This design comes from an exercise in tuning for small area on the open sky130 flow, not from production work.
Only simulation tests tie the RTL to the original design; equivalence was not proved.
Not every run is shown, and edits may drop behaviour that the tests do not exercise.
No activity file was given, so power comes from the tool's default toggle rates.

==> design/flow/design.v <==
`timescale 1ns / 1ps
module debouncer(input clk,input rst,input button1,output reg button2);
 reg [3:0] cnt1;
 reg [1:0]  cnt2;
always @(posedge clk) begin
  if(rst) begin
  button2<=1'b0;cnt1<=4'b0;cnt2<=2'b0;end
  else
  if(cnt1==0&&button1==1'b1) begin
  button2<=1'b1;cnt2<=2'b11;cnt1<=4'b1011;end
  else if(button2==1'b1&&cnt2!=0) begin
  cnt2<=cnt2-1'b1;cnt1<=cnt1-1'b1;end
  else if (cnt2==0&&cnt1!=0) begin button2<=1'b0;cnt1<=cnt1-1;end
  else button2<=1'b0;
end
endmodule
`timescale 1ns / 1ps
module flappy_game(input clk,input rst,
				input pushin,paus,quit,
				input STATUS_IN,
				input [7:0] temp,    
				input [7:0] temp2,   
				output reg [2:0] state,
				output reg mode,
				output reg [1:0] level,
				output reg [7:0] score1,score2,
				output reg [8:0] birdrow1,birdrow2,
				output reg [7:0] birdcolumn1,birdcolumn2,
				output reg [1:0] birdangle1,birdangle2,
				output [8:0] row0,row1,row2,
				output [9:0] column0,column1,column2,
				output reg [7:0] height2,
				output test);
parameter set0=3'b000,set=3'b001,set2=3'b010,play=3'b011,pause=3'b100,fail=3'b101;
parameter set2time=6'b111111;
reg [8:0] row[2:0]; 
reg [9:0] column[2:0]; 
reg [7:0] height; 
reg heightdir,heightch; 
reg [5:0] counter1; 
reg [7:0] counter2; 
reg collide1,collide2;
reg [3:0] risetimec1,risetimec2; 
reg [6:0] falltimec1,falltimec2; 
wire push,push1,push2;  
wire [8:0] randomR;
reg [7:0] temp1,temp21; 
wire Pause,Quit;
integer i;  
assign row0=row[0]; assign row1=row[1]; assign row2=row[2];
assign column0=column[0]; assign column1=column[1]; assign column2=column[2];
debouncer D1(clk,rst,pushin,push1); 
Random R(clk,rst,randomR);
assign test=temp1[0];
assign push=STATUS_IN? temp1[0]:push1||temp21[0];  
assign push2=temp21[7];  
assign Pause=paus||temp1[2]||temp21[2]; 
assign Quit=STATUS_IN? quit||temp1[1]:quit||temp21[1]; 
always@(posedge clk) begin   
if(rst) temp1<=8'b0; else
case(temp)
   0:temp1<=8'b0;
	8'b00100000:temp1<=8'b00000100;
   8'b01100001:temp1<=8'b00000010;
   8'b01100110:temp1<=8'b00000001;
	8'b01101100:temp1<=8'b10000000;
   8'b01110011:temp1<=8'b00001000;
	8'b00110001:temp1<=8'b01000000;
	8'b00110010:temp1<=8'b00100000;
	8'b00110011:temp1<=8'b00010000;
   default:temp1<=8'b0;  
endcase
end
always@(posedge clk) begin   
if(rst) temp21<=8'b0; else
case(temp2)
   8'b00100000:temp21<=8'b00000100;  
	8'b01100001:temp21<=8'b00000010;  
	8'b01100110:temp21<=8'b00000001;  
	8'b01101100:temp21<=8'b10000000;  
	8'b01110011:temp21<=8'b00001000;  
	8'b00110001:temp21<=8'b01000000;  
	8'b00110010:temp21<=8'b00100000;  
	8'b00110011:temp21<=8'b00010000;  
default:temp21<=8'b0; 
endcase	
end
always@(posedge clk) begin  
 if(rst) begin
   state=set0; mode=1'b0; level=2'b0; score1=8'b0; score2=8'b0;
   birdrow1=9'b0; birdrow2=9'b0; birdcolumn1=8'b0; birdcolumn2=8'b0;
   birdangle1=2'b0; birdangle2=2'b0; height=8'b0; height2=8'b0;
   heightdir=1'b0; heightch=1'b0; counter1=6'b0; counter2=8'b0;
   collide1=1'b0; collide2=1'b0; risetimec1=4'b0; risetimec2=4'b0;
   falltimec1=7'b0; falltimec2=7'b0;
   for(i=0;i<3;i=i+1) begin row[i]=9'b0; column[i]=10'b0; end
 end else begin
 if(state==set0) begin 
                if(STATUS_IN==1) begin 
					                      if(temp1[0]) begin mode=1'b0;state=set;end  
												 else if(temp1[7]||temp21[7]) begin mode=1'b1;state=set;end  
												 else state=set0;
											end
					 else begin
					         if(temp21[0]) begin mode=1'b0;state=set;end 
							   else if(temp21[7]) begin mode=1'b1;state=set;end
								else state=set0;
					      end
					 end 
 if(state==set) begin 
                if(Quit==1'b1)     begin state=set0;end else
                if(temp1[6:4]==3'b100||temp21[6:4]==3'b100) begin state=set2;height=210;level=2'b0;heightch=0;counter1=set2time;end else
                if(temp1[6:4]==3'b010||temp21[6:4]==3'b010) begin state=set2;height=150;level=2'b01;heightch=0;counter1=set2time;end else
					 if(temp1[6:4]==3'b001||temp21[6:4]==3'b001) begin state=set2;height=130;level=2'b10;heightch=1;counter1=set2time;end else
						                 begin state=set;height=0;end 
					 end 
 else
 if(state==set2) begin 
                    if(counter1==0) begin state=play;
					                           score1=8'b0;score2=8'b0;collide1=1'b0; birdangle1=2'b00;birdangle2=2'b00;
													   row[0]=1'b0;row[1]=1'b0;row[2]=1'b0;column[0]=1'b0;column[1]=1'b0;column[2]=1'b0;
                                          birdrow1=240;falltimec1=0;falltimec2=0;risetimec1=0;risetimec2=0;counter2=140;
														birdcolumn1=250;birdcolumn2=150;heightdir=1'b1;height2=height;
														collide2=mode?1'b0:1'b1;
														birdrow2=mode?240:511;
                                    end  
                    else counter1=counter1-1;  
					  end 
 else
 if(state==play) begin 
                    if(Pause==1'b1) state=pause; else 
						  if(birdrow1>470&&birdrow2>470)  state=fail; else 
						   state=play;
					  end 
 else
 if(state==pause) begin 
                     if(Quit==1'b1) state=play; else 
						                  state=pause;
						end 
 else
 if(state==fail) begin 
                     if(Quit==1'b1) state=set; else 
							               state=fail;
					  end 
 else
 state=set0;
 if(state==play) begin  
                    if(push==1) begin risetimec1=4'b1011;falltimec1=7'b0;end 
						  else
                    if(push==0&&risetimec1>0) risetimec1=risetimec1-1; 
						  else
                    if(push==0&&risetimec1==0&&falltimec1<7'b1111111) falltimec1=falltimec1+1;
	                 else falltimec1=7'b1111111;
						  if(mode==1'b1) begin 
						                       if(push2==1) begin risetimec2=4'b1011;falltimec2=7'b0;end 
						                       else
                                         if(push2==0&&risetimec2>0) risetimec2=risetimec2-1; 
						                       else
                                         if(push2==0&&risetimec2==0&&falltimec2<7'b1111111) falltimec2=falltimec2+1;
	                                      else falltimec2=7'b1111111; 
												 end
                 end
 if(state==play&&collide1==1'b0) begin   
                    if(risetimec1>4'b1000 && birdrow1>19)  begin birdrow1=birdrow1-5;birdangle1=2'b01;end 
						  else 
						  if(risetimec1>4'b0011 && birdrow1>19)  begin birdrow1=birdrow1-4;birdangle1=2'b01;end 
						  else 
						  if(risetimec1>4'b0000 && birdrow1>19)  begin birdrow1=birdrow1-2;birdangle1=2'b01;end 
						  else 
						  if(risetimec1>4'b0000 && birdrow1<=19) begin birdrow1=19;birdangle1=2'b00;end
	                 else 
						  if(risetimec1==0&&falltimec1<20&& birdrow1<500)       begin birdrow1=birdrow1+falltimec1[6:4];birdangle1=2'b00;end 
						  else 
						  if(risetimec1==0&&falltimec1>19&& birdrow1<500)       begin birdrow1=birdrow1+falltimec1[6:4];birdangle1=2'b10;end
						  else  begin birdrow1=511;birdangle1=2'b00;end
                 end
 if(state==play&&collide2==1'b0) begin   
                    if(risetimec2>4'b1000 && birdrow2>19)  begin birdrow2=birdrow2-5;birdangle2=2'b01;end 
						  else 
						  if(risetimec2>4'b0011 && birdrow2>19)  begin birdrow2=birdrow2-4;birdangle2=2'b01;end 
						  else 
						  if(risetimec2>4'b0000 && birdrow2>19)  begin birdrow2=birdrow2-2;birdangle2=2'b01;end 
						  else 
						  if(risetimec2>4'b0000 && birdrow2<=19) begin birdrow2=19;birdangle2=2'b00;end
	                 else 
						  if(risetimec2==0&&falltimec2<20&& birdrow2<500)       begin birdrow2=birdrow2+falltimec2[6:4];birdangle2=2'b00;end
                    else 
						  if(risetimec2==0&&falltimec2>19&& birdrow2<500)       begin birdrow2=birdrow2+falltimec2[6:4];birdangle2=2'b10;end						  
						  else  begin birdrow2=511;birdangle2=2'b00;end
                 end
 if(state==play&&(collide1==0||collide2==0)) begin  
                   if(counter2==119) begin 
                                        row[2]=row[1];column[2]=column[1];row[1]=row[0];column[1]=column[0];
													 column[0]=610;row[0]=randomR; counter2=counter2-1; 
	                                  end
						 else
                   if(counter2==0) begin counter2=120; end  
						 else begin 
						         counter2=counter2-1'b1;
									for(i=0;i<3;i=i+1) begin  
                                              if(column[i]>=25) column[i]=column[i]-2;else column[i]=0;
                                             end
									if(heightch==1) begin  
									                   if(height2>160) begin heightdir=0;height2=height2-2;end else
															 if(height2<130) begin heightdir=1;height2=height2+2;end else
															 height2=heightdir? height2+1:height2-1;
									                end
							   end
                 end
 if(state==play) begin 
                    for(i=1;i<3;i=i+1) begin 
						                       if(column[i]>birdcolumn2-25-16&&column[i]<birdcolumn2-25-13&&collide2==1'b0) score2=score2+1;else 
						                       if(column[i]==birdcolumn1-25-15&&collide1==1'b0) score1=score1+1;else
													  begin score2=score2;score1=score1; end
													end
                 end
 if(state==play) begin  
	                 if((column[0]>birdcolumn1-25-15)&&(column[0]<birdcolumn1+25+15)) 
						        begin 
								      if((birdrow1<row[0]+height/2-12)&&(birdrow1>row[0]-height/2+12)) collide1=collide1;
										else collide1=1'b1;
								  end 
						  else
                    if((column[1]>birdcolumn1-25-15)&&(column[1]<birdcolumn1+25+15)) 
						        begin 
								      if((birdrow1<row[1]+height/2-12)&&(birdrow1>row[1]-height/2+12)) collide1=collide1;
										else collide1=1'b1;
								  end 
						  else collide1=collide1;
                 end
 if(state==play&&mode==1'b1) begin  
                     if((column[0]>birdcolumn2-25-15)&&(column[0]<birdcolumn2+25+15)) 
						        begin 
								      if((birdrow2<row[0]+height/2-12)&&(birdrow2>row[0]-height/2+12)) collide2=collide2;
										else collide2=1'b1;
								  end 
						  else
                    if((column[1]>birdcolumn2-25-15)&&(column[1]<birdcolumn2+25+15)) 
						        begin 
								      if((birdrow2<row[1]+height/2-12)&&(birdrow2>row[1]-height/2+12)) collide2=collide2;
										else collide2=1'b1;
								  end 
						  else collide2=collide2;
                 end
 if(state==play&&collide1==1'b1&&birdrow1<505&&collide2==1'b0) begin 
                                                                  if(column[1]>birdcolumn1+25+15-2&&column[1]<birdcolumn1+25+15+2)
																						   begin birdrow1=birdrow1+4;birdcolumn1=birdcolumn1-2;end else
																						if(column[1]<birdcolumn1-25-15||column[1]>birdcolumn1+25+15) birdrow1=birdrow1+4;
																					end 
 if(state==play&&collide2==1'b1&&birdrow2<505&&collide1==1'b0) begin 
                                                                if(column[2]>birdcolumn2+25+15-2&&column[2]<birdcolumn2+25+15+2)
																					     begin birdrow2=birdrow2+4;birdcolumn2=birdcolumn2-2; end else
																				    if(column[2]<birdcolumn2-25-15||column[2]>birdcolumn2+25+15) birdrow2=birdrow2+4;
																					 end
 if(state==play&&collide1==1'b1&&collide2==1'b1) begin 
                                                 if(birdrow1<505) birdrow1=birdrow1+4;
																 if(birdrow2<505) birdrow2=birdrow2+4;
																end
 end
end
endmodule
module Random(input clk,input rst,output reg [8:0] random); 
reg [6:0] counter;
reg [4:0] random1;
always@(posedge clk) begin
  if(rst) begin counter=7'b0; random1=5'b0; random<=9'b0; end else begin
  counter=counter+1;
  case(counter[4:1])
    3'b000: random1=4'b1101^counter[5:2];
	 3'b001: random1=4'b1010^counter[5:2];
  	 3'b010: random1=4'b1111^counter[6:3];
	 3'b011: random1=4'b0111^counter[5:2];
	 3'b100: random1=4'b0110^counter[6:3];
	 3'b101: random1=4'b1101^counter[5:2];
	 3'b110: random1=4'b1110^counter[6:3];
	 default: random1=4'b1011^counter[5:2];
 endcase
  random<=365-17*random1;  
  end
end
endmodule
==> design/flow/run.sh <==
#!/bin/bash
# synth_recipe.tcl (not shown) runs the flow's synth.tcl, then flattens the netlist and writes it again
# the make line also repeats each setting of config.mk as NAME=value (left out here)
make -C /OpenROAD-flow-scripts/flow DESIGN_CONFIG=/design/flow/config.mk WORK_HOME=/design/flow/orfs CLKGATE_MAP_FILE= SYNTH_SCRIPT=/design/flow/synth_recipe.tcl finish
==> design/flow/config.mk <==
export PLATFORM = sky130hd
export DESIGN_NAME = flappy_game
export DESIGN_NICKNAME = flappy_game
export VERILOG_FILES = /design/flow/design.v
export SDC_FILE = /design/flow/constraint.sdc
export NUM_CORES = 4
export LEC_CHECK = 0
export CAP_MARGIN = 20
export CORE_MARGIN = 2
export CORE_UTILIZATION = 40
export SLEW_MARGIN = 20
==> design/flow/constraint.sdc <==
create_clock -name core_clock -period 20.0 [get_ports {clk}]
set_input_delay 4.0000 -clock core_clock [delete_from_list [all_inputs] [get_ports {clk}]]
set_output_delay 4.0000 -clock core_clock [all_outputs]
set_load 0.01 [all_outputs]
==> run_1/pdn.png <==
Scale: 2 px per um. Pins as bars on the die edge.
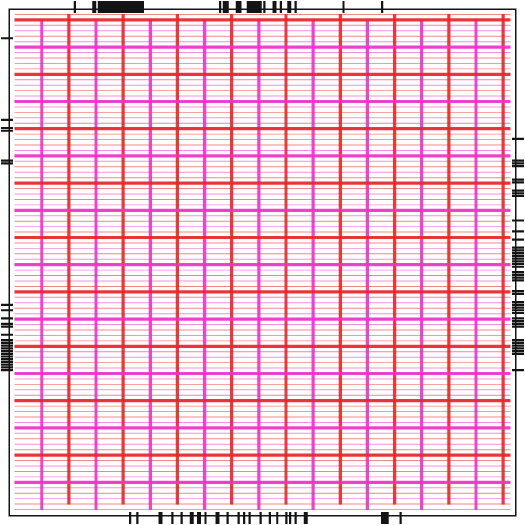
| net | color |
|---|---|
| VSS | magenta |
| VDD | red |
met4 straps: 18
met1 rails: 92
Die X: 252 um
VDD IR-drop max: 70.9 uV

==> run_1/cell_classes.png <==
Scale: 2 px per um.
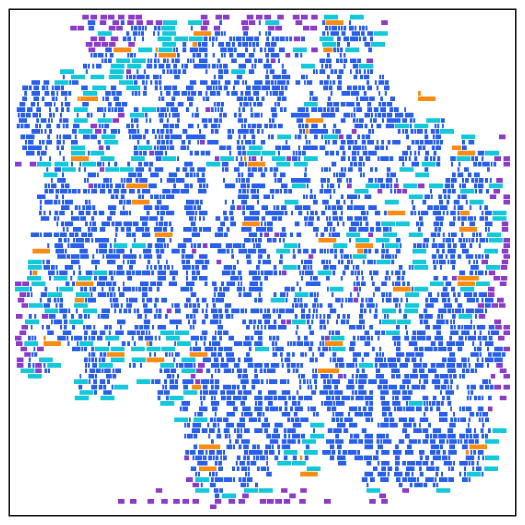
| class | color | cells | share of their area |
|---|---|---|---|
| other buffers and delay cells | purple | 188 | 6.6% |
| flip-flops | cyan | 209 | 16% |
| all other logic | blue | 2935 | 74% |
| clock drivers and dummy loads | orange | 50 | 3.6% |
final instance area: 0.0280 mm^2
core area: 0.0614 mm^2
cell row count: 91
Seq area share: 15.0%
Layout Utilization: 45.6%

==> metrics.md, run 1 <==
| Metric | Value |
|---|---|
| Status | `finished clean` |
| Sequential cell area | `0.00418 mm^2` |
| Hold_ws | `roughly 0.46 ns` |
| Mean Syn Cell Area | `approximately 7.6 um^2` |
| Mux cell area share after synthesis | `between 1.5 and 2%` |
| CTS root buf | `clkbuf_16` |
| Synth Area in Adders | `between 15 and 20%` |
| Multi-input gate area | `0.0194 mm^2` |
| # IOs | `about 150` |
| Postcts setup bufs | `0` |
| Highest clock rate | `approximately 76 MHz` |
| Reg power frac | `about 37%` |
| FFs w/ async S/R, synth | `0%` |
| Syn Inst Count | `between 3000 and 4000` |
| Clock sink count | `between 200 and 250` |
| Setup ws final | `slightly below 7 ns` |
| Rel. slew slack | `around a fifth` |
| Period utilisation layout | `65.4%` |
| Crit path launch type | `input port` |
| Cell Area, Synth | `approximately 0.025 mm^2` |
| Post-synth EDFFs | `0` |
| Initial DRC count | `about 2100` |
| Synth Area in Compound Gates | `between 20% and 30%` |
| Post-CTS Hold Buffers | `0` |
| Vias/cell | `5.99` |
| First-pass GRT wire length | `approximately 130 mm` |
| Grt ovf | `0` |
| Met2 usage | `43.6%` |
| Crit-path max FO | `21` |
| H-tree lvl count | `1` |
| Number of global-route vias before repair | `approximately 23000` |
| R2R setup slack | `~9 ns` |
| Clock edge transition at the registers on the reported setup and hold paths | `~0.060 ns` |
| TritonCTS Buffers | `29` |
| Final nets | `approximately 3800` |
| Most frequent CP cell | `o21ai_0` |
| Routed Antenna Nets | `0` |
| Post-layout minimum cycle time | `around 13 ns` |
| Most frequent cell after synthesis | `ha_1` |
| Layout area overhead | `13.2%` |
| Hold Violations, Final | `0` |
| Comb power frac | `18.1%` |
| Place WS | `around 6.5 ns` |
| Die ar. | `approximately 0.064 mm^2` |
| Vias after detailed routing | `~25000` |
| Leading area contributor after synthesis | `ha_1` |
| Req. time, crit path | `just over 20 ns` |
| Sw Pwr | `~0.00036 W` |
| Setup TNS | `0 ns` |
| Seq/Total Area, Yosys | `16.9%` |
| Worst path arrival time | `around 14 ns` |
| Synth Warn # | `5` |
| Placer Congestion | `roughly 0.93` |
| CP max stage delay | `0.50 ns` |
| TritonRoute pass-1 iters | `6` |
| Critical path capture point type | `register` |
| Wire per inst | `approximately 21 um` |
| Hold Path Class | `register to register` |
| Layout cells sized above 1 | `between 5 and 6%` |
| Synth Area in XOR/XNOR | `6.60%` |
| Initial Util | `about two fifths` |
| Crit Path Class | `input port to register` |
| Worst-Skew Late Latency | `approximately 0.60 ns` |
| Int Pwr | `roughly 0.00085 W` |
| Largest family of logic cells by synthesized area | `simple AND/OR/NAND/NOR gates` |
| Fillers | `about 6200` |
| Final Slew Violations | `0` |
| RSZ-0062 raised after global routing | `false` |
| Max Cap Viol | `0` |
| Grt peak-use layer | `met2` |
| Tot GR Track Use | `between 20% and 30%` |
| Largest net degree at the start of global routing | `just under 80` |
| CP max-delay cell | `or2_2` |
| Synth top area share | `19.2%` |
| Ys flop type | `dfxtp_1` |
| Diodes inserted | `0` |
| Routed WL | `~87 mm` |
| Most instantiated cells after synthesis | `ha_1, nor2_1, nand2_1` |
| Antenna violations before repair | `1` |
| Post-DP HPWL | `67.0 mm` |
| Worst slew pin tran | `~1.2 ns` |
| Buffers on Ports | `around 150` |
| CTS tree | `built` |
| Sw frac | `between 20% and 30%` |
| Lkg Pwr | `about 12 nW` |
| PD cells | `about 44 mW/mm^2` |
| DRC viols | `0` |
| Clock buffer depth | `3` |
| Met1 usage | `a little under two fifths` |
| Register bit total from synthesis | `about 210` |
| Simple-gate share of the synthesized area | `between 20% and 30%` |
| Final setup violation count | `0` |
| Post_cts resized | `0` |
| Ranking of synthesized cells by area | `ha_1, dfxtp_1, nor2_1, nand2_1, xnor2_1` |
| Placed Area | `0.0270 mm^2` |
| Distinct cell type count after synthesis | `roughly 130` |
| Grt met3 use | `approximately 3.5%` |
==> run_1/clock_map.png <==
Scale: 3 px per um.
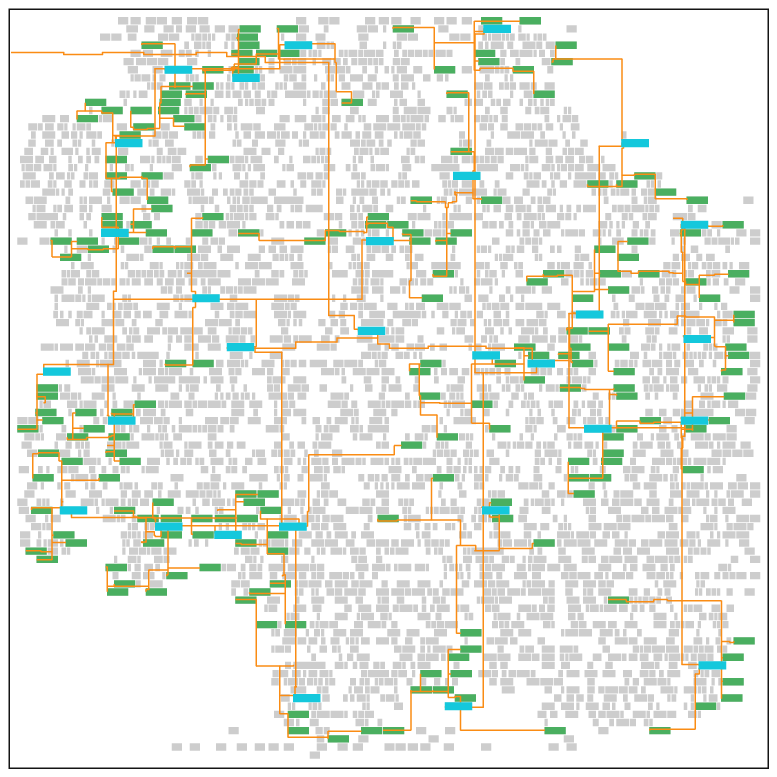
[flip-flops] green | count: 209
[clock wires] orange | length: 3980 um
[cells driving clock nets] cyan | count: 29
routed clock nets: 30
flops lie: widely spread
clk_skew: 0.0233 ns
clock share of power: 45.0%
clock-net power: 0.000548 W

==> run 1: stage by stage <==
step | total power, W | util (%) | cells
final | 0.00122 | 45.6 | 4172
after global routing | 0.00127 | 45.6 | 4172
after CTS | 0.00123 | 45.6 | 4172
after detailed placement | 0.000676 | 44.0 | 4122
after global placement | 0.000677 | 44.0 | 4122
after floorplan | 0.000620 | - | 3261
==> run 1: state kept, by name, summed over array words and instances, names as in the netlist, 8 cells and up <==
name         cells
R.random         9
birdcolumn1      8
birdcolumn2      8
birdrow1         9
birdrow2         9
column          30
counter2         8
height2          8
row             27
score1           8
score2           8
==> run 1: worst max-delay path: cells and delay by family <==
family / cells / cell delay [ns]
XOR/XNOR: 2 / 0.43
buffers and inverters: 6 / 1.40
AND/OR/NAND/NOR: 16 / 4.08
adder cells (fa/ha/maj): 3 / 0.83
AO/OA/AOI/OAI: 14 / 2.72
multiplexers: 1 / 0.10
==> run 1: kinds of logic after synthesis <==
family	after synthesis
AOI/OAI and AO/OA	874
xor gates and xnor gates	186
buffers and inverters	289
DFF	209
adders and majority gates	386
other	1
and+or+nand+nor	1273
muxes	42
==> run 1: layer usage <==
layer  vias up  part of all wire (%)  wire, um
met5         -                     0         0
met4         0                   2.6      2310
met3       141                   6.8      5930
met2       917                    45     39400
met1     11800                    45     39700
li1      12100                     -         -
==> run 1: path summary, 6_finish.rpt <==
kind                            startpoint  cells after the start     endpoint
worst min-delay path             row[2][5]                      2    row[2][5]
worst max register to register    state[1]                     39  birdrow1[8]
worst max-delay path                  paus                     42  birdrow1[8]
worst min register to register   row[2][5]                      2    row[2][5]
==> run 1: power groups by stage <==
| stage | logic [W] | registers [W] | clock network (W) |
|---|---|---|---|
| 5_1_grt | 0.000248 | 0.000451 | 0.000574 |
| 3_3_place_gp | 0.000219 | 0.000458 | 0 |
| 4_1_cts | 0.000220 | 0.000449 | 0.000560 |
| 6_report | 0.000221 | 0.000449 | 0.000548 |
| 3_5_place_dp | 0.000218 | 0.000458 | 0 |
| 2_1_floorplan | 0.000167 | 0.000454 | 0 |
==> run 1: placed cells by master, fill, tap and decap left out, types with 13 or more instances in the layout <==
cell type        instances
a211oi_1                36
a21o_1                  36
a21oi_1                216
a31oi_1                 42
and2_1                  49
and3_1                  30
buf_4                   41
clkbuf_16               29
clkdlybuf4s50_1        146
dfxtp_1                209
ha_1                   379
inv_1                  170
mux2i_1                 30
nand2_1                319
nand2b_1                45
nand3_1                 97
nand4_1                 57
nor2_1                 341
nor2b_1                 48
nor3_1                  96
nor4_1                  35
o2111ai_1               13
o211ai_1                30
o21a_1                  87
o21ai_0                159
o21bai_1                14
o22ai_1                 15
o31ai_1                 23
or2_2                   18
or3_1                   34
or4_1                   20
xnor2_1                127
xor2_1                  59
==> run 1: final cells by class <==
class / instances / share of cell area [%]
flip-flops and latches: 209 / 15.0
multi-input cells: 2763 / 69.3
repair buffers: 188 / 6.37
inverters: 172 / 2.31
clock buffers: 40 / 2.92
well taps: 790 / 3.54
clock inverters: 10 / 0.568
==> run_1/metal_stack.png <==
Scale: 2 px per um.
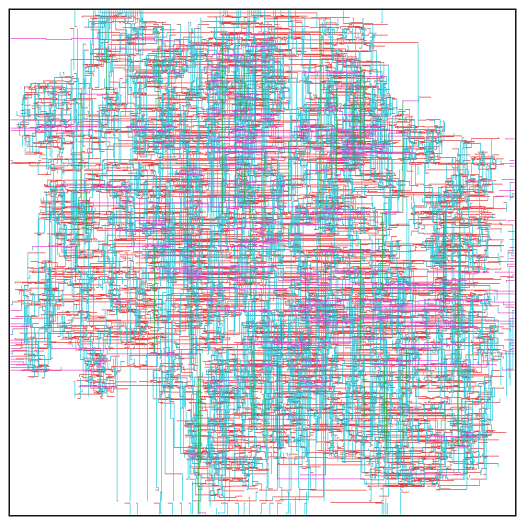

--- run 2 (changed files replaced; the others as in run 1) ---
removed: design/flow/run.sh
==> design/flow/design.v <==
`timescale 1ns / 1ps
module debouncer(input clk,input rst,input button1,output button2);
 reg [3:0] cnt1;
always @(posedge clk) begin
  if(rst) cnt1<=4'd0;
  else if(cnt1==4'd0) cnt1<=button1 ? 4'd11 : 4'd0;
  else cnt1<=cnt1-4'd1;
end
assign button2=cnt1[3];
endmodule
`timescale 1ns / 1ps
module flappy_game(input clk,input rst,
				input pushin,paus,quit,
				input STATUS_IN,
				input [7:0] temp,    
				input [7:0] temp2,   
				output reg [2:0] state,
				output reg mode,
				output reg [1:0] level,
				output reg [7:0] score1,score2,
				output reg [8:0] birdrow1,birdrow2,
				output [7:0] birdcolumn1,birdcolumn2,
				output reg [1:0] birdangle1,birdangle2,
				output reg [8:0] row0,row1,row2,
				output [9:0] column0,column1,column2,
				output [7:0] height2,
				output test);
parameter set0=3'b000,set=3'b001,set2=3'b010,play=3'b011,pause=3'b100,fail=3'b101;
function [9:0] add10(input [9:0] a, input [9:0] b, input ci);
  integer i; reg c;
  begin
    c=ci;
    for(i=0;i<10;i=i+1) begin
      add10[i]=a[i]^b[i]^c;
      c=(a[i]&b[i])|(a[i]&c)|(b[i]&c);
    end
  end
endfunction
reg [7:0] C;         
reg [1:0] n;         
reg z;               
reg [6:0] hgt;       
reg heightdir;
reg [6:0] bc1;       
wire g=bc1[6]|bc1[5];  
reg collide1,collide2;
reg [7:0] x1,x2;     
reg f1,f2,a1,a2,l2,l12,sp;
reg [1:0] lv;        
reg [8:0] G;         
reg [8:0] s;         
reg [8:0] brs;
reg [6:0] xi1,xi2;
reg [7:0] Cm;
reg [9:0] t;
reg win1,win2,in,s1,s2,aft1,aft2,push1b,sel2,play_now;
wire push,push1,push2;
wire [6:0] rcnt;
reg [8:0] randomR;
wire Pause,Quit;
wire [9:0] c0s,c2s;
debouncer D1(clk,rst,pushin,push1);
Random R(clk,rst,rcnt);
always @* begin
  case (rcnt[4:1])
    4'd0: t[3:0]=4'b1101^rcnt[5:2];
    4'd1: t[3:0]=4'b1010^rcnt[5:2];
    4'd2: t[3:0]=4'b1111^rcnt[6:3];
    4'd3: t[3:0]=4'b0111^rcnt[5:2];
    4'd4: t[3:0]=4'b0110^rcnt[6:3];
    4'd5: t[3:0]=4'b1101^rcnt[5:2];
    4'd6: t[3:0]=4'b1110^rcnt[6:3];
    default: t[3:0]=4'b1011^rcnt[5:2];
  endcase
  case (t[3:0])
    4'd0: randomR=9'd365;  4'd1: randomR=9'd348;  4'd2: randomR=9'd331;  4'd3: randomR=9'd314;
    4'd4: randomR=9'd297;  4'd5: randomR=9'd280;  4'd6: randomR=9'd263;  4'd7: randomR=9'd246;
    4'd8: randomR=9'd229;  4'd9: randomR=9'd212;  4'd10: randomR=9'd195; 4'd11: randomR=9'd178;
    4'd12: randomR=9'd161; 4'd13: randomR=9'd144; 4'd14: randomR=9'd127; default: randomR=9'd110;
  endcase
end
assign c0s = add10({2'd0,C},10'd119,1'b0);
assign c2s = add10({2'd0,C},10'h389,1'b0);    
assign column0 = (n!=2'd0) ? {c0s[8:0],1'b0} : 10'd0;
assign column1 = n[1] ? {1'b0,C,1'b0} : 10'd0;
assign column2 = (n==2'd3 && C>=8'd131) ? {c2s[8:0],1'b0} : 10'd0;
assign birdcolumn1 = {bc1,1'b0};
assign birdcolumn2 = {g,2'b00,g,1'b0,g,g,1'b0};    
assign height2 = {g,hgt};
assign test=f1;
assign push=STATUS_IN? f1:push1||f2;
assign push2=l2;
assign Pause=paus||sp;
assign Quit=quit||(STATUS_IN? a1:a2);
always@(posedge clk) begin   
  if(rst) begin f1<=0;f2<=0;l2<=0;l12<=0; end
  else begin
    f1<=temp==8'h66; f2<=temp2==8'h66;
    l2<=temp2==8'h6c; l12<=temp==8'h6c||temp2==8'h6c;
  end
end
always@(posedge clk) begin
  a1<=temp==8'h61; a2<=temp2==8'h61;
  sp<=temp==8'h20||temp2==8'h20;
  lv<=(temp==8'h31||temp2==8'h31)?2'd1:(temp==8'h32||temp2==8'h32)?2'd2:(temp==8'h33||temp2==8'h33)?2'd3:2'd0;
end
always@(posedge clk) begin  
 if(rst) begin
   state=set0; mode=1'b0; level=2'b0; score1=8'b0; score2=8'b0;
   birdrow1=9'b0; birdrow2=9'b0; bc1=7'b0;
   birdangle1=2'b0; birdangle2=2'b0; hgt=7'b0;
   n=2'b0; row0=9'b0; row1=9'b0; row2=9'b0;
 end else begin
 xi1=add10({3'd0,x1[6:0]},10'd0,1'b1);
 xi2=add10({3'd0,x2[6:0]},10'd0,1'b1);
 if(state==set0) begin
   if(STATUS_IN) begin
     if(f1) begin mode=1'b0;state=set;end
     else if(l12) begin mode=1'b1;state=set;end
   end else begin
     if(f2) begin mode=1'b0;state=set;end
     else if(l2) begin mode=1'b1;state=set;end
   end
 end
 if(state==set) begin
   if(Quit) state=set0;
   else if(lv!=2'd0) begin state=set2;level={lv[1]&lv[0],lv[1]&~lv[0]};x1=8'd64;end
 end
 else if(state==set2) begin
   if(x1[6:0]==7'h7f) begin state=play;
     score1=8'b0;score2=8'b0;collide1=1'b0;birdangle1=2'b00;birdangle2=2'b00;
     row0=9'd0;row1=9'd0;row2=9'd0;n=2'd0;C=8'd88;z=1'b0;
     birdrow1=9'd240;x1=8'd0;x2=8'd0;xi1=7'd1;xi2=7'd1;
     bc1=7'd125;heightdir=1'b1;
     hgt=(level==2'd0)?7'd82:(level==2'd1)?7'd22:7'd2;
     collide2=~mode;
     birdrow2=mode?9'd240:9'd511;
   end
   else x1[6:0]=xi1;
 end
 else if(state==play) begin
   if(Pause) state=pause;
   else if(birdrow1>9'd470&&birdrow2>9'd470) state=fail;
 end
 else if(state==pause) begin
   if(Quit) state=play;
 end
 else if(state==fail) begin
   if(Quit) state=set;
 end
 else state=set0;
 play_now=state==play;
 if(play_now) begin  
   if(push) x1=8'b1111_0101;
   else if(x1[7]||x1[6:0]!=7'h7f) x1={x1[7]&&x1[6:0]!=7'h7f,xi1};
   if(mode) begin
     if(push2) x2=8'b1111_0101;
     else if(x2[7]||x2[6:0]!=7'h7f) x2={x2[7]&&x2[6:0]!=7'h7f,xi2};
   end
 end
 if(play_now&&!collide1) begin  
   if(x1[7]) begin
     if(birdrow1>9'd19) begin
       birdrow1=add10({1'b0,birdrow1},(x1[6:0]<7'd120)?10'h3fb:(x1[6:0]<7'd125)?10'h3fc:10'h3fe,1'b0);
       birdangle1=2'b01;
     end else begin birdrow1=9'd19;birdangle1=2'b00;end
   end
   else if(birdrow1<9'd500) begin
     birdrow1=add10({1'b0,birdrow1},{7'd0,x1[6:4]},1'b0);
     birdangle1=(x1[6:0]>7'd19)?2'b10:2'b00;
   end
   else begin birdrow1=9'd511;birdangle1=2'b00;end
 end
 if(play_now&&!collide2) begin  
   if(x2[7]) begin
     if(birdrow2>9'd19) begin
       birdrow2=add10({1'b0,birdrow2},(x2[6:0]<7'd120)?10'h3fb:(x2[6:0]<7'd125)?10'h3fc:10'h3fe,1'b0);
       birdangle2=2'b01;
     end else begin birdrow2=9'd19;birdangle2=2'b00;end
   end
   else if(birdrow2<9'd500) begin
     birdrow2=add10({1'b0,birdrow2},{7'd0,x2[6:4]},1'b0);
     birdangle2=(x2[6:0]>7'd19)?2'b10:2'b00;
   end
   else begin birdrow2=9'd511;birdangle2=2'b00;end
 end
 sel2=C<8'd96;
 brs=sel2?birdrow2:birdrow1;
 s=add10({1'b0,brs},~{1'b0,row1},1'b1);
 case(level)
   2'd0: in=s[8]? s>9'h1a3 : s<9'd93;
   2'd1: in=s[8]? s>9'h1c1 : s<9'd63;
   default: in=s[8]? s>9'h1cb : s<9'd53;
 endcase
 Cm=add10({2'd0,C},10'h3ff,1'b0);
 if(play_now&&!(collide1&&collide2)) begin  
   if(C==8'd67) begin
     row2=row1;row1=row0;row0=randomR;C=8'd186;
     if(n!=2'd3) n={n[1]|n[0],~n[0]};
   end
   else if(C==8'd68&&!z&&n!=2'd0) z=1'b1;
   else begin
     C=Cm;z=1'b0;
     if(level==2'd2) begin
       if(hgt>7'd32) begin heightdir=1'b0;hgt=add10({3'd0,hgt},10'h3fe,1'b0);end
       else if(hgt<7'd2) begin heightdir=1'b1;hgt=add10({3'd0,hgt},10'd2,1'b0);end
       else hgt=add10({3'd0,hgt},heightdir?10'd1:10'h3ff,1'b0);
     end
   end
 end
 s1=play_now&&n[1]&&C==8'd105&&!collide1;
 s2=play_now&&n==2'd3&&C==8'd174&&!collide2;
 score1=add10({2'd0,score1},10'd0,s1);
 score2=add10({2'd0,score2},10'd0,s2);
 win1=n[1]&&C>8'd105&&C<8'd145;
 if(play_now&&win1&&!in) collide1=1'b1;
 win2=n[1]&&C<8'd95;
 if(play_now&&mode&&win2&&!in) collide2=1'b1;
 G=add10({2'd0,C},~{3'd0,bc1},1'b1);
 aft1=play_now&&collide1&&birdrow1<9'd505&&(collide2||!n[1]||(!G[8]&&G>=9'd20)||(G[8]&&G<9'h1ec));
 push1b=play_now&&collide1&&birdrow1<9'd505&&!collide2&&n[1]&&G==9'd20;
 aft2=play_now&&collide2&&birdrow2<9'd505&&(collide1||!(n==2'd3&&C>=8'd174));
 birdrow1[8:2]=add10({3'd0,birdrow1[8:2]},10'd0,aft1);
 birdrow2[8:2]=add10({3'd0,birdrow2[8:2]},10'd0,aft2);
 bc1=add10({3'd0,bc1},{10{push1b}},1'b0);
 end
end
endmodule
module Random(input clk,input rst,output reg [6:0] counter);
always@(posedge clk) begin
  if(rst) counter<=7'b0; else counter<=counter+7'd1;
end
endmodule
==> design/flow/flow/run.sh <==
#!/bin/bash
# Layout flow: the standard flow (standard.sh) with three changes that
# leave the design, its registers and constraints as they are:
#  - synthesis maps the logic with an area-oriented abc script
#    (flow/abc_deep.script) and without extracting half/full adder cells;
#  - the port buffers are the smallest buffer, buf_1;
#  - clock tree synthesis uses small clock buffers and no dummy loads.
# Each tool's output goes to the ORFS logs under orfs/logs; make's output
# goes to standard.log.
set -euo pipefail
here=$(pwd)
{
  cat <<EOT
# The standard flow's synthesis script, with abc's mapping script replaced
proc abc {args} {
  set i [lsearch -exact \$args -script]
  if {\$i >= 0} { set args [lreplace \$args \$i [expr {\$i + 1}]] }
  yosys abc -script $here/flow/abc_deep.script {*}\$args
}
EOT
  cat synth_recipe.tcl
} > flow_synth.tcl
CTS="-sink_clustering_enable -repair_clock_nets -dont_use_dummy_load -buf_list sky130_fd_sc_hd__clkbuf_8 -root_buf sky130_fd_sc_hd__clkbuf_8"
bash standard.sh SYNTH_SCRIPT=$here/flow_synth.tcl ADDER_MAP_FILE= \
  BUFFER_PORTS_ARGS="-buffer_cell sky130_fd_sc_hd__buf_1" \
  CTS_ARGS="$CTS" finish > standard.log 2>&1
==> design/flow/flow/abc_deep.script <==
strash
&get -n
&deepsyn -T 60
&dch -f
&nf -R 1000 -p
&put
==> design/flow/standard.sh <==
#!/bin/bash
# synth_recipe.tcl (not shown) runs the flow's synth.tcl, then flattens the netlist and writes it again
# the make line also repeats each setting of config.mk as NAME=value (left out here)
make -C /OpenROAD-flow-scripts/flow DESIGN_CONFIG=/design/flow/config.mk WORK_HOME=/design/flow/orfs CLKGATE_MAP_FILE= SYNTH_SCRIPT=/design/flow/synth_recipe.tcl "${@:-finish}"
==> run_2/metal_stack.png <==
Scale: 3 px per um.
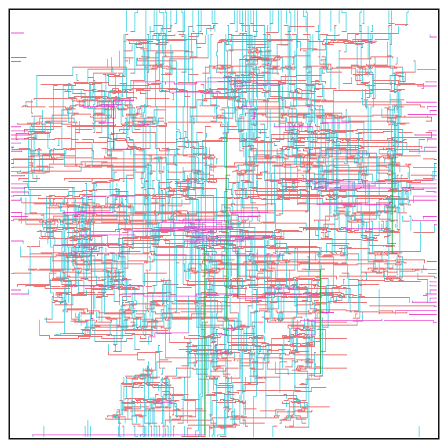
| layer | color | wire length |
|---|---|---|
| met1 | red | 10600 um |
| met4 | green | 307 um |
| met2 | cyan | 9760 um |
| met3 | magenta | 1310 um |
vias after detailed routing: 7603
wire per inst: 16.2 um
Tot GR Track Use: 21.7%

==> run_2/cts_layout.png <==
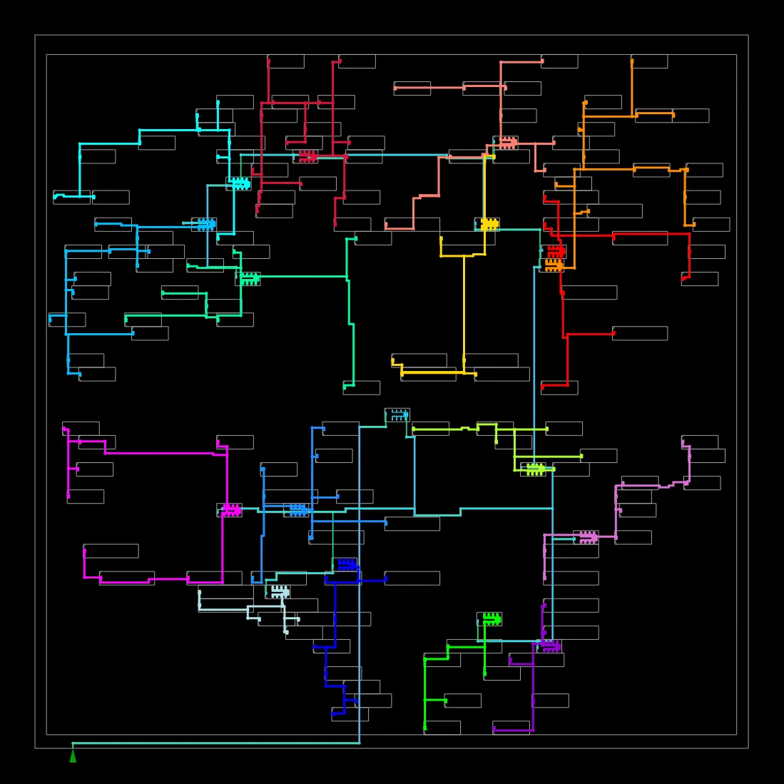
CTS root buf: clkbuf_8
TritonCTS Buffers: 17
sequential cells: 135
H-tree lvl count: 4
clock sink count: 135

==> run 2 against run 1 <==
Net effect: combinational power decreased by 81%; sequential share of layout area increased by 19 points; first-iteration DRC count decreased by 71%; critical endpoint is now bc1[6].
==> metrics.md, run 2 <==
| Metric | Value |
|---|---|
| Status | `finished clean (unchanged)` |
| Multi-input gate area | `0.00457 mm^2 (was 0.0194 mm^2)` |
| Commonest non-fill, non-tap cells in the layout | `buf_1, nor2_1, dfxtp_1, nand2_1, a21oi_1 (was ha_1, nor2_1, nand2_1, a21oi_1, dfxtp_1)` |
| Crit Path Class | `input port to register (unchanged)` |
| CP max-delay cell | `or4b_1 (was or2_2)` |
| Grt ovf | `0 (unchanged)` |
| Setup TNS | `0 ns (unchanged)` |
| Post-route insts no fill | `1355 (was 4172)` |
| Clock buffer depth | `2 (was 3)` |
| Post-CTS Hold Buffers | `0 (unchanged)` |
| Synth top area share | `27.9% (was 19.2%)` |
| FFs w/ async S/R, synth | `0% (unchanged)` |
| Final nets | `1145 (was 3771)` |
| Cell row count | `50 (was 91)` |
| Post_cts resized | `0 (unchanged)` |
| Placer Congestion | `0.871 (was 0.931)` |
| First-pass GRT wire length | `35.1 mm (was 135 mm)` |
| Sw frac | `25.5% (was 29.9%)` |
| Clock edge transition at the registers on the reported setup and hold paths | `0.07 ns (was 0.06 ns)` |
| Die ar. | `0.0203 mm^2 (was 0.0637 mm^2)` |
| Final Slew Violations | `0 (unchanged)` |
| Most frequent cell after synthesis | `nor2_1 (was ha_1)` |
| Post-synth EDFFs | `28 (was 0)` |
| Comb power frac | `8.5% (was 18.1%)` |
| Placed Area | `0.00852 mm^2 (was 0.0270 mm^2)` |
| Routed Antenna Nets | `0 (unchanged)` |
| Most frequent CP cell | `o21ai_0 (unchanged)` |
| Crit-path max FO | `9 (was 21)` |
| Period utilisation layout | `64.3% (was 65.4%)` |
| Clock share of power | `33.1% (was 45.0%)` |
| Number of global-route vias before repair | `6811 (was 22900)` |
| Buffers on Ports | `137 (was 147)` |
| Worst-Skew Late Latency | `0.47 ns (was 0.60 ns)` |
| Initial Util | `41.0% (was 40.2%)` |
| Worst path arrival time | `13.22 ns (was 13.59 ns)` |
| Initial DRC count | `621 (was 2148)` |
| Highest clock rate | `77.8 MHz (was 76.5 MHz)` |
| Distinct cell type count after synthesis | `60 (was 126)` |
| Clk_skew | `0.0395 ns (was 0.0233 ns)` |
| Ys flop type | `dfxtp_1 (unchanged)` |
| Most instantiated cells after synthesis | `nor2_1, dfxtp_1, nand2_1 (was ha_1, nor2_1, nand2_1)` |
| Reg power frac | `58.4% (was 36.9%)` |
| Largest net degree at the start of global routing | `60 (was 77)` |
| CP bufs+invs | `1 (was 6)` |
| Crit path launch type | `input port (unchanged)` |
| Final instance area | `0.00875 mm^2 (was 0.0280 mm^2)` |
| Hold Violations, Final | `0 (unchanged)` |
| Synth Warn # | `3 (was 5)` |
| Met2 usage | `33.6% (was 43.6%)` |
| Crit-path leading delay family | `simple AND/OR/NAND/NOR gates (unchanged)` |
| Die X | `143 um (was 252 um)` |
| Post-DP HPWL | `16.2 mm (was 67.0 mm)` |
| Fillers | `1913 (was 6210)` |
| Antenna violations before repair | `0 (was 1)` |
| Leading area contributor after synthesis | `dfxtp_1 (was ha_1)` |
| Sequential cell area | `0.00298 mm^2 (was 0.00418 mm^2)` |
| TritonRoute pass-1 iters | `5 (was 6)` |
| RSZ-0062 raised after global routing | `false (unchanged)` |
| PD cells | `57.7 mW/mm^2 (was 43.5 mW/mm^2)` |
| DRC viols | `0 (unchanged)` |
| Hold Path Class | `register to register (unchanged)` |
| Post-layout minimum cycle time | `12.85 ns (was 13.07 ns)` |
| Worst slew pin tran | `1.05 ns (was 1.17 ns)` |
| Ranking of synthesized cells by area | `dfxtp_1, edfxtp_1, nor2_1, a21oi_1, nand2_1 (was ha_1, dfxtp_1, nor2_1, nand2_1, xnor2_1)` |
| # IOs | `148 (unchanged)` |
| Rel. slew slack | `29.5% (was 21.4%)` |
| Layout area overhead | `13.9% (was 13.2%)` |
| Mean Syn Cell Area | `8.01 um^2 (was 7.58 um^2)` |
| Post-placement cell count | `1338 (was 4122)` |
| Max Cap Viol | `0 (unchanged)` |
| CTS tree | `built (unchanged)` |
| Postcts setup bufs | `0 (unchanged)` |
| Syn Inst Count | `960 (was 3260)` |
| Critical path capture point type | `register (unchanged)` |
| Most common cell after layout, fill and taps aside | `buf_1 (was ha_1)` |
| Routed WL | `21.9 mm (was 87.3 mm)` |
==> run_2/cell_classes.png <==
Scale: 3 px per um.
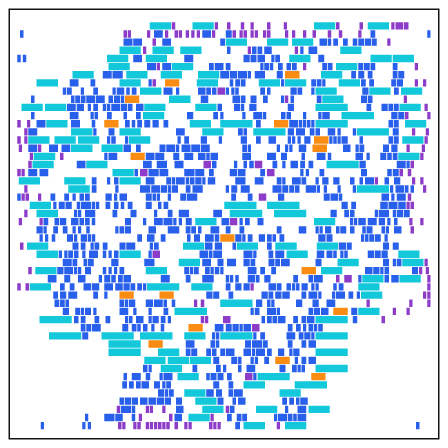
| class | color | cells | share of their area |
|---|---|---|---|
| cells driving clock nets | orange | 17 | 2.8% |
| other buffers and delay cells | purple | 150 | 7.2% |
| flip-flops | cyan | 135 | 35% |
| all other logic | blue | 819 | 55% |
Layout Utilization: 46.6%
Seq area share: 34.1%
core area: 0.0188 mm^2

[run 2: worst min-delay path, cell delays in order (launching register included)]
cell     delay (ns)
dfxtp_1        0.32
nand2_1        0.06
nand2_1        0.04
[run 2: final timing paths]
kind              startpoint       to  slack (ns)  cells past startpoint
hold / removal       row0[5]  row0[5]        0.46                      2
hold reg to reg      row0[5]  row0[5]        0.46                      2
setup reg to reg          a2   bc1[6]       10.55                     40
setup / recovery   STATUS_IN   bc1[6]        7.15                     41
[run 2: layout make-up]
type | instances | share of cell area, %
inverter | 17 | 0.729
timing repair buffer | 150 | 7.00
tap | 234 | 3.34
sequential | 135 | 34.1
multi-input combinational | 802 | 52.2
clock buffer | 17 | 2.67
[run 2: per-stage QoR]
stage          hold WS (ns)  total power [W]  worst slack [ns]
3_5_place_dp          0.460         0.000343              6.77
4_1_cts               0.470         0.000509              7.25
2_1_floorplan         0.448         0.000330              8.26
3_3_place_gp          0.452         0.000343              7.08
5_1_grt               0.503         0.000531              6.13
6_report              0.463         0.000505              7.15
[run 2: routing by layer]
layer / vias up / routed length [um]
met5: - / 0
met4: 0 / 307
met3: 21 / 1310
met2: 239 / 9760
met1: 3511 / 10600
li1: 3832 / -
[run 2: logic make-up after synthesis]
logic type	after synthesis	share of synthesized area, %
multiplexers	8	1.06
buffers and inverters	32	2.29
AO/OA/AOI/OAI	274	22.5
AND/OR/NAND/NOR	460	29.6
other	1	0.0488
XOR/XNOR	47	5.35
flip-flops	135	38.8
adder cells (fa/ha/maj)	3	0.391
[run 2: power groups by stage]
stage	combinational (W)	clock (W)	sequential [W]
floorplan	0.0000319	0	0.000298
global placement	0.0000422	0	0.000301
detailed placement	0.0000425	0	0.000301
CTS	0.0000428	0.000172	0.000295
global route	0.0000490	0.000185	0.000296
finish	0.0000429	0.000167	0.000295
==> run_2/clock_map.png <==
Scale: 4 px per um.
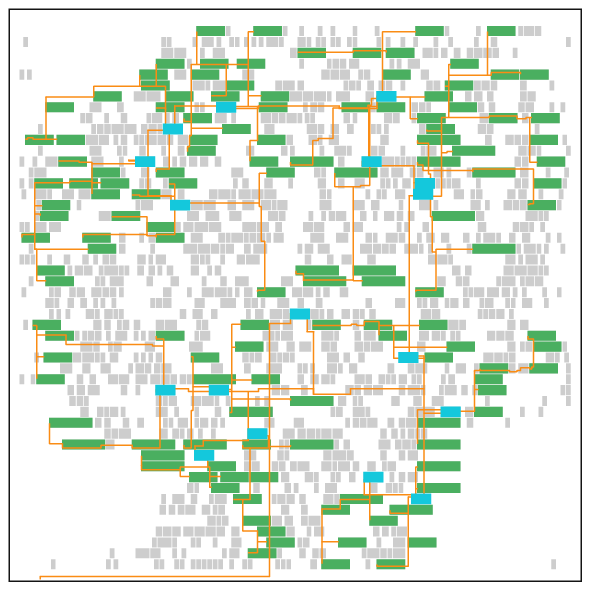

--- run 3 (diff from run 2) ---
--- a/design/flow/design.v
+++ b/design/flow/design.v
@@ -110,5 +110,5 @@
    birdrow1=9'b0; birdrow2=9'b0; bc1=7'b0;
    birdangle1=2'b0; birdangle2=2'b0; hgt=7'b0;
-   n=2'b0; row0=9'b0; row1=9'b0; row2=9'b0;
+   n=2'b0; row0=9'b0; row1=9'b0; row2=9'b0; C=0; x1=0; x2=0; z=0; collide1=0; collide2=0; heightdir=0;
  end else begin
  xi1=add10({3'd0,x1[6:0]},10'd0,1'b1);
==> run_3/clock_map.png <==
Scale: 4 px per um.
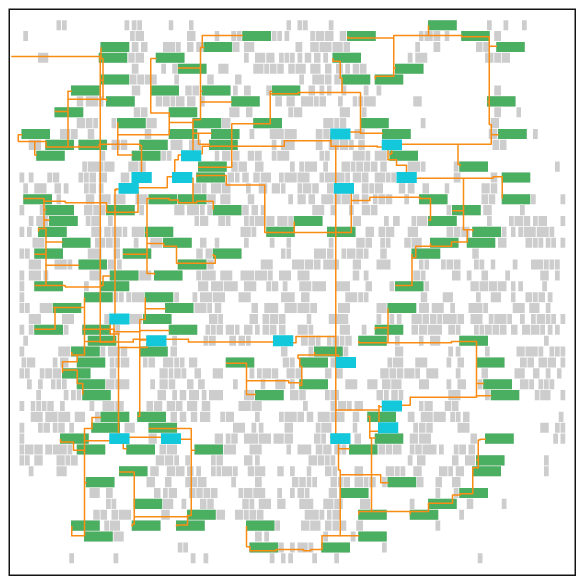
[cells driving clock nets] cyan | count: 17
[clock wires] orange | length: 1800 um
[flip-flops] green | count: 135
flops lie: widely spread
routed clock nets: 18
clock share of power: 36.1%
clock-net power: 0.000166 W
Worst-Skew Late Latency: 0.45 ns

==> run_3/cts_layout.png <==
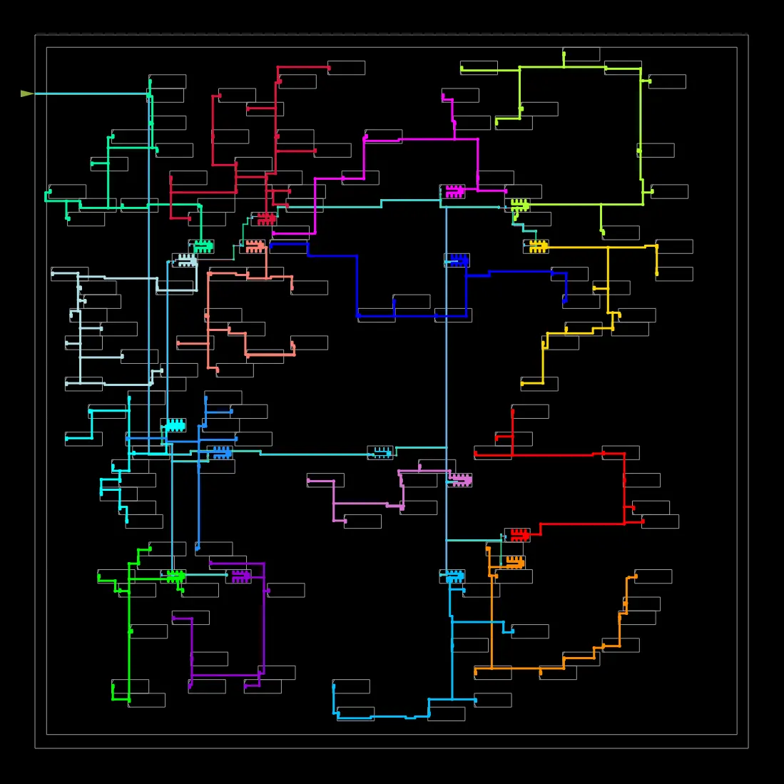

==> run_3/metal_stack.png <==
Scale: 3 px per um.
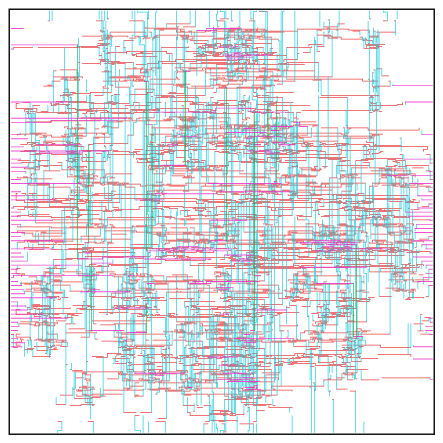
| layer | color | wire length |
|---|---|---|
| met4 | green | 479 um |
| met1 | red | 10400 um |
| met2 | cyan | 10100 um |
| met3 | magenta | 1400 um |
vias after detailed routing: 7801
Routed WL: 22.4 mm
wire per inst: 16.1 um
Tot GR Track Use: 22.3%

==> run 3 against run 2 <==
Net effect: critical path type unchanged; non-clock buffer count decreased by 7; sequential share of layout area down 2.5 points; highest routed layer unchanged; clock power about the same; power down 8.8%; critical endpoint unchanged.
==> metrics.md, run 3 <==
| Metric | Value |
|---|---|
| Status | `finished clean (unchanged)` |
| Initial DRC count | `411 (was 621)` |
| Layout area overhead | `13.6% (was 13.9%)` |
| Layout Utilization | `46.0% (was 46.6%)` |
| Setup ws final | `6.70 ns (was 7.15 ns)` |
| Critical path capture point type | `register (unchanged)` |
| Worst Reg-to-Reg Cells | `42 (was 40)` |
| Simple-gate share of the synthesized area | `31.4% (was 29.6%)` |
| Worst slew pin tran | `0.977 ns (was 1.05 ns)` |
| Synth Area in XOR/XNOR | `5.70% (was 5.35%)` |
| H-tree lvl count | `4 (unchanged)` |
| Distinct cell type count after synthesis | `58 (was 60)` |
| TritonCTS Buffers | `17 (unchanged)` |
| Hold Path Class | `register to register (unchanged)` |
| CP max-delay cell | `o21ai_0 (was or4b_1)` |
| Final setup violation count | `0 (unchanged)` |
| Crit path launch type | `input port (unchanged)` |
| Vias/cell | `5.62 (was 5.61)` |
| DRC viols | `0 (unchanged)` |
| Hold_ws | `0.458 ns (was 0.463 ns)` |
| Diodes inserted | `0 (unchanged)` |
| CTS tree | `built (unchanged)` |
| Placer Congestion | `0.913 (was 0.871)` |
| Req. time, crit path | `20.34 ns (was 20.36 ns)` |
| Crit Path Class | `input port to register (unchanged)` |
| Final Slew Violations | `0 (unchanged)` |
| Clock buffer depth | `2 (unchanged)` |
| Register bit total from synthesis | `135 (unchanged)` |
| RSZ-0062 raised after global routing | `false (unchanged)` |
| TritonRoute pass-1 iters | `5 (unchanged)` |
| Post-synth EDFFs | `0 (was 28)` |
| Highest clock rate | `75.2 MHz (was 77.8 MHz)` |
| Crit-path max FO | `8 (was 9)` |
| PD cells | `53.9 mW/mm^2 (was 57.7 mW/mm^2)` |
| Rel. slew slack | `34.8% (was 29.5%)` |
| FFs w/ async S/R, synth | `0% (unchanged)` |
| Seq/Total Area, Yosys | `35.9% (was 38.8%)` |
| Commonest non-fill, non-tap cells in the layout | `nor2_1, buf_1, dfxtp_1, nand2_1, a21oi_1 (was buf_1, nor2_1, dfxtp_1, nand2_1, a21oi_1)` |
| Critical path endpoint | `bc1[6] (unchanged)` |
| Most frequent cell after synthesis | `nor2_1 (unchanged)` |
| Mean Syn Cell Area | `7.53 um^2 (was 8.01 um^2)` |
| CP max stage delay | `0.46 ns (was 0.53 ns)` |
| FF-to-FF Start | `l2 (was a2)` |
| Largest family of logic cells by synthesized area | `simple AND/OR/NAND/NOR gates (unchanged)` |
| Post-layout minimum cycle time | `13.30 ns (was 12.85 ns)` |
| Layout cells sized above 1 | `2.34% (was 2.85%)` |
| Die ar. | `0.0199 mm^2 (was 0.0203 mm^2)` |
| Final nets | `1177 (was 1145)` |
| Synth top area share | `35.9% (was 27.9%)` |
| Max Cap Viol | `0 (unchanged)` |
| CP Launch Point | `STATUS_IN (unchanged)` |
| Postcts setup bufs | `0 (unchanged)` |
| Post-DP HPWL | `16.4 mm (was 16.2 mm)` |
[run 3: cell count changes in the layout (fill, tap and decap cells not counted), moves of 18 or more]
cell      delta
a21oi_1     +20
o21ai_0     -18
nor3_1      +28
dfxtp_1     +28
edfxtp_1    -28
nor2_1      +25
[run 3: worst min path at each step]
stage,from,endpoint,slack (ns),cells past startpoint
2_1_floorplan,D1.cnt1[0],D1.cnt1[0],0.45,1
4_1_cts,birdangle1[1],birdangle1[1],0.46,2
6_report,birdangle1[1],birdangle1[1],0.46,2
3_5_place_dp,birdangle1[1],birdangle1[1],0.46,2
5_1_grt,birdangle2[1],birdangle2[1],0.49,2
3_3_place_gp,birdangle1[1],birdangle1[1],0.44,2
[run 3: power breakdown]
group / switching [W] / leakage (nW) / internal [W]
Sequential: 0.00000307 / 1.09 / 0.000271
Combinational: 0.0000134 / 1.83 / 0.00000645
Clock: 0.0000916 / 0.122 / 0.0000748
[run 3: area by class of cell]
class / instances / area (um^2) / share of cell area [%]
Clock buffer: 17 / 234 / 2.74
Inverter: 16 / 60.1 / 0.702
Multi-Input combinational cell: 842 / 4700 / 54.9
Sequential cell: 135 / 2700 / 31.6
Tap cell: 234 / 293 / 3.42
Timing Repair Buffer: 143 / 563 / 6.59
[run 3: metal layers]
metal,vias to the layer above,wire length [um],track usage (%)
met3,31,1400,4.72
met1,3597,10400,29.7
met2,265,10100,35.6
met4,0,478,8.16
li1,3908,-,-
met5,-,0,1.00
[run 3: kinds of logic (layout without fill, tap and decap cells)]
| group | after synthesis | after routing |
|---|---|---|
| flip-flops | 135 | 135 |
| XOR/XNOR | 49 | 49 |
| adder cells (fa/ha/maj) | 6 | 6 |
| multiplexers | 6 | 6 |
| other | 1 | 10 |
| AO/OA/AOI/OAI | 278 | 278 |
| AND/OR/NAND/NOR | 493 | 493 |
| buffers and inverters | 31 | 176 |
[run 3: metrics by stage]
step | area, um^2 | cells
after floorplan | 7560 | 1008
after global placement | 8310 | 1370
after detailed placement | 8310 | 1370
after CTS | 8540 | 1387
after global routing | 8550 | 1387
final | 8550 | 1387
[run 3: worst min-delay path, stage by stage (launching register included)]
cell and delay (ns):
dfxtp_1 0.31, nand2_1 0.05, a21oi_1 0.05
--- run 4 (diff from run 3) ---
--- a/design/flow/flow/run.sh
+++ b/design/flow/flow/run.sh
@@ -21,5 +21,5 @@
   cat synth_recipe.tcl
 } > flow_synth.tcl
-CTS="-sink_clustering_enable -repair_clock_nets -dont_use_dummy_load -buf_list sky130_fd_sc_hd__clkbuf_8 -root_buf sky130_fd_sc_hd__clkbuf_8"
+CTS="-sink_clustering_enable -sink_clustering_size 24 -sink_clustering_max_diameter 120 -repair_clock_nets -dont_use_dummy_load -buf_list sky130_fd_sc_hd__clkbuf_8 -root_buf sky130_fd_sc_hd__clkbuf_8"
 bash standard.sh SYNTH_SCRIPT=$here/flow_synth.tcl ADDER_MAP_FILE= \
   BUFFER_PORTS_ARGS="-buffer_cell sky130_fd_sc_hd__buf_1" \
==> run_4/pdn.png <==
Scale: 3 px per um. Pins as bars on the die edge.
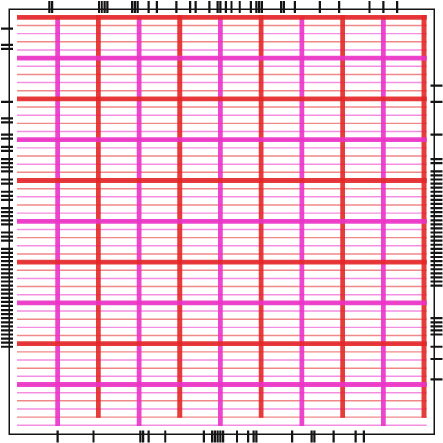
| net | color |
|---|---|
| VDD | red |
| VSS | magenta |
signal pins: 148
met1 rails: 51
rows: 50
met4 straps: 10
met5 straps: 10
die height: 141 um
core area: 0.0186 mm^2

==> run_4/cell_classes.png <==
Scale: 3 px per um.
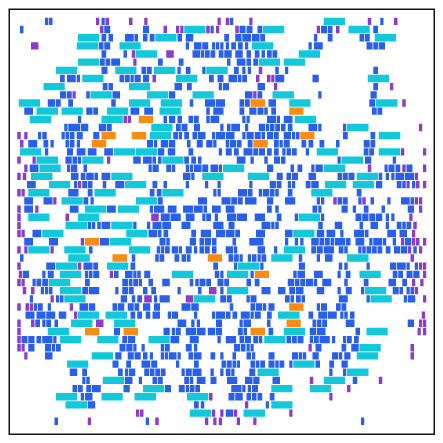
| class | color | cells | share of their area |
|---|---|---|---|
| other buffers and delay cells | purple | 143 | 6.8% |
| all other logic | blue | 858 | 58% |
| flip-flops | cyan | 135 | 33% |
| cells driving clock nets | orange | 17 | 2.8% |
Seq area share: 31.6%
Layout Utilization: 46.0%
final instance area: 0.00855 mm^2
cell row count: 50

==> run 4 against run 3 <==
Net effect: highest routed layer unchanged; worst setup slack did not move; via count did not move; sequential cell count did not move; worst hold slack did not move; critical endpoint unchanged; largest cell class unchanged; clock-buffer cell count did not move; cell count did not move; still clean; sequential share of layout area did not move.
==> metrics.md, run 4 <==
| Metric | Value |
|---|---|
| Met1 usage | `29.7% (unchanged)` |
| Sw Pwr | `0.000108 W (unchanged)` |
| Cell Area, Synth | `0.00752 mm^2 (unchanged)` |
| Routed WL | `22.4 mm (unchanged)` |
| Clock edge transition at the registers on the reported setup and hold paths | `0.07 ns (about the same)` |
| Met2 usage | `35.6% (unchanged)` |
| Tot GR Track Use | `22.3% (unchanged)` |
| Initial Util | `40.5% (unchanged)` |
| RSZ-0062 raised after global routing | `false (unchanged)` |
| Worst-Skew Late Latency | `0.45 ns (about the same)` |
| Most common cell after layout, fill and taps aside | `nor2_1 (unchanged)` |
| Clk_skew | `0.0338 ns (unchanged)` |
| Diodes inserted | `0 (unchanged)` |
| Grt ovf | `0 (unchanged)` |
| Total Power | `0.000460 W (unchanged)` |
| Ys flop type | `dfxtp_1 (unchanged)` |
| Final nets | `1177 (unchanged)` |
| Worst path arrival time | `13.65 ns (about the same)` |
| Vias/cell | `5.62 (unchanged)` |
| Syn Inst Count | `999 (unchanged)` |
| Antenna violations before repair | `0 (unchanged)` |
| Vias after detailed routing | `7801 (unchanged)` |
| Post-synth EDFFs | `0 (unchanged)` |
| Worst slew pin tran | `0.977 ns (unchanged)` |
| Layout cells sized above 1 | `2.34% (unchanged)` |
| TritonRoute pass-1 iters | `5 (unchanged)` |
| Hold Path Depth | `2 (unchanged)` |
| Placer Congestion | `0.913 (unchanged)` |
| Req. time, crit path | `20.34 ns (about the same)` |
| Highest clock rate | `75.2 MHz (unchanged)` |
| Buffers on Ports | `137 (unchanged)` |
| Status | `finished clean (unchanged)` |
| Grt met3 use | `4.72% (unchanged)` |
| Grt peak-use layer | `met2 (unchanged)` |
| Clock buffer depth | `2 (unchanged)` |
| Post-CTS Hold Buffers | `0 (unchanged)` |
| FFs w/ async S/R, synth | `0% (unchanged)` |
| Clock sink count | `135 (unchanged)` |
| CP max-delay cell | `o21ai_0 (unchanged)` |
| Most frequent cell after synthesis | `nor2_1 (unchanged)` |
| H-tree lvl count | `4 (unchanged)` |
| Register bit total from synthesis | `135 (unchanged)` |
| CTS tree | `built (unchanged)` |
| Final setup violation count | `0 (unchanged)` |
| Routed Antenna Nets | `0 (unchanged)` |
| CP max stage delay | `0.46 ns (about the same)` |
| First-pass GRT wire length | `35.9 mm (unchanged)` |
| Seq/Total Area, Yosys | `35.9% (unchanged)` |
| Distinct cell type count after synthesis | `58 (unchanged)` |
| Wire per inst | `16.1 um (unchanged)` |
| Post-layout minimum cycle time | `13.30 ns (unchanged)` |
| Synth Warn # | `3 (unchanged)` |
| VDD IR-drop max | `37.7 uV (unchanged)` |
| Max Cap Viol | `0 (unchanged)` |
| Worst Reg-to-Reg Cells | `42 (unchanged)` |
| Leading area contributor after synthesis | `dfxtp_1 (unchanged)` |
| Crit path launch type | `input port (unchanged)` |
| Post-placement cell count | `1370 (unchanged)` |
| Postcts setup bufs | `0 (unchanged)` |
| Comb power frac | `4.3% (about the same)` |
| Ranking of synthesized cells by area | `dfxtp_1, nor2_1, a21oi_1, nand2_1, nor3_1 (unchanged)` |
| R2R setup slack | `10.06 ns (about the same)` |
| Post-route insts no fill | `1387 (unchanged)` |
| Int Pwr | `0.000352 W (unchanged)` |
| Lkg Pwr | `3.04 nW (unchanged)` |
| Initial DRC count | `411 (unchanged)` |
| Clock share of power | `36.1% (about the same)` |
| Die X | `141 um (unchanged)` |
| Rel. slew slack | `34.8% (unchanged)` |
| # IOs | `148 (unchanged)` |
| Period utilisation layout | `66.5% (unchanged)` |
| Sw frac | `23.5% (unchanged)` |
| Post-DP HPWL | `16.4 mm (unchanged)` |
| Reg power frac | `59.5% (about the same)` |
| PD cells | `53.9 mW/mm^2 (unchanged)` |
| Hold Path Class | `register to register (unchanged)` |
| Hold Violations, Final | `0 (unchanged)` |
| Synth top area share | `35.9% (unchanged)` |
| Crit-path max FO | `8 (unchanged)` |
| Most instantiated cells after synthesis | `nor2_1, dfxtp_1, nand2_1 (unchanged)` |
| Number of global-route vias before repair | `7015 (unchanged)` |
| Crit Path Class | `input port to register (unchanged)` |
| CTS root buf | `clkbuf_8 (unchanged)` |
| Commonest non-fill, non-tap cells in the layout | `nor2_1, buf_1, dfxtp_1, nand2_1, a21oi_1 (unchanged)` |
| Final Slew Violations | `0 (unchanged)` |
| Critical path capture point type | `register (unchanged)` |
| TritonCTS Buffers | `17 (unchanged)` |
| Largest net degree at the start of global routing | `55 (unchanged)` |
| Layout area overhead | `13.6% (unchanged)` |
| Mean Syn Cell Area | `7.53 um^2 (unchanged)` |
| DRC viols | `0 (unchanged)` |
| Fillers | `1958 (unchanged)` |
| Post_cts resized | `0 (unchanged)` |
| Setup TNS | `0 ns (unchanged)` |
| Die ar. | `0.0199 mm^2 (unchanged)` |
run 4: final timing paths:
check                                   start       endpoint
worst max-delay path                STATUS_IN         bc1[6]
worst min-delay path            birdangle1[1]  birdangle1[1]
worst max register to register             l2         bc1[6]
worst min register to register  birdangle1[1]  birdangle1[1]
run 4: power by group through the flow:
stage           logic, W  registers [W]  clock network (W)
3_3_place_gp   0.0000196       0.000280                  0
5_1_grt        0.0000227       0.000275           0.000183
3_5_place_dp   0.0000198       0.000280                  0
6_report       0.0000199       0.000274           0.000166
2_1_floorplan  0.0000125       0.000279                  0
4_1_cts        0.0000199       0.000274           0.000173
run 4: layout make-up:
| type | count | area (um^2) | area share (%) |
|---|---|---|---|
| Timing Repair Buffer | 143 | 563 | 6.59 |
| Tap cell | 234 | 293 | 3.42 |
| Sequential cell | 135 | 2700 | 31.6 |
| Multi-Input combinational cell | 842 | 4700 | 54.9 |
| Inverter | 16 | 60.1 | 0.702 |
| Clock buffer | 17 | 234 | 2.74 |
run 4: worst max-delay path, delay by kind of cell:
| family | cells | cell delay, ns |
|---|---|---|
| and+or+nand+nor | 21 | 4.35 |
| buffers and inverters | 1 | 0.19 |
| adders and majority gates | 4 | 1.58 |
| AOI/OAI and AO/OA | 14 | 2.91 |
| xor gates and xnor gates | 2 | 0.40 |
| muxes | 1 | 0.19 |
run 4: per-layer routing:
layer / wire [um] / share of wire [%]
met4: 478 / 2.1
met5: 0 / 0
met2: 10100 / 45
met1: 10400 / 46
met3: 1400 / 6.2
run 4: kinds of logic after synthesis:
logic type      count (synthesis)  synth area share, %
mux                             6                0.815
fa+ha+maj                       6                0.798
xor+xnor                       49                 5.70
other cells                     1               0.0498
buf+inv                        31                 2.29
simple gates                  493                 31.4
compound gates                278                 23.0
flops                         135                 35.9
run 4: stage by stage:
stage	hold slack (ns)	area [um^2]	worst slack, ns
after floorplan	0.453	7560	7.78
after global placement	0.444	8310	6.75
after detailed placement	0.456	8310	6.35
after CTS	0.463	8540	6.79
after global routing	0.488	8550	5.57
final	0.458	8550	6.70
--- run 5 (diff from run 4) ---
--- a/design/flow/flow/run.sh
+++ b/design/flow/flow/run.sh
@@ -21,5 +21,5 @@
   cat synth_recipe.tcl
 } > flow_synth.tcl
-CTS="-sink_clustering_enable -sink_clustering_size 24 -sink_clustering_max_diameter 120 -repair_clock_nets -dont_use_dummy_load -buf_list sky130_fd_sc_hd__clkbuf_8 -root_buf sky130_fd_sc_hd__clkbuf_8"
+CTS="-sink_clustering_enable -sink_clustering_size 16 -repair_clock_nets -dont_use_dummy_load -buf_list sky130_fd_sc_hd__clkbuf_8 -root_buf sky130_fd_sc_hd__clkbuf_8"
 bash standard.sh SYNTH_SCRIPT=$here/flow_synth.tcl ADDER_MAP_FILE= \
   BUFFER_PORTS_ARGS="-buffer_cell sky130_fd_sc_hd__buf_1" \
==> run 5 against run 4 <==
Net effect: still clean on timing, DRC and antenna; clock power is essentially flat; worst hold slack is the same; via count is the same.
==> metrics.md, run 5 <==
| Metric | Value |
|---|---|
| VDD IR-drop max | `37.7 uV (unchanged)` |
| Clock buffer depth | `2 (unchanged)` |
| Vias/cell | `5.62 (unchanged)` |
| DRC viols | `0 (unchanged)` |
| Synth top area share | `35.9% (unchanged)` |
| Syn Inst Count | `999 (unchanged)` |
| Worst path arrival time | `13.65 ns (about the same)` |
| Post-DP HPWL | `16.4 mm (unchanged)` |
| Worst Hold End | `birdangle1[1] (unchanged)` |
| Post-CTS Hold Buffers | `0 (unchanged)` |
| FF-to-FF Start | `l2 (unchanged)` |
| Crit-path max FO | `8 (unchanged)` |
| Initial Util | `40.5% (unchanged)` |
| Setup TNS | `0 ns (unchanged)` |
| Status | `finished clean (unchanged)` |
| Initial DRC count | `411 (unchanged)` |
| Reg power frac | `59.5% (about the same)` |
| Req. time, crit path | `20.34 ns (about the same)` |
| Vias after detailed routing | `7801 (unchanged)` |
| Rel. slew slack | `34.8% (unchanged)` |
| Post-layout minimum cycle time | `13.30 ns (unchanged)` |
| Crit path launch type | `input port (unchanged)` |
| TritonCTS Buffers | `17 (unchanged)` |
| Seq/Total Area, Yosys | `35.9% (unchanged)` |
| Most instantiated cells after synthesis | `nor2_1, dfxtp_1, nand2_1 (unchanged)` |
| Crit Path Class | `input port to register (unchanged)` |
| Distinct cell type count after synthesis | `58 (unchanged)` |
| Die ar. | `0.0199 mm^2 (unchanged)` |
| Clock sink count | `135 (unchanged)` |
| Total Power | `0.000460 W (unchanged)` |
| Ranking of synthesized cells by area | `dfxtp_1, nor2_1, a21oi_1, nand2_1, nor3_1 (unchanged)` |
| Number of global-route vias before repair | `7015 (unchanged)` |
| Die X | `141 um (unchanged)` |
| Tot GR Track Use | `22.3% (unchanged)` |
| Worst slew pin tran | `0.977 ns (unchanged)` |
| Cell row count | `50 (unchanged)` |
| Worst Reg-to-Reg Cells | `42 (unchanged)` |
| Hold Startpoint | `birdangle1[1] (unchanged)` |
| Post-synth EDFFs | `0 (unchanged)` |
| Int Pwr | `0.000352 W (unchanged)` |
| Highest clock rate | `75.2 MHz (unchanged)` |
| PD cells | `53.9 mW/mm^2 (unchanged)` |
| Cell Area, Synth | `0.00752 mm^2 (unchanged)` |
| Placer Congestion | `0.913 (unchanged)` |
| Most frequent cell after synthesis | `nor2_1 (unchanged)` |
| FFs w/ async S/R, synth | `0% (unchanged)` |
| Routed WL | `22.4 mm (unchanged)` |
| Most common cell after layout, fill and taps aside | `nor2_1 (unchanged)` |
| Grt ovf | `0 (unchanged)` |
| Period utilisation layout | `66.5% (unchanged)` |
| Final setup violation count | `0 (unchanged)` |
| CTS tree | `built (unchanged)` |
| Buffers on Ports | `137 (unchanged)` |
| CP max-delay cell | `o21ai_0 (unchanged)` |
| Worst-Skew Late Latency | `0.45 ns (about the same)` |
| Register bit total from synthesis | `135 (unchanged)` |
| Die height | `141 um (unchanged)` |
| Final Slew Violations | `0 (unchanged)` |
| Wire per inst | `16.1 um (unchanged)` |
| Crit-path leading delay family | `simple AND/OR/NAND/NOR gates (unchanged)` |
| Lkg Pwr | `3.04 nW (unchanged)` |
| Layout area overhead | `13.6% (unchanged)` |
| Antenna violations before repair | `0 (unchanged)` |
| Clk_skew | `0.0338 ns (unchanged)` |
| CP bufs+invs | `1 (unchanged)` |
| Sw Pwr | `0.000108 W (unchanged)` |
| RSZ-0062 raised after global routing | `false (unchanged)` |
| R2R setup slack | `10.06 ns (about the same)` |
| Routed Antenna Nets | `0 (unchanged)` |
| First-pass GRT wire length | `35.9 mm (unchanged)` |
| Hold Violations, Final | `0 (unchanged)` |
| Max Cap Viol | `0 (unchanged)` |
| H-tree lvl count | `4 (unchanged)` |
| CP max stage delay | `0.46 ns (about the same)` |
| # IOs | `148 (unchanged)` |
| CTS root buf | `clkbuf_8 (unchanged)` |
| Critical path capture point type | `register (unchanged)` |
| Core area | `0.0186 mm^2 (unchanged)` |
| Diodes inserted | `0 (unchanged)` |
| Final nets | `1177 (unchanged)` |
| Commonest non-fill, non-tap cells in the layout | `nor2_1, buf_1, dfxtp_1, nand2_1, a21oi_1 (unchanged)` |
| Postcts setup bufs | `0 (unchanged)` |
| Ys flop type | `dfxtp_1 (unchanged)` |
| Largest net degree at the start of global routing | `55 (unchanged)` |
| Post_cts resized | `0 (unchanged)` |
| Layout cells sized above 1 | `2.34% (unchanged)` |
[run 5: how the worst max path moves through the flow]
stage | start | endpoint | slack (ns) | depth (start not counted)
after global routing | STATUS_IN | bc1[6] | 5.57 | 43
after CTS | STATUS_IN | bc1[6] | 6.79 | 43
after global placement | STATUS_IN | bc1[6] | 6.75 | 43
after detailed placement | STATUS_IN | bc1[6] | 6.35 | 42
after floorplan | STATUS_IN | bc1[6] | 7.78 | 42
final | STATUS_IN | bc1[6] | 6.70 | 43
[run 5: kinds of logic after synthesis]
logic type / count (synthesis) / synth area share [%]
multiplexers: 6 / 0.815
flip-flops: 135 / 35.9
AND/OR/NAND/NOR: 493 / 31.4
AO/OA/AOI/OAI: 278 / 23.0
XOR/XNOR: 49 / 5.70
buffers and inverters: 31 / 2.29
adder cells (fa/ha/maj): 6 / 0.798
other: 1 / 0.0498
[run 5: stage by stage]
stage | hold WS, ns | std cells | utilization (%) | instance area, um^2 | setup slack, ns
2_1_floorplan | 0.453 | 1008 | - | 7560 | 7.78
3_3_place_gp | 0.444 | 1370 | 44.7 | 8310 | 6.75
3_5_place_dp | 0.456 | 1370 | 44.7 | 8310 | 6.35
4_1_cts | 0.463 | 1387 | 46.0 | 8540 | 6.79
5_1_grt | 0.488 | 1387 | 46.0 | 8550 | 5.57
6_report | 0.458 | 1387 | 46.0 | 8550 | 6.70
[run 5: worst register-to-register path: cells and delay by family (launching register included)]
| kind | cells | cell delay (ns) |
|---|---|---|
| fa+ha+maj | 4 | 1.58 |
| mux | 1 | 0.19 |
| xor+xnor | 2 | 0.40 |
| simple gates | 21 | 4.38 |
| flops | 1 | 0.45 |
| compound gates | 14 | 2.85 |
[run 5: power by group through the flow]
stage	registers, W	clock network, W	logic [W]
after floorplan	0.000279	0	0.0000125
after global placement	0.000280	0	0.0000196
after detailed placement	0.000280	0	0.0000198
after CTS	0.000274	0.000173	0.0000199
after global routing	0.000275	0.000183	0.0000227
final	0.000274	0.000166	0.0000199
[run 5: final cells by class]
| cell class | count | area [um^2] |
|---|---|---|
| fill | 1958 | 10000 |
| clock buffer | 17 | 234 |
| tap | 234 | 293 |
| multi-input combinational | 842 | 4700 |
| inverter | 16 | 60.1 |
| timing repair buffer | 143 | 563 |
| sequential | 135 | 2700 |
[run 5: routing by layer]
layer	track usage (%)	part of all wire, %	up-vias
met4	8.16	2.1	0
met3	4.72	6.2	31
li1	-	-	3908
met1	29.7	46	3597
met5	1.00	0	-
met2	35.6	45	265
--- run 6 (diff from run 5) ---
--- a/design/flow/flow/run.sh
+++ b/design/flow/flow/run.sh
@@ -21,5 +21,5 @@
   cat synth_recipe.tcl
 } > flow_synth.tcl
-CTS="-sink_clustering_enable -sink_clustering_size 16 -repair_clock_nets -dont_use_dummy_load -buf_list sky130_fd_sc_hd__clkbuf_8 -root_buf sky130_fd_sc_hd__clkbuf_8"
+CTS="-repair_clock_nets -dont_use_dummy_load -buf_list sky130_fd_sc_hd__clkbuf_8 -root_buf sky130_fd_sc_hd__clkbuf_8"
 bash standard.sh SYNTH_SCRIPT=$here/flow_synth.tcl ADDER_MAP_FILE= \
   BUFFER_PORTS_ARGS="-buffer_cell sky130_fd_sc_hd__buf_1" \
==> run 6 against run 5 <==
Net effect: still clean; synthesized cell count did not move; register-to-register slack about the same; sequential share of layout area unchanged; final area unchanged; routed wire length is the same; global-route usage is the same; largest power group unchanged.
==> metrics.md, run 6 <==
| Metric | Value |
|---|---|
| Status | `finished clean (unchanged)` |
| Crit Path Class | `input port to register (unchanged)` |
| CP max stage delay | `0.46 ns (about the same)` |
| Worst Hold End | `birdangle1[1] (unchanged)` |
| Die X | `141 um (unchanged)` |
| RSZ-0062 raised after global routing | `false (unchanged)` |
| CP max-delay cell | `o21ai_0 (unchanged)` |
| Syn Inst Count | `999 (unchanged)` |
| Synth Warn # | `3 (unchanged)` |
| Most common cell after layout, fill and taps aside | `nor2_1 (unchanged)` |
| Cell Area, Synth | `0.00752 mm^2 (unchanged)` |
| Crit path launch type | `input port (unchanged)` |
| Hold Startpoint | `birdangle1[1] (unchanged)` |
| CTS root buf | `clkbuf_8 (unchanged)` |
| Post-synth EDFFs | `0 (unchanged)` |
| Grt ovf | `0 (unchanged)` |
| Place WS | `6.35 ns (unchanged)` |
| Antenna violations before repair | `0 (unchanged)` |
| CTS tree | `built (unchanged)` |
| Period utilisation layout | `66.5% (unchanged)` |
| Tot GR Track Use | `22.3% (unchanged)` |
| Final setup violation count | `0 (unchanged)` |
| Rel. slew slack | `34.8% (unchanged)` |
| VDD IR-drop max | `37.7 uV (unchanged)` |
| Cell row count | `50 (unchanged)` |
| Highest clock rate | `75.2 MHz (unchanged)` |
| Post-CTS Hold Buffers | `0 (unchanged)` |
| Largest net degree at the start of global routing | `55 (unchanged)` |
| Vias/cell | `5.62 (unchanged)` |
| Max Cap Viol | `0 (unchanged)` |
| Layout cells sized above 1 | `2.34% (unchanged)` |
| Seq/Total Area, Yosys | `35.9% (unchanged)` |
| Buffers on Ports | `137 (unchanged)` |
| Capture point of the worst reg-to-reg path | `bc1[6] (unchanged)` |
| R2R setup slack | `10.06 ns (about the same)` |
| Synth top area share | `35.9% (unchanged)` |
| Postcts setup bufs | `0 (unchanged)` |
| Hold Violations, Final | `0 (unchanged)` |
| Routed Antenna Nets | `0 (unchanged)` |
| Clock sink count | `135 (unchanged)` |
| Placer Congestion | `0.913 (unchanged)` |
| Ys flop type | `dfxtp_1 (unchanged)` |
| Register bit total from synthesis | `135 (unchanged)` |
| Post-DP HPWL | `16.4 mm (unchanged)` |
| TritonCTS Buffers | `17 (unchanged)` |
| Setup TNS | `0 ns (unchanged)` |
| Ranking of synthesized cells by area | `dfxtp_1, nor2_1, a21oi_1, nand2_1, nor3_1 (unchanged)` |
| Clk_skew | `0.0338 ns (unchanged)` |
| Diodes inserted | `0 (unchanged)` |
| FF-to-FF Start | `l2 (unchanged)` |
| Total Power | `0.000460 W (unchanged)` |
| Critical path capture point type | `register (unchanged)` |
| Crit-path max FO | `8 (unchanged)` |
| Distinct cell type count after synthesis | `58 (unchanged)` |
| Initial DRC count | `411 (unchanged)` |
| Lkg Pwr | `3.04 nW (unchanged)` |
| Clock buffer depth | `2 (unchanged)` |
| Routed WL | `22.4 mm (unchanged)` |
| Layout area overhead | `13.6% (unchanged)` |
| Most frequent cell after synthesis | `nor2_1 (unchanged)` |
| Worst path arrival time | `13.65 ns (about the same)` |
| Most instantiated cells after synthesis | `nor2_1, dfxtp_1, nand2_1 (unchanged)` |
| Commonest non-fill, non-tap cells in the layout | `nor2_1, buf_1, dfxtp_1, nand2_1, a21oi_1 (unchanged)` |
| First-pass GRT wire length | `35.9 mm (unchanged)` |
| FFs w/ async S/R, synth | `0% (unchanged)` |
| Number of global-route vias before repair | `7015 (unchanged)` |
| PD cells | `53.9 mW/mm^2 (unchanged)` |
| Setup ws final | `6.70 ns (unchanged)` |
| # IOs | `148 (unchanged)` |
| Post_cts resized | `0 (unchanged)` |
| Die height | `141 um (unchanged)` |
| Worst-Skew Late Latency | `0.45 ns (about the same)` |
| Leading area contributor after synthesis | `dfxtp_1 (unchanged)` |
| Clock edge transition at the registers on the reported setup and hold paths | `0.07 ns (about the same)` |
| Mean Syn Cell Area | `7.53 um^2 (unchanged)` |
| TritonRoute pass-1 iters | `5 (unchanged)` |
| DRC viols | `0 (unchanged)` |
| Worst Reg-to-Reg Cells | `42 (unchanged)` |
| Core area | `0.0186 mm^2 (unchanged)` |
| Hold Path Depth | `2 (unchanged)` |
| Post-layout minimum cycle time | `13.30 ns (unchanged)` |
| Vias after detailed routing | `7801 (unchanged)` |
| Wire per inst | `16.1 um (unchanged)` |
| Final Slew Violations | `0 (unchanged)` |
| H-tree lvl count | `4 (unchanged)` |
| Die ar. | `0.0199 mm^2 (unchanged)` |
| Worst slew pin tran | `0.977 ns (unchanged)` |
| Hold Path Class | `register to register (unchanged)` |
| Final nets | `1177 (unchanged)` |
| Req. time, crit path | `20.34 ns (about the same)` |
| Initial Util | `40.5% (unchanged)` |
-- run 6: cell counts after synthesis --
No cell type changed its count.
-- run 6: cell families after synthesis --
logic type | count (synthesis) | share of synthesized area [%]
AOI/OAI and AO/OA | 278 | 23.0
adders and majority gates | 6 | 0.798
xor gates and xnor gates | 49 | 5.70
muxes | 6 | 0.815
DFF | 135 | 35.9
buffers and inverters | 31 | 2.29
and+or+nand+nor | 493 | 31.4
other | 1 | 0.0498
-- run 6: metrics by stage --
stage	area (um^2)	utilization [%]	cells	hold slack [ns]
finish	8550	46.0	1387	0.458
global placement	8310	44.7	1370	0.444
detailed placement	8310	44.7	1370	0.456
global route	8550	46.0	1387	0.488
CTS	8540	46.0	1387	0.463
floorplan	7560	-	1008	0.453
-- run 6: worst max path at each step --
stage	cells after the start	to	slack, ns	from
6_report	43	bc1[6]	6.70	STATUS_IN
5_1_grt	43	bc1[6]	5.57	STATUS_IN
4_1_cts	43	bc1[6]	6.79	STATUS_IN
3_5_place_dp	42	bc1[6]	6.35	STATUS_IN
3_3_place_gp	43	bc1[6]	6.75	STATUS_IN
2_1_floorplan	42	bc1[6]	7.78	STATUS_IN
-- run 6: area by class of cell --
cell class              count  area (um^2)
well taps                 234          293
flip-flops and latches    135         2700
repair buffers            143          563
multi-input cells         842         4700
fillers                  1958        10000
inverters                  16         60.1
clock buffers              17          234
-- run 6: worst max-delay path, delay by kind of cell --
kind,cells,cell delay (ns)
simple gates,21,4.35
compound gates,14,2.91
fa+ha+maj,4,1.58
xor+xnor,2,0.40
buf+inv,1,0.19
mux,1,0.19
-- run 6: routing by layer --
metal	part of all wire [%]	track usage, %
met5	0	1.00
met4	2.1	8.16
met3	6.2	4.72
met2	45	35.6
met1	46	29.7
-- run 6: where the power goes --
part	internal [W]	switching (W)	total, W
registers	0.000271	0.00000307	0.000274
logic	0.00000645	0.0000134	0.0000199
clock network	0.0000748	0.0000916	0.000166
total	0.000352	0.000108	0.000460
--- run 7 (diff from run 6) ---
--- a/design/flow/flow/run.sh
+++ b/design/flow/flow/run.sh
@@ -21,5 +21,5 @@
   cat synth_recipe.tcl
 } > flow_synth.tcl
-CTS="-repair_clock_nets -dont_use_dummy_load -buf_list sky130_fd_sc_hd__clkbuf_8 -root_buf sky130_fd_sc_hd__clkbuf_8"
+CTS="-sink_clustering_enable -repair_clock_nets -dont_use_dummy_load -buf_list sky130_fd_sc_hd__clkbuf_16 -root_buf sky130_fd_sc_hd__clkbuf_8"
 bash standard.sh SYNTH_SCRIPT=$here/flow_synth.tcl ADDER_MAP_FILE= \
   BUFFER_PORTS_ARGS="-buffer_cell sky130_fd_sc_hd__buf_1" \
==> run_7/cell_classes.png <==
Scale: 3 px per um.
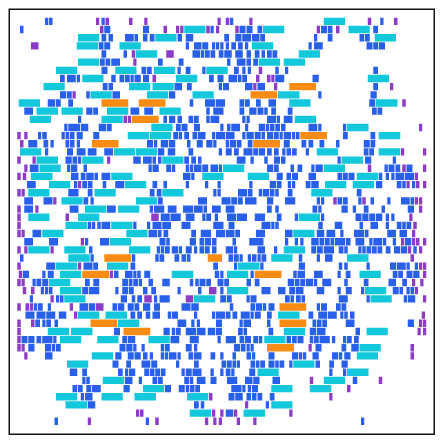
| class | color | cells | share of their area |
|---|---|---|---|
| cells driving clock nets | orange | 17 | 4.9% |
| other buffers and delay cells | purple | 143 | 6.7% |
| all other logic | blue | 858 | 56% |
| flip-flops | cyan | 135 | 32% |
Seq area share: 31.0%
Layout Utilization: 47.0%
final instance area: 0.00873 mm^2

==> run_7/cts_layout.png <==
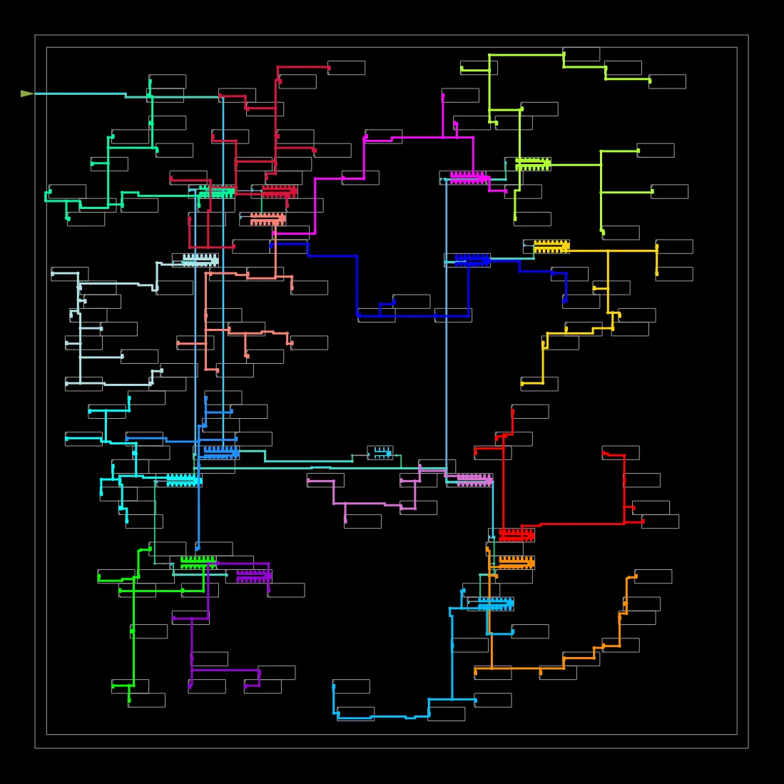

==> run 7 against run 6 <==
Net effect: sequential cell count did not move; critical endpoint unchanged; routed wire length increased by 0.98%; sequential power barely moved; still clean.
==> metrics.md, run 7 <==
| Metric | Value |
|---|---|
| Cell Area, Synth | `0.00752 mm^2 (unchanged)` |
| Worst slew pin tran | `0.956 ns (was 0.977 ns)` |
| Clock edge transition at the registers on the reported setup and hold paths | `0.06 ns (was 0.07 ns)` |
| Syn Inst Count | `999 (unchanged)` |
| Req. time, crit path | `20.43 ns (was 20.34 ns)` |
| Synth top area share | `35.9% (unchanged)` |
| Die X | `141 um (unchanged)` |
| Antenna violations before repair | `0 (unchanged)` |
| Die ar. | `0.0199 mm^2 (unchanged)` |
| RSZ-0062 raised after global routing | `false (unchanged)` |
| Leading area contributor after synthesis | `dfxtp_1 (unchanged)` |
| Largest net degree at the start of global routing | `55 (unchanged)` |
| Crit-path leading delay family | `simple AND/OR/NAND/NOR gates (unchanged)` |
| Rel. slew slack | `36.2% (was 34.8%)` |
| PD cells | `61.7 mW/mm^2 (was 53.9 mW/mm^2)` |
| CTS tree | `built (unchanged)` |
| Post-synth EDFFs | `0 (unchanged)` |
| Wire per inst | `16.3 um (was 16.1 um)` |
| CP max-delay cell | `o21ai_0 (unchanged)` |
| Initial DRC count | `383 (was 411)` |
| Diodes inserted | `0 (unchanged)` |
| Cell row count | `50 (unchanged)` |
| Commonest non-fill, non-tap cells in the layout | `nor2_1, buf_1, dfxtp_1, nand2_1, a21oi_1 (unchanged)` |
| Distinct cell type count after synthesis | `58 (unchanged)` |
| Post_cts resized | `0 (unchanged)` |
| Routed WL | `22.6 mm (was 22.4 mm)` |
| Die height | `141 um (unchanged)` |
| TritonRoute pass-1 iters | `5 (unchanged)` |
| Crit path launch type | `input port (unchanged)` |
| Buffers on Ports | `137 (unchanged)` |
| CTS root buf | `clkbuf_8 (unchanged)` |
| Final nets | `1177 (unchanged)` |
| Synth Warn # | `3 (unchanged)` |
| Most common cell after layout, fill and taps aside | `nor2_1 (unchanged)` |
| H-tree lvl count | `4 (unchanged)` |
| Core area | `0.0186 mm^2 (unchanged)` |
| Mean Syn Cell Area | `7.53 um^2 (unchanged)` |
| Post-CTS Hold Buffers | `0 (unchanged)` |
| Final setup violation count | `0 (unchanged)` |
| First-pass GRT wire length | `36.1 mm (was 35.9 mm)` |
| Final Slew Violations | `0 (unchanged)` |
| Max Cap Viol | `0 (unchanged)` |
| Lkg Pwr | `3.12 nW (was 3.04 nW)` |
| Period utilisation layout | `66.2% (was 66.5%)` |
| Layout area overhead | `16.0% (was 13.6%)` |
| Comb power frac | `3.7% (was 4.3%)` |
| Register bit total from synthesis | `135 (unchanged)` |
| # IOs | `148 (unchanged)` |
| Vias/cell | `5.61 (was 5.62)` |
| Seq/Total Area, Yosys | `35.9% (unchanged)` |
| Placer Congestion | `0.913 (unchanged)` |
| Initial Util | `40.5% (unchanged)` |
| Ranking of synthesized cells by area | `dfxtp_1, nor2_1, a21oi_1, nand2_1, nor3_1 (unchanged)` |
| Hold Path Class | `register to register (unchanged)` |
| Layout cells sized above 1 | `2.34% (unchanged)` |
| CP max stage delay | `0.46 ns (about the same)` |
| Post-DP HPWL | `16.4 mm (unchanged)` |
| Crit Path Class | `input port to register (unchanged)` |
| Reg power frac | `51.0% (was 59.5%)` |
| Int Pwr | `0.000419 W (was 0.000352 W)` |
| Critical path capture point type | `register (unchanged)` |
| Postcts setup bufs | `0 (unchanged)` |
| Clock sink count | `135 (unchanged)` |
| Status | `finished clean (unchanged)` |
| Number of global-route vias before repair | `7056 (was 7015)` |
| Highest clock rate | `75.6 MHz (was 75.2 MHz)` |
| Setup TNS | `0 ns (unchanged)` |
| Tot GR Track Use | `22.5% (was 22.3%)` |
| TritonCTS Buffers | `17 (unchanged)` |
| Most instantiated cells after synthesis | `nor2_1, dfxtp_1, nand2_1 (unchanged)` |
| DRC viols | `0 (unchanged)` |
| Worst path arrival time | `13.67 ns (was 13.65 ns)` |
| Clock buffer depth | `2 (unchanged)` |
| Hold Violations, Final | `0 (unchanged)` |
| Post-layout minimum cycle time | `13.23 ns (was 13.30 ns)` |
| Ys flop type | `dfxtp_1 (unchanged)` |
| Most frequent cell after synthesis | `nor2_1 (unchanged)` |
| Routed Antenna Nets | `0 (unchanged)` |
| Sw Pwr | `0.000120 W (was 0.000108 W)` |
| Vias after detailed routing | `7788 (was 7801)` |
| CP bufs+invs | `1 (unchanged)` |
| Sw frac | `22.3% (was 23.5%)` |
| FFs w/ async S/R, synth | `0% (unchanged)` |
| Grt ovf | `0 (unchanged)` |
| Crit-path max FO | `8 (unchanged)` |
| VDD IR-drop max | `52.8 uV (was 37.7 uV)` |
==> run_7/clock_map.png <==
Scale: 4 px per um.
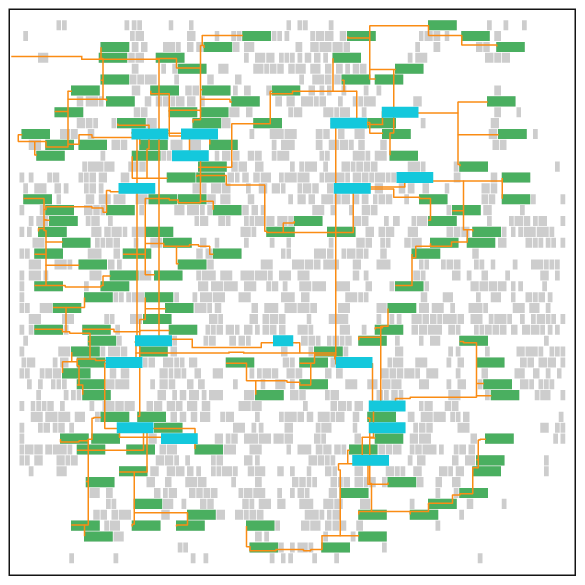
[clock wires] orange | length: 1840 um
[flip-flops] green | count: 135
[cells driving clock nets] cyan | count: 17
routed clock nets: 18
flops lie: widely spread
clock share of power: 45.3%
clock-net power: 0.000244 W
clk_skew: 0.0270 ns
Worst-Skew Late Latency: 0.53 ns

==> run 7: cell counts after synthesis <==
Identical to the previous run, type by type.
==> run 7: power by group through the flow <==
stage	clock network, W	registers, W	logic [W]
finish	0.000244	0.000275	0.0000200
global route	0.000261	0.000275	0.0000227
CTS	0.000250	0.000275	0.0000199
detailed placement	0	0.000280	0.0000198
global placement	0	0.000280	0.0000196
floorplan	0	0.000279	0.0000125
==> run 7: cells by family (layout without fill, tap and decap cells) <==
group / count (synthesis) / after routing / synth area share, %
multiplexers: 6 / 6 / 0.815
flip-flops: 135 / 135 / 35.9
adder cells (fa/ha/maj): 6 / 6 / 0.798
AO/OA/AOI/OAI: 278 / 278 / 23.0
buffers and inverters: 31 / 176 / 2.29
AND/OR/NAND/NOR: 493 / 493 / 31.4
other: 1 / 10 / 0.0498
XOR/XNOR: 49 / 49 / 5.70
==> run 7: path summary, 6_finish.rpt <==
kind / start / end / slack (ns) / cells after the start
setup / recovery: STATUS_IN / bc1[6] / 6.77 / 43
setup reg to reg: l2 / bc1[6] / 10.06 / 42
hold / removal: birdangle1[1] / birdangle1[1] / 0.46 / 2
hold reg to reg: birdangle1[1] / birdangle1[1] / 0.46 / 2
==> run 7: area by class of cell <==
| class | count | area [um^2] |
|---|---|---|
| fill | 1930 | 9850 |
| multi-input combinational | 842 | 4700 |
| sequential | 135 | 2700 |
| timing repair buffer | 143 | 563 |
| clock buffer | 17 | 414 |
| tap | 234 | 293 |
| inverter | 16 | 60.1 |
==> run 7: through the flow <==
stage	hold WS, ns	instance area (um^2)	cells	setup slack (ns)	power, W
floorplan	0.453	7560	1008	7.78	0.000292
global placement	0.444	8310	1370	6.75	0.000300
detailed placement	0.456	8310	1370	6.35	0.000300
CTS	0.461	8720	1387	6.88	0.000545
global route	0.485	8730	1387	5.65	0.000558
finish	0.457	8730	1387	6.77	0.000539
==> run 7: layer usage <==
layer  wire length (um)  up-vias  track usage, %
li1                   -     3923               -
met1              10600     3592            29.8
met2              10200      245            36.1
met3               1290       28            4.89
met4                490        0            7.89
met5                  0        -            1.00
==> run 7: worst register-to-register path: cells and delay by family, from the launching register on <==
family,cells,cell delay [ns]
AOI/OAI and AO/OA,14,2.85
muxes,1,0.20
and+or+nand+nor,21,4.38
xor gates and xnor gates,2,0.40
adders and majority gates,4,1.58
DFF,1,0.44
==> run_7/metal_stack.png <==
Scale: 3 px per um.
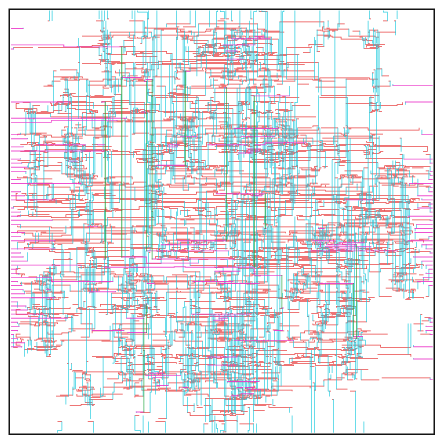

--- run 8 (diff from run 7) ---
--- a/design/flow/design.v
+++ b/design/flow/design.v
@@ -48,5 +48,5 @@
 reg f1,f2,a1,a2,l2,l12,sp;
 reg [1:0] lv;        
-reg [8:0] G;         
+reg [7:0] G;         
 reg [8:0] s;         
 reg [8:0] brs;
@@ -81,5 +81,5 @@
 end
 assign c0s = add10({2'd0,C},10'd119,1'b0);
-assign c2s = add10({2'd0,C},10'h389,1'b0);    
+assign c2s = {3'd0,add10({3'd0,C[6:0]},10'd9,1'b0)&10'h7f};    
 assign column0 = (n!=2'd0) ? {c0s[8:0],1'b0} : 10'd0;
 assign column1 = n[1] ? {1'b0,C,1'b0} : 10'd0;
@@ -203,7 +203,7 @@
      C=Cm;z=1'b0;
      if(level==2'd2) begin
-       if(hgt>7'd32) begin heightdir=1'b0;hgt=add10({3'd0,hgt},10'h3fe,1'b0);end
-       else if(hgt<7'd2) begin heightdir=1'b1;hgt=add10({3'd0,hgt},10'd2,1'b0);end
-       else hgt=add10({3'd0,hgt},heightdir?10'd1:10'h3ff,1'b0);
+       if(hgt[5]&&hgt[4:0]!=5'd0) begin heightdir=1'b0;hgt[5:0]=add10({4'd0,hgt[5:0]},10'h3fe,1'b0);end
+       else if(hgt[5:1]==5'd0) begin heightdir=1'b1;hgt[5:0]=add10({4'd0,hgt[5:0]},10'd2,1'b0);end
+       else hgt[5:0]=add10({4'd0,hgt[5:0]},heightdir?10'd1:10'h3ff,1'b0);
      end
    end
@@ -218,6 +218,6 @@
  if(play_now&&mode&&win2&&!in) collide2=1'b1;
  G=add10({2'd0,C},~{3'd0,bc1},1'b1);
- aft1=play_now&&collide1&&birdrow1<9'd505&&(collide2||!n[1]||(!G[8]&&G>=9'd20)||(G[8]&&G<9'h1ec));
- push1b=play_now&&collide1&&birdrow1<9'd505&&!collide2&&n[1]&&G==9'd20;
+ aft1=play_now&&collide1&&birdrow1<9'd505&&(collide2||!n[1]||(!G[7]&&G>=8'd20)||(G[7]&&G<8'hec));
+ push1b=play_now&&collide1&&birdrow1<9'd505&&!collide2&&n[1]&&G==8'd20;
  aft2=play_now&&collide2&&birdrow2<9'd505&&(collide1||!(n==2'd3&&C>=8'd174));
  birdrow1[8:2]=add10({3'd0,birdrow1[8:2]},10'd0,aft1);
--- a/design/flow/flow/run.sh
+++ b/design/flow/flow/run.sh
@@ -21,5 +21,5 @@
   cat synth_recipe.tcl
 } > flow_synth.tcl
-CTS="-sink_clustering_enable -repair_clock_nets -dont_use_dummy_load -buf_list sky130_fd_sc_hd__clkbuf_16 -root_buf sky130_fd_sc_hd__clkbuf_8"
+CTS="-sink_clustering_enable -repair_clock_nets -dont_use_dummy_load -buf_list sky130_fd_sc_hd__clkbuf_8 -root_buf sky130_fd_sc_hd__clkbuf_8"
 bash standard.sh SYNTH_SCRIPT=$here/flow_synth.tcl ADDER_MAP_FILE= \
   BUFFER_PORTS_ARGS="-buffer_cell sky130_fd_sc_hd__buf_1" \
==> design/flow/flow/abc_deep.script (replaced) <==
strash
&get -n
&deepsyn -T 240
&dch -f
&nf -R 1000 -p -F 10 -A 10 -a
&put
==> run_8/metal_stack.png <==
Scale: 3 px per um.
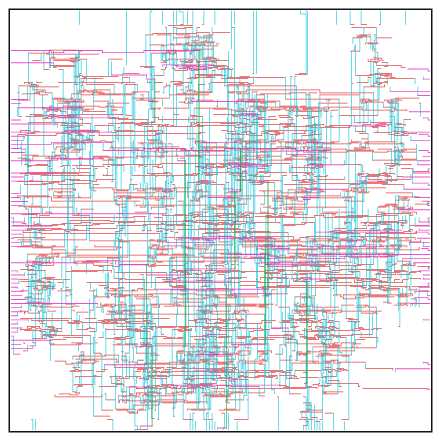
| layer | color | wire length |
|---|---|---|
| met1 | red | 10000 um |
| met4 | green | 371 um |
| met3 | magenta | 1600 um |
| met2 | cyan | 9660 um |
Routed WL: 21.7 mm
Tot GR Track Use: 21.5%
wire per inst: 15.9 um

==> run_8/cell_classes.png <==
Scale: 3 px per um.
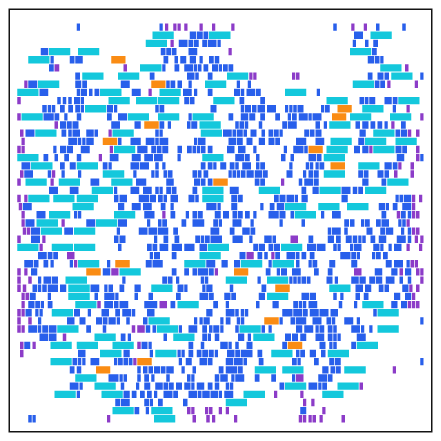
| class | color | cells | share of their area |
|---|---|---|---|
| other buffers and delay cells | purple | 144 | 7.0% |
| flip-flops | cyan | 135 | 33% |
| all other logic | blue | 839 | 57% |
| cells driving clock nets | orange | 17 | 2.9% |
Seq area share: 31.9%
Layout Utilization: 46.8%
core area: 0.0181 mm^2
cell row count: 49
final instance area: 0.00846 mm^2

==> run_8/clock_map.png <==
Scale: 4 px per um.
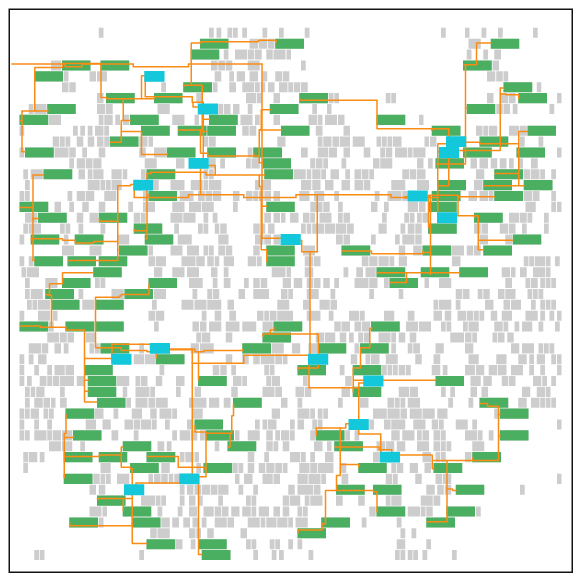
[cells driving clock nets] cyan | count: 17
[flip-flops] green | count: 135
[clock wires] orange | length: 1760 um
routed clock nets: 18
flops lie: widely spread
clk_skew: 0.0339 ns
clock share of power: 36.0%
clock-net power: 0.000165 W
Worst-Skew Late Latency: 0.46 ns

==> run 8 against run 7 <==
Net effect: still clean on timing, DRC and antenna; first-iteration DRC count grew 20%; via count decreased by 2.4%; routed wire length is 4.1% lower; non-clock buffer count grew 1; final area fell by 3.1%; clock-buffer cell count did not move; die area is 1.1% lower; clock skew increased by 0.0070 ns; synthesized cell count fell by 1.9%; critical path type unchanged.
==> metrics.md, run 8 <==
| Metric | Value |
|---|---|
| Lkg Pwr | `2.98 nW (was 3.12 nW)` |
| Fillers | `1925 (was 1930)` |
| Req. time, crit path | `20.30 ns (was 20.43 ns)` |
| CTS root buf | `clkbuf_8 (unchanged)` |
| Met1 usage | `28.7% (was 29.8%)` |
| Die ar. | `0.0197 mm^2 (was 0.0199 mm^2)` |
| Distinct cell type count after synthesis | `58 (unchanged)` |
| Final nets | `1159 (was 1177)` |
| Period utilisation layout | `67.7% (was 66.2%)` |
| Post-placement cell count | `1347 (was 1370)` |
| Post-layout minimum cycle time | `13.55 ns (was 13.23 ns)` |
| PD cells | `54.3 mW/mm^2 (was 61.7 mW/mm^2)` |
| CP max-delay cell | `o311ai_0 (was o21ai_0)` |
| Crit-path max FO | `10 (was 8)` |
| Met2 usage | `34.3% (was 36.1%)` |
| First-pass GRT wire length | `34.5 mm (was 36.1 mm)` |
| Die height | `140 um (was 141 um)` |
| Most instantiated cells after synthesis | `dfxtp_1, nor2_1, nand2_1 (was nor2_1, dfxtp_1, nand2_1)` |
| Leading area contributor after synthesis | `dfxtp_1 (unchanged)` |
| Multi-input gate area | `0.00458 mm^2 (was 0.00470 mm^2)` |
| Worst Reg-to-Reg Cells | `43 (was 42)` |
| Ys flop type | `dfxtp_1 (unchanged)` |
| DRC viols | `0 (unchanged)` |
| Post_cts resized | `0 (unchanged)` |
| Initial Util | `41.1% (was 40.5%)` |
| Sequential cell area | `0.00270 mm^2 (unchanged)` |
| CTS tree | `built (unchanged)` |
| RSZ-0062 raised after global routing | `false (unchanged)` |
| Syn Inst Count | `980 (was 999)` |
| Place WS | `6.05 ns (was 6.35 ns)` |
| Seq/Total Area, Yosys | `36.3% (was 35.9%)` |
| Worst path arrival time | `13.84 ns (was 13.67 ns)` |
| Critical path capture point type | `register (unchanged)` |
| Die X | `140 um (was 141 um)` |
| Post-CTS Hold Buffers | `0 (unchanged)` |
| Hold Violations, Final | `0 (unchanged)` |
| TritonCTS Buffers | `17 (unchanged)` |
| Hold Path Class | `register to register (unchanged)` |
| Highest clock rate | `73.8 MHz (was 75.6 MHz)` |
| TritonRoute pass-1 iters | `7 (was 5)` |
| Post-DP HPWL | `15.8 mm (was 16.4 mm)` |
| Max Cap Viol | `0 (unchanged)` |
| Grt ovf | `0 (unchanged)` |
| Postcts setup bufs | `0 (unchanged)` |
| Status | `finished clean (unchanged)` |
| Layout cells sized above 1 | `2.56% (was 2.34%)` |
| # IOs | `148 (unchanged)` |
| Initial DRC count | `461 (was 383)` |
| Mean Syn Cell Area | `7.59 um^2 (was 7.53 um^2)` |
| Vias/cell | `5.57 (was 5.61)` |
| Most frequent cell after synthesis | `dfxtp_1 (was nor2_1)` |
| Clock sink count | `135 (unchanged)` |
| Vias after detailed routing | `7602 (was 7788)` |
| Setup TNS | `0 ns (unchanged)` |
| Worst slew pin tran | `0.811 ns (was 0.956 ns)` |
| VDD IR-drop max | `38.3 uV (was 52.8 uV)` |
| Largest net degree at the start of global routing | `58 (was 55)` |
| CP max stage delay | `0.55 ns (was 0.46 ns)` |
| Routed Antenna Nets | `0 (unchanged)` |
| Post-route insts no fill | `1364 (was 1387)` |
| Layout area overhead | `13.8% (was 16.0%)` |
| Grt met3 use | `5.26% (was 4.89%)` |
| Commonest non-fill, non-tap cells in the layout | `dfxtp_1, buf_1, nor2_1, nand2_1, o21ai_0 (was nor2_1, buf_1, dfxtp_1, nand2_1, a21oi_1)` |
| Crit path launch type | `input port (unchanged)` |
| Register bit total from synthesis | `135 (unchanged)` |
| Clock edge transition at the registers on the reported setup and hold paths | `0.07 ns (was 0.06 ns)` |
| FFs w/ async S/R, synth | `0% (unchanged)` |
| Placed Area | `0.00822 mm^2 (was 0.00831 mm^2)` |
| Diodes inserted | `0 (unchanged)` |
| Synth Warn # | `3 (unchanged)` |
| Synth top area share | `36.3% (was 35.9%)` |
| Crit Path Class | `input port to register (unchanged)` |
| Number of global-route vias before repair | `6766 (was 7056)` |
| Placer Congestion | `0.893 (was 0.913)` |
| Final setup violation count | `0 (unchanged)` |
| Grt peak-use layer | `met2 (unchanged)` |
| Final Slew Violations | `0 (unchanged)` |
| Antenna violations before repair | `0 (unchanged)` |
| Clock buffer depth | `2 (unchanged)` |
| Hold_ws | `0.457 ns (about the same)` |
| Hold Path Depth | `2 (unchanged)` |
| H-tree lvl count | `4 (unchanged)` |
| Rel. slew slack | `45.9% (was 36.2%)` |
| Setup ws final | `6.45 ns (was 6.77 ns)` |
| Post-synth EDFFs | `0 (unchanged)` |
| Cell Area, Synth | `0.00744 mm^2 (was 0.00752 mm^2)` |
| Buffers on Ports | `136 (was 137)` |
| Ranking of synthesized cells by area | `dfxtp_1, o21ai_0, nor2_1, a21oi_1, nand2_1 (was dfxtp_1, nor2_1, a21oi_1, nand2_1, nor3_1)` |
[run 8: cell count changes in the layout (fill, tap and decap cells not counted), moves of 7 or more]
cell	previous run	this run
a21oi_1	99	90
clkbuf_16	16	0
clkbuf_8	1	17
nor3_1	75	43
nand2b_1	19	12
o21ai_0	56	99
or3_1	4	12
nor2_1	143	125
[run 8: report_power, final]
part	internal, W	total [W]	switching, W
logic	0.00000615	0.0000188	0.0000126
clock network	0.0000746	0.000165	0.0000909
registers	0.000272	0.000276	0.00000369
[run 8: final timing paths]
path                                  start       to  slack, ns
worst min-delay path                row0[7]  row0[7]       0.46
worst max register to register  birdrow1[3]   bc1[6]       9.28
worst min register to register      row0[7]  row0[7]       0.46
worst max-delay path              STATUS_IN   bc1[6]       6.45
[run 8: cell type report]
type / count / area share, %
clock buffers: 17 / 2.77
well taps: 229 / 3.39
flip-flops and latches: 135 / 31.9
repair buffers: 144 / 6.76
multi-input cells: 817 / 54.2
inverters: 22 / 0.976
[run 8: cell families (layout without fill, tap and decap cells)]
group	Yosys count	count (layout)	synth area share [%]
compound gates	299	299	24.5
xor+xnor	49	49	5.77
fa+ha+maj	5	5	0.673
buf+inv	38	183	2.73
flops	135	135	36.3
mux	7	7	0.993
other cells	1	11	0.0504
simple gates	446	446	29.0
[run 8: metrics by stage]
| step | total power, W | utilization (%) |
|---|---|---|
| final | 0.000460 | 46.8 |
| after global routing | 0.000481 | 46.8 |
| after CTS | 0.000466 | 46.8 |
| after detailed placement | 0.000300 | 45.5 |
| after global placement | 0.000300 | 45.5 |
| after floorplan | 0.000293 | - |
[run 8: routing by layer]
layer	share of wire, %	up-vias
li1	-	3852
met5	0	-
met4	1.7	0
met3	7.4	23
met2	45	264
met1	46	3463
[run 8: worst max-delay path, delay by kind of cell]
family	cells	cell delay, ns
AND/OR/NAND/NOR	18	4.43
AO/OA/AOI/OAI	13	2.80
adder cells (fa/ha/maj)	5	2.02
XOR/XNOR	2	0.39
buffers and inverters	2	0.18
==> run_8/pdn.png <==
Scale: 3 px per um. Pins as bars on the die edge.
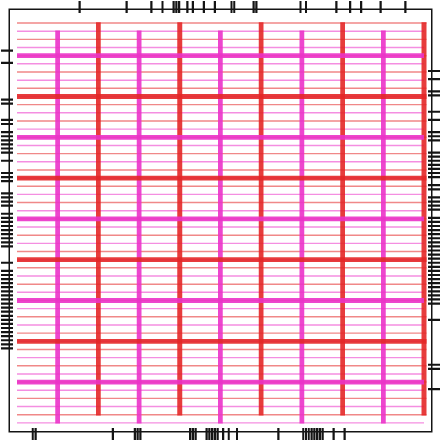

--- run 9 (diff from run 8) ---
==> design/flow/flow/abc_deep.script (replaced) <==
strash
&get -n
&deepsyn -T 240 -t
&dch -f
&nf -R 1000 -p
&put
==> run_9/pdn.png <==
Scale: 3 px per um. Pins as bars on the die edge.
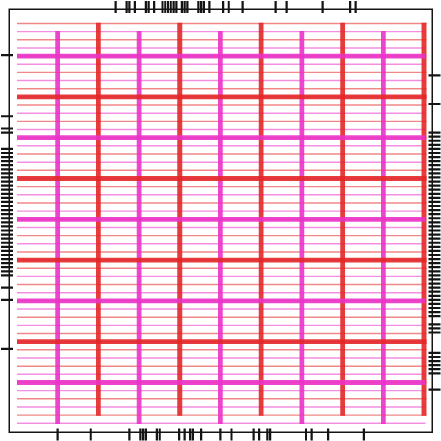
| net | color |
|---|---|
| VDD | red |
| VSS | magenta |
met5 straps: 9
signal pins: 148
Die X: 140 um
core area: 0.0181 mm^2
VDD IR-drop max: 39.4 uV
die height: 140 um

==> run_9/clock_map.png <==
Scale: 4 px per um.
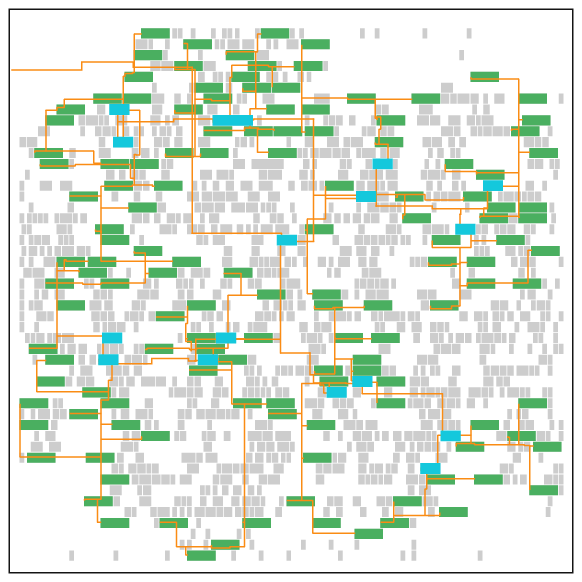
[flip-flops] green | count: 135
[clock wires] orange | length: 1800 um
[cells driving clock nets] cyan | count: 17
routed clock nets: 18
flops lie: widely spread
clock-net power: 0.000167 W
clk_skew: 0.0350 ns
clock share of power: 35.6%

==> run 9 against run 8 <==
Net effect: sequential cell count stayed put; critical endpoint is now birdrow1[8]; synthesized area is 0.20% higher; largest cell class unchanged; fmax is 3.7% lower; routed wire length is 0.11% higher; final area hardly changed; register-to-register slack worse by 0.04 ns; still clean; power is 1.9% higher; via count is 0.89% higher.
==> metrics.md, run 9 <==
| Metric | Value |
|---|---|
| Status | `finished clean (unchanged)` |
| Routed WL | `21.7 mm (about the same)` |
| Grt ovf | `0 (unchanged)` |
| Wire per inst | `16.0 um (was 15.9 um)` |
| Number of global-route vias before repair | `6876 (was 6766)` |
| Antenna violations before repair | `1 (was 0)` |
| Req. time, crit path | `20.38 ns (was 20.30 ns)` |
| Initial DRC count | `525 (was 461)` |
| Rel. slew slack | `43.6% (was 45.9%)` |
| Worst path arrival time | `14.45 ns (was 13.84 ns)` |
| Crit Path Class | `input port to register (unchanged)` |
| # IOs | `148 (unchanged)` |
| TritonCTS Buffers | `17 (unchanged)` |
| Routed Antenna Nets | `0 (unchanged)` |
| Hold_ws | `0.454 ns (was 0.457 ns)` |
| CTS tree | `built (unchanged)` |
| Sequential cell area | `0.00270 mm^2 (unchanged)` |
| Multi-input gate area | `0.00461 mm^2 (was 0.00458 mm^2)` |
| Hold Path Class | `register to register (unchanged)` |
| Vias/cell | `5.65 (was 5.57)` |
| Hold Violations, Final | `0 (unchanged)` |
| Lkg Pwr | `2.98 nW (about the same)` |
| Cell row count | `49 (unchanged)` |
| H-tree lvl count | `4 (unchanged)` |
| Register bit total from synthesis | `135 (unchanged)` |
| Max Cap Viol | `0 (unchanged)` |
| Grt peak-use layer | `met2 (unchanged)` |
| Leading area contributor after synthesis | `dfxtp_1 (unchanged)` |
| Grt met3 use | `5.16% (was 5.26%)` |
| Clock edge transition at the registers on the reported setup and hold paths | `0.08 ns (was 0.07 ns)` |
| Ranking of synthesized cells by area | `dfxtp_1, nor2_1, nand2_1, a21oi_1, o21ai_0 (was dfxtp_1, o21ai_0, nor2_1, a21oi_1, nand2_1)` |
| RSZ-0062 raised after global routing | `false (unchanged)` |
| Post-CTS Hold Buffers | `0 (unchanged)` |
| Crit path launch type | `input port (unchanged)` |
| Mean Syn Cell Area | `7.63 um^2 (was 7.59 um^2)` |
| Clock buffer depth | `2 (unchanged)` |
| Period utilisation layout | `70.3% (was 67.7%)` |
| Layout cells sized above 1 | `2.30% (was 2.56%)` |
| Met2 usage | `35.3% (was 34.3%)` |
| DRC viols | `0 (unchanged)` |
==> run_9/cts_layout.png <==
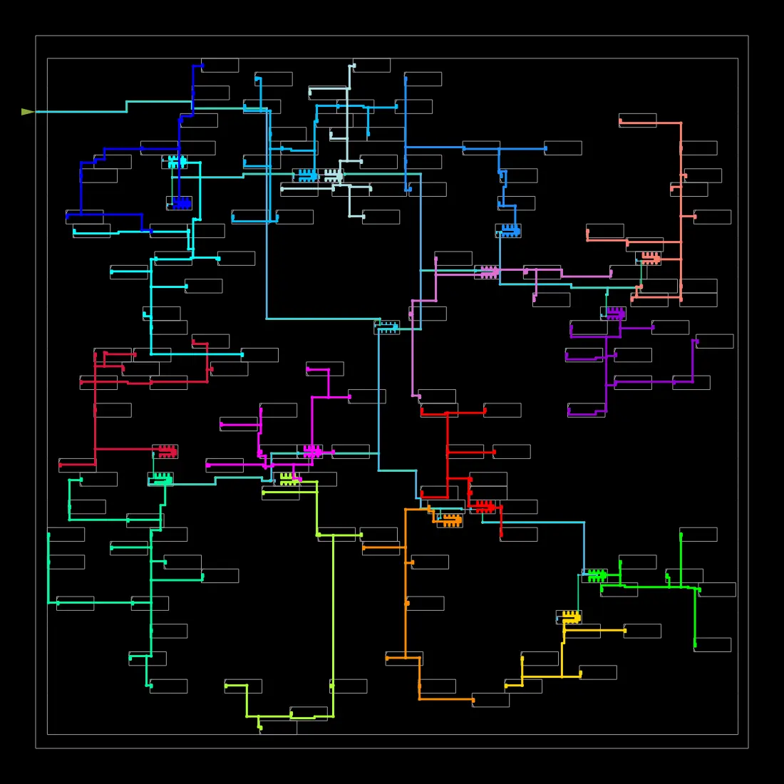

[run 9: worst reg2reg max path, delay by kind of cell (launching register included)]
| family | cells | cell delay, ns |
|---|---|---|
| AND/OR/NAND/NOR | 28 | 5.81 |
| AO/OA/AOI/OAI | 15 | 3.21 |
| adder cells (fa/ha/maj) | 3 | 1.21 |
| flip-flops | 1 | 0.48 |
[run 9: area by class of cell]
type | instances | share of cell area [%]
Clock buffer | 17 | 2.77
Timing Repair Buffer | 141 | 6.50
Inverter | 18 | 0.799
Sequential cell | 135 | 32.0
Tap cell | 229 | 3.39
Multi-Input combinational cell | 817 | 54.6
[run 9: layer usage]
layer | wire [um] | up-vias
met3 | 1530 | 30
met4 | 243 | 2
met1 | 10100 | 3551
met2 | 9800 | 267
li1 | - | 3820
met5 | 13 | -
[run 9: report_power, final]
part / total, W / switching [W] / internal [W] / leakage (nW)
combinational: 0.0000234 / 0.0000149 / 0.00000848 / 1.76
clock: 0.000167 / 0.0000923 / 0.0000747 / 0.122
sequential: 0.000278 / 0.00000536 / 0.000273 / 1.09
[run 9: final timing paths]
path	start	endpoint	slack, ns	cells past startpoint
worst min register to register	row2[2]	row2[2]	0.45	2
worst min-delay path	row2[2]	row2[2]	0.45	2
worst max register to register	l2	birdrow1[8]	9.24	46
worst max-delay path	STATUS_IN	birdrow1[8]	5.93	47
[run 9: cells by family after synthesis]
family	share of synthesized area, %
AO/OA/AOI/OAI	23.0
XOR/XNOR	5.47
adder cells (fa/ha/maj)	0.806
buffers and inverters	2.52
flip-flops	36.3
multiplexers	0.823
other	0.0503
AND/OR/NAND/NOR	31.0
[run 9: per-stage QoR]
step	worst slack (ns)	instances	cell area [um^2]	util (%)	total power, W
floorplan	7.38	986	7490	-	0.000299
global placement	6.05	1340	8210	45.2	0.000307
global route	4.72	1357	8450	46.6	0.000488
finish	5.93	1357	8450	46.6	0.000468
CTS	6.04	1357	8450	46.5	0.000474
detailed placement	5.65	1340	8210	45.2	0.000307
==> run_9/cell_classes.png <==
Scale: 3 px per um.
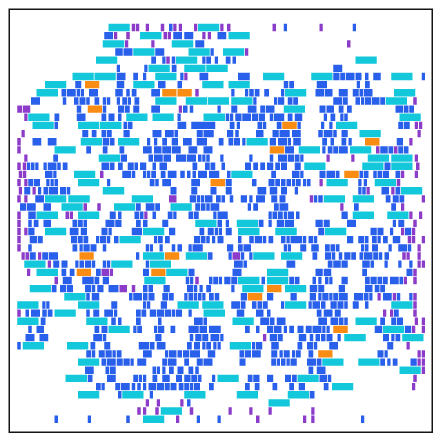

--- run 10 (diff from run 9) ---
==> design/flow/flow/abc_deep.script (replaced) <==
strash
&get -n
&deepsyn -T 600 -t
&dch -f
&nf -R 1000 -p
&put
==> run_10/cell_classes.png <==
Scale: 3 px per um.
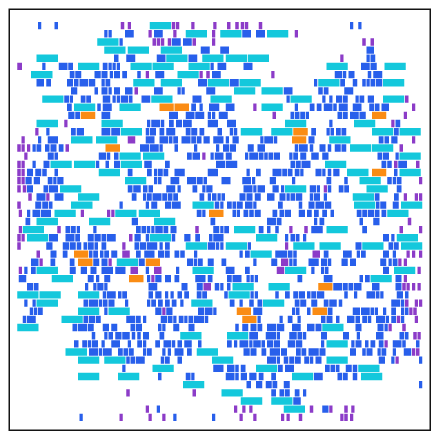
| class | color | cells | share of their area |
|---|---|---|---|
| other buffers and delay cells | purple | 144 | 7.0% |
| flip-flops | cyan | 135 | 33% |
| all other logic | blue | 827 | 57% |
| cells driving clock nets | orange | 17 | 2.9% |
Layout Utilization: 46.7%
core area: 0.0180 mm^2
final instance area: 0.00841 mm^2
Seq area share: 32.1%

==> run_10/pdn.png <==
Scale: 3 px per um. Pins as bars on the die edge.
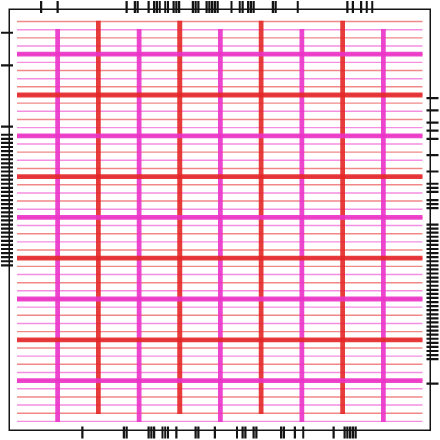
| net | color |
|---|---|
| VSS | magenta |
| VDD | red |
met1 rails: 50
signal pins: 148
met4 straps: 9
rows: 49
VDD IR-drop max: 42.0 uV
Die X: 140 um

==> run 10 against run 9 <==
Net effect: largest power group unchanged; still clean on timing, DRC and antenna; synthesized area shrank 0.92%; final area shrank 0.52%; routed wire length shrank 3.2%; sequential power is essentially flat; first-iteration DRC count grew 4.4%; sequential cell count is the same; critical path type unchanged.
==> metrics.md, run 10 <==
| Metric | Value |
|---|---|
| Crit-path max FO | `10 (was 11)` |
| Wire per inst | `15.5 um (was 16.0 um)` |
| TritonCTS Buffers | `17 (unchanged)` |
| Worst slew pin tran | `1.05 ns (was 0.846 ns)` |
| CP max-delay cell | `nor2b_1 (unchanged)` |
| Layout area overhead | `13.9% (was 13.5%)` |
| Number of global-route vias before repair | `6822 (was 6876)` |
| # IOs | `148 (unchanged)` |
| Post-DP HPWL | `15.5 mm (was 15.9 mm)` |
| Post_cts resized | `0 (unchanged)` |
| Crit path launch type | `input port (unchanged)` |
| FF-to-FF Start | `l2 (unchanged)` |
| Crit Path Class | `input port to register (unchanged)` |
| Cell Area, Synth | `0.00738 mm^2 (was 0.00745 mm^2)` |
| Hold Startpoint | `row0[5] (was row2[2])` |
| TritonRoute pass-1 iters | `5 (unchanged)` |
| Register bit total from synthesis | `135 (unchanged)` |
| Grt ovf | `0 (unchanged)` |
| Hold Violations, Final | `0 (unchanged)` |
| Commonest non-fill, non-tap cells in the layout | `nor2_1, dfxtp_1, buf_1, nand2_1, a21oi_1 (was dfxtp_1, buf_1, nor2_1, nand2_1, a21oi_1)` |
| Lkg Pwr | `2.99 nW (was 2.98 nW)` |
| Vias/cell | `5.55 (was 5.65)` |
| Vias after detailed routing | `7497 (was 7670)` |
| Final Slew Violations | `0 (unchanged)` |
| CTS root buf | `clkbuf_8 (unchanged)` |
| First-pass GRT wire length | `34.3 mm (was 34.8 mm)` |
| Max Cap Viol | `0 (unchanged)` |
| Clock buffer depth | `2 (unchanged)` |
| PD cells | `55.5 mW/mm^2 (was 55.4 mW/mm^2)` |
| Final setup violation count | `0 (unchanged)` |
| Ranking of synthesized cells by area | `dfxtp_1, nor2_1, a21oi_1, nand2_1, o21ai_0 (was dfxtp_1, nor2_1, nand2_1, a21oi_1, o21ai_0)` |
| Routed WL | `21.0 mm (was 21.7 mm)` |
| Die ar. | `0.0196 mm^2 (was 0.0197 mm^2)` |
| DRC viols | `0 (unchanged)` |
| Final nets | `1147 (was 1152)` |
| Antenna violations before repair | `0 (was 1)` |
| Placer Congestion | `0.889 (was 0.885)` |
| Hold Path Class | `register to register (unchanged)` |
| Postcts setup bufs | `0 (unchanged)` |
| Initial DRC count | `548 (was 525)` |
| CP Launch Point | `STATUS_IN (unchanged)` |
| Post-CTS Hold Buffers | `0 (unchanged)` |
| Leading area contributor after synthesis | `dfxtp_1 (unchanged)` |
| Status | `finished clean (unchanged)` |
| Seq/Total Area, Yosys | `36.6% (was 36.3%)` |
| Req. time, crit path | `20.30 ns (was 20.38 ns)` |
| Clock sink count | `135 (unchanged)` |
| Period utilisation layout | `65.4% (was 70.3%)` |
| Most common cell after layout, fill and taps aside | `nor2_1` |
| Highest clock rate | `76.4 MHz (was 71.1 MHz)` |
| Ys flop type | `dfxtp_1 (unchanged)` |
| Post-layout minimum cycle time | `13.09 ns (was 14.07 ns)` |
| CTS tree | `built (unchanged)` |
| Setup TNS | `0 ns (unchanged)` |
| RSZ-0062 raised after global routing | `false (unchanged)` |
| Post-synth EDFFs | `0 (unchanged)` |
| Worst-Skew Late Latency | `0.45 ns (was 0.46 ns)` |
| Clk_skew | `0.0235 ns (was 0.0350 ns)` |
| Cell row count | `49 (unchanged)` |
| Syn Inst Count | `968 (was 976)` |
| Distinct cell type count after synthesis | `60 (was 55)` |
| Tot GR Track Use | `21.4% (was 21.6%)` |
| Layout cells sized above 1 | `2.58% (was 2.30%)` |
| Initial Util | `41.0% (was 41.1%)` |
| H-tree lvl count | `4 (unchanged)` |
| Most instantiated cells after synthesis | `nor2_1, dfxtp_1, nand2_1 (was dfxtp_1, nor2_1, nand2_1)` |
| Buffers on Ports | `136 (unchanged)` |
| FFs w/ async S/R, synth | `0% (unchanged)` |
| Synth Warn # | `3 (unchanged)` |
| Largest net degree at the start of global routing | `48 (was 44)` |
| Rel. slew slack | `29.7% (was 43.6%)` |
| Critical path capture point type | `register (unchanged)` |
| Routed Antenna Nets | `0 (unchanged)` |
| CP max stage delay | `0.61 ns (was 0.55 ns)` |
| Diodes inserted | `0 (unchanged)` |
| Mean Syn Cell Area | `7.63 um^2 (about the same)` |
| Synth top area share | `36.6% (was 36.3%)` |
| Worst path arrival time | `13.39 ns (was 14.45 ns)` |
| Most frequent cell after synthesis | `nor2_1 (was dfxtp_1)` |
| Clock edge transition at the registers on the reported setup and hold paths | `0.07 ns (was 0.08 ns)` |
==> run_10/cts_layout.png <==
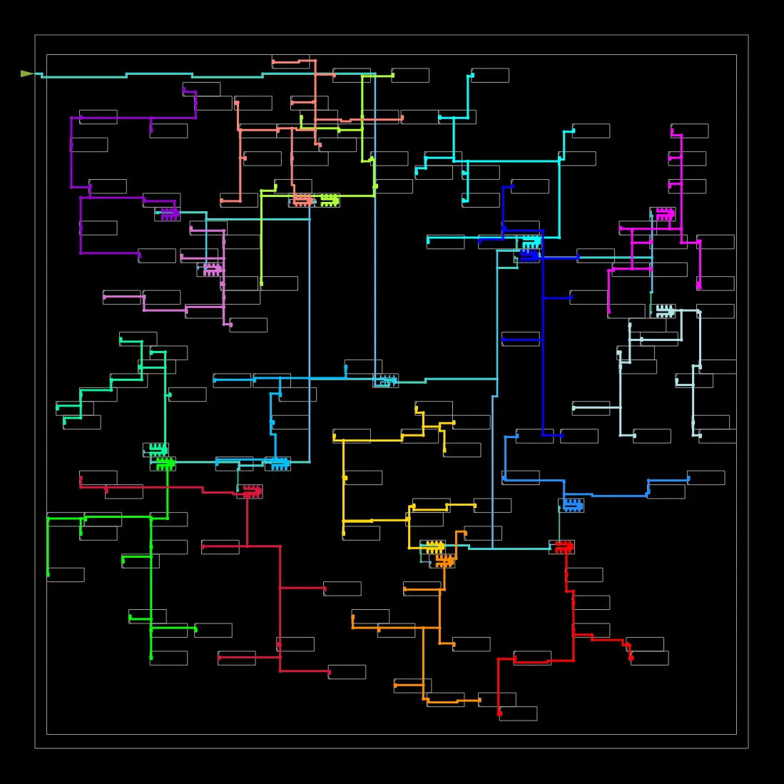

-- run 10: path summary, 6_finish.rpt --
path / to / slack, ns / depth (start not counted)
min reg2reg: row0[5] / 0.46 / 2
min: row0[5] / 0.46 / 2
max reg2reg: birdrow1[7] / 10.22 / 39
max: birdrow1[7] / 6.91 / 40
-- run 10: cell type report --
| class | count | area [um^2] |
|---|---|---|
| fill | 1914 | 9620 |
| multi-input combinational | 808 | 4540 |
| sequential | 135 | 2700 |
| timing repair buffer | 144 | 572 |
| tap | 229 | 287 |
| clock buffer | 17 | 234 |
| inverter | 19 | 71.3 |
-- run 10: worst max-delay path, delay by kind of cell --
kind / cells / cell delay (ns)
and+or+nand+nor: 21 / 4.61
AOI/OAI and AO/OA: 14 / 3.34
adders and majority gates: 2 / 0.80
xor gates and xnor gates: 1 / 0.29
muxes: 1 / 0.22
buffers and inverters: 1 / 0.14
-- run 10: cells by family after synthesis --
kind of cell | count (synthesis) | share of synthesized area [%]
multiplexers | 7 | 0.966
XOR/XNOR | 50 | 5.93
flip-flops | 135 | 36.6
AO/OA/AOI/OAI | 264 | 22.2
other | 1 | 0.0508
adder cells (fa/ha/maj) | 2 | 0.271
buffers and inverters | 35 | 2.59
AND/OR/NAND/NOR | 474 | 31.4
-- run 10: power breakdown --
part / switching (W) / internal (W) / total [W]
clock: 0.0000942 / 0.0000748 / 0.000169
combinational: 0.0000147 / 0.00000780 / 0.0000225
sequential: 0.00000364 / 0.000272 / 0.000276
-- run 10: per-layer routing --
layer  wire length (um)  vias up  track usage [%]
met2               9510      208             34.1
met5                  0        -                0
met3               1250       28             4.96
met1               9890     3462             29.1
met4                344        0             6.42
li1                   -     3799                -
-- run 10: per-stage QoR --
step	power, W	instances	hold slack, ns	worst slack [ns]	cell area (um^2)
floorplan	0.000296	978	0.434	8.16	7420
global placement	0.000304	1335	0.440	6.93	8170
detailed placement	0.000304	1335	0.452	6.71	8170
CTS	0.000472	1352	0.463	7.10	8400
global route	0.000485	1352	0.489	5.68	8410
finish	0.000467	1352	0.458	6.91	8410

-- port drivers added, routing unchanged --
Ports are ideal in the flow. The routed layouts listed here were re-timed in OpenROAD. Step 1: set_driving_cell puts a clkbuf_16 on clk and a buf_2 on each other input, an assumption about the parent block. Step 2 also shifts input and output timing later by t, the mid clock arrival at the registers, as if the neighbouring blocks saw the same clock. a / b / c = no drivers / after step 1 / after step 2; a / b = the first two.
run | shift t [ns] | setup slack, ns | worst hold slack (ns) | worst slew at a driven data input, ns | cell pins on the clock port's net
run 1 | 0.647 | 6.927 / 6.963 / 6.316 | 0.458 / 0.458 / 0.458 | 0.05 | 1
run 2 | 0.487 | 7.147 / 7.159 / 6.673 | 0.463 / 0.463 / 0.463 | 0.03 | 1
run 3 | 0.474 | 6.698 / 6.703 / 6.229 | 0.458 / 0.458 / 0.458 | 0.04 | 1
run 4 | 0.474 | 6.698 / 6.703 / 6.229 | 0.458 / 0.458 / 0.458 | 0.04 | 1
run 5 | 0.474 | 6.698 / 6.703 / 6.229 | 0.458 / 0.458 / 0.458 | 0.04 | 1
run 6 | 0.474 | 6.698 / 6.703 / 6.229 | 0.458 / 0.458 / 0.458 | 0.04 | 1
run 7 | 0.561 | 6.766 / 6.769 / 6.207 | 0.457 / 0.457 / 0.457 | 0.04 | 1
run 8 | 0.477 | 6.455 / 6.471 / 5.994 | 0.457 / 0.457 / 0.457 | 0.04 | 1
run 9 | 0.479 | 5.933 / 5.951 / 5.472 | 0.454 / 0.454 / 0.454 | 0.03 | 1
run 10 | 0.477 | 6.910 / 6.931 / 6.455 | 0.458 / 0.458 / 0.458 | 0.03 | 1
After both steps every run listed still meets setup and hold. The setup slack of run 1, which loses most, moves by +0.036 ns with the drivers and by -0.611 ns with both steps.
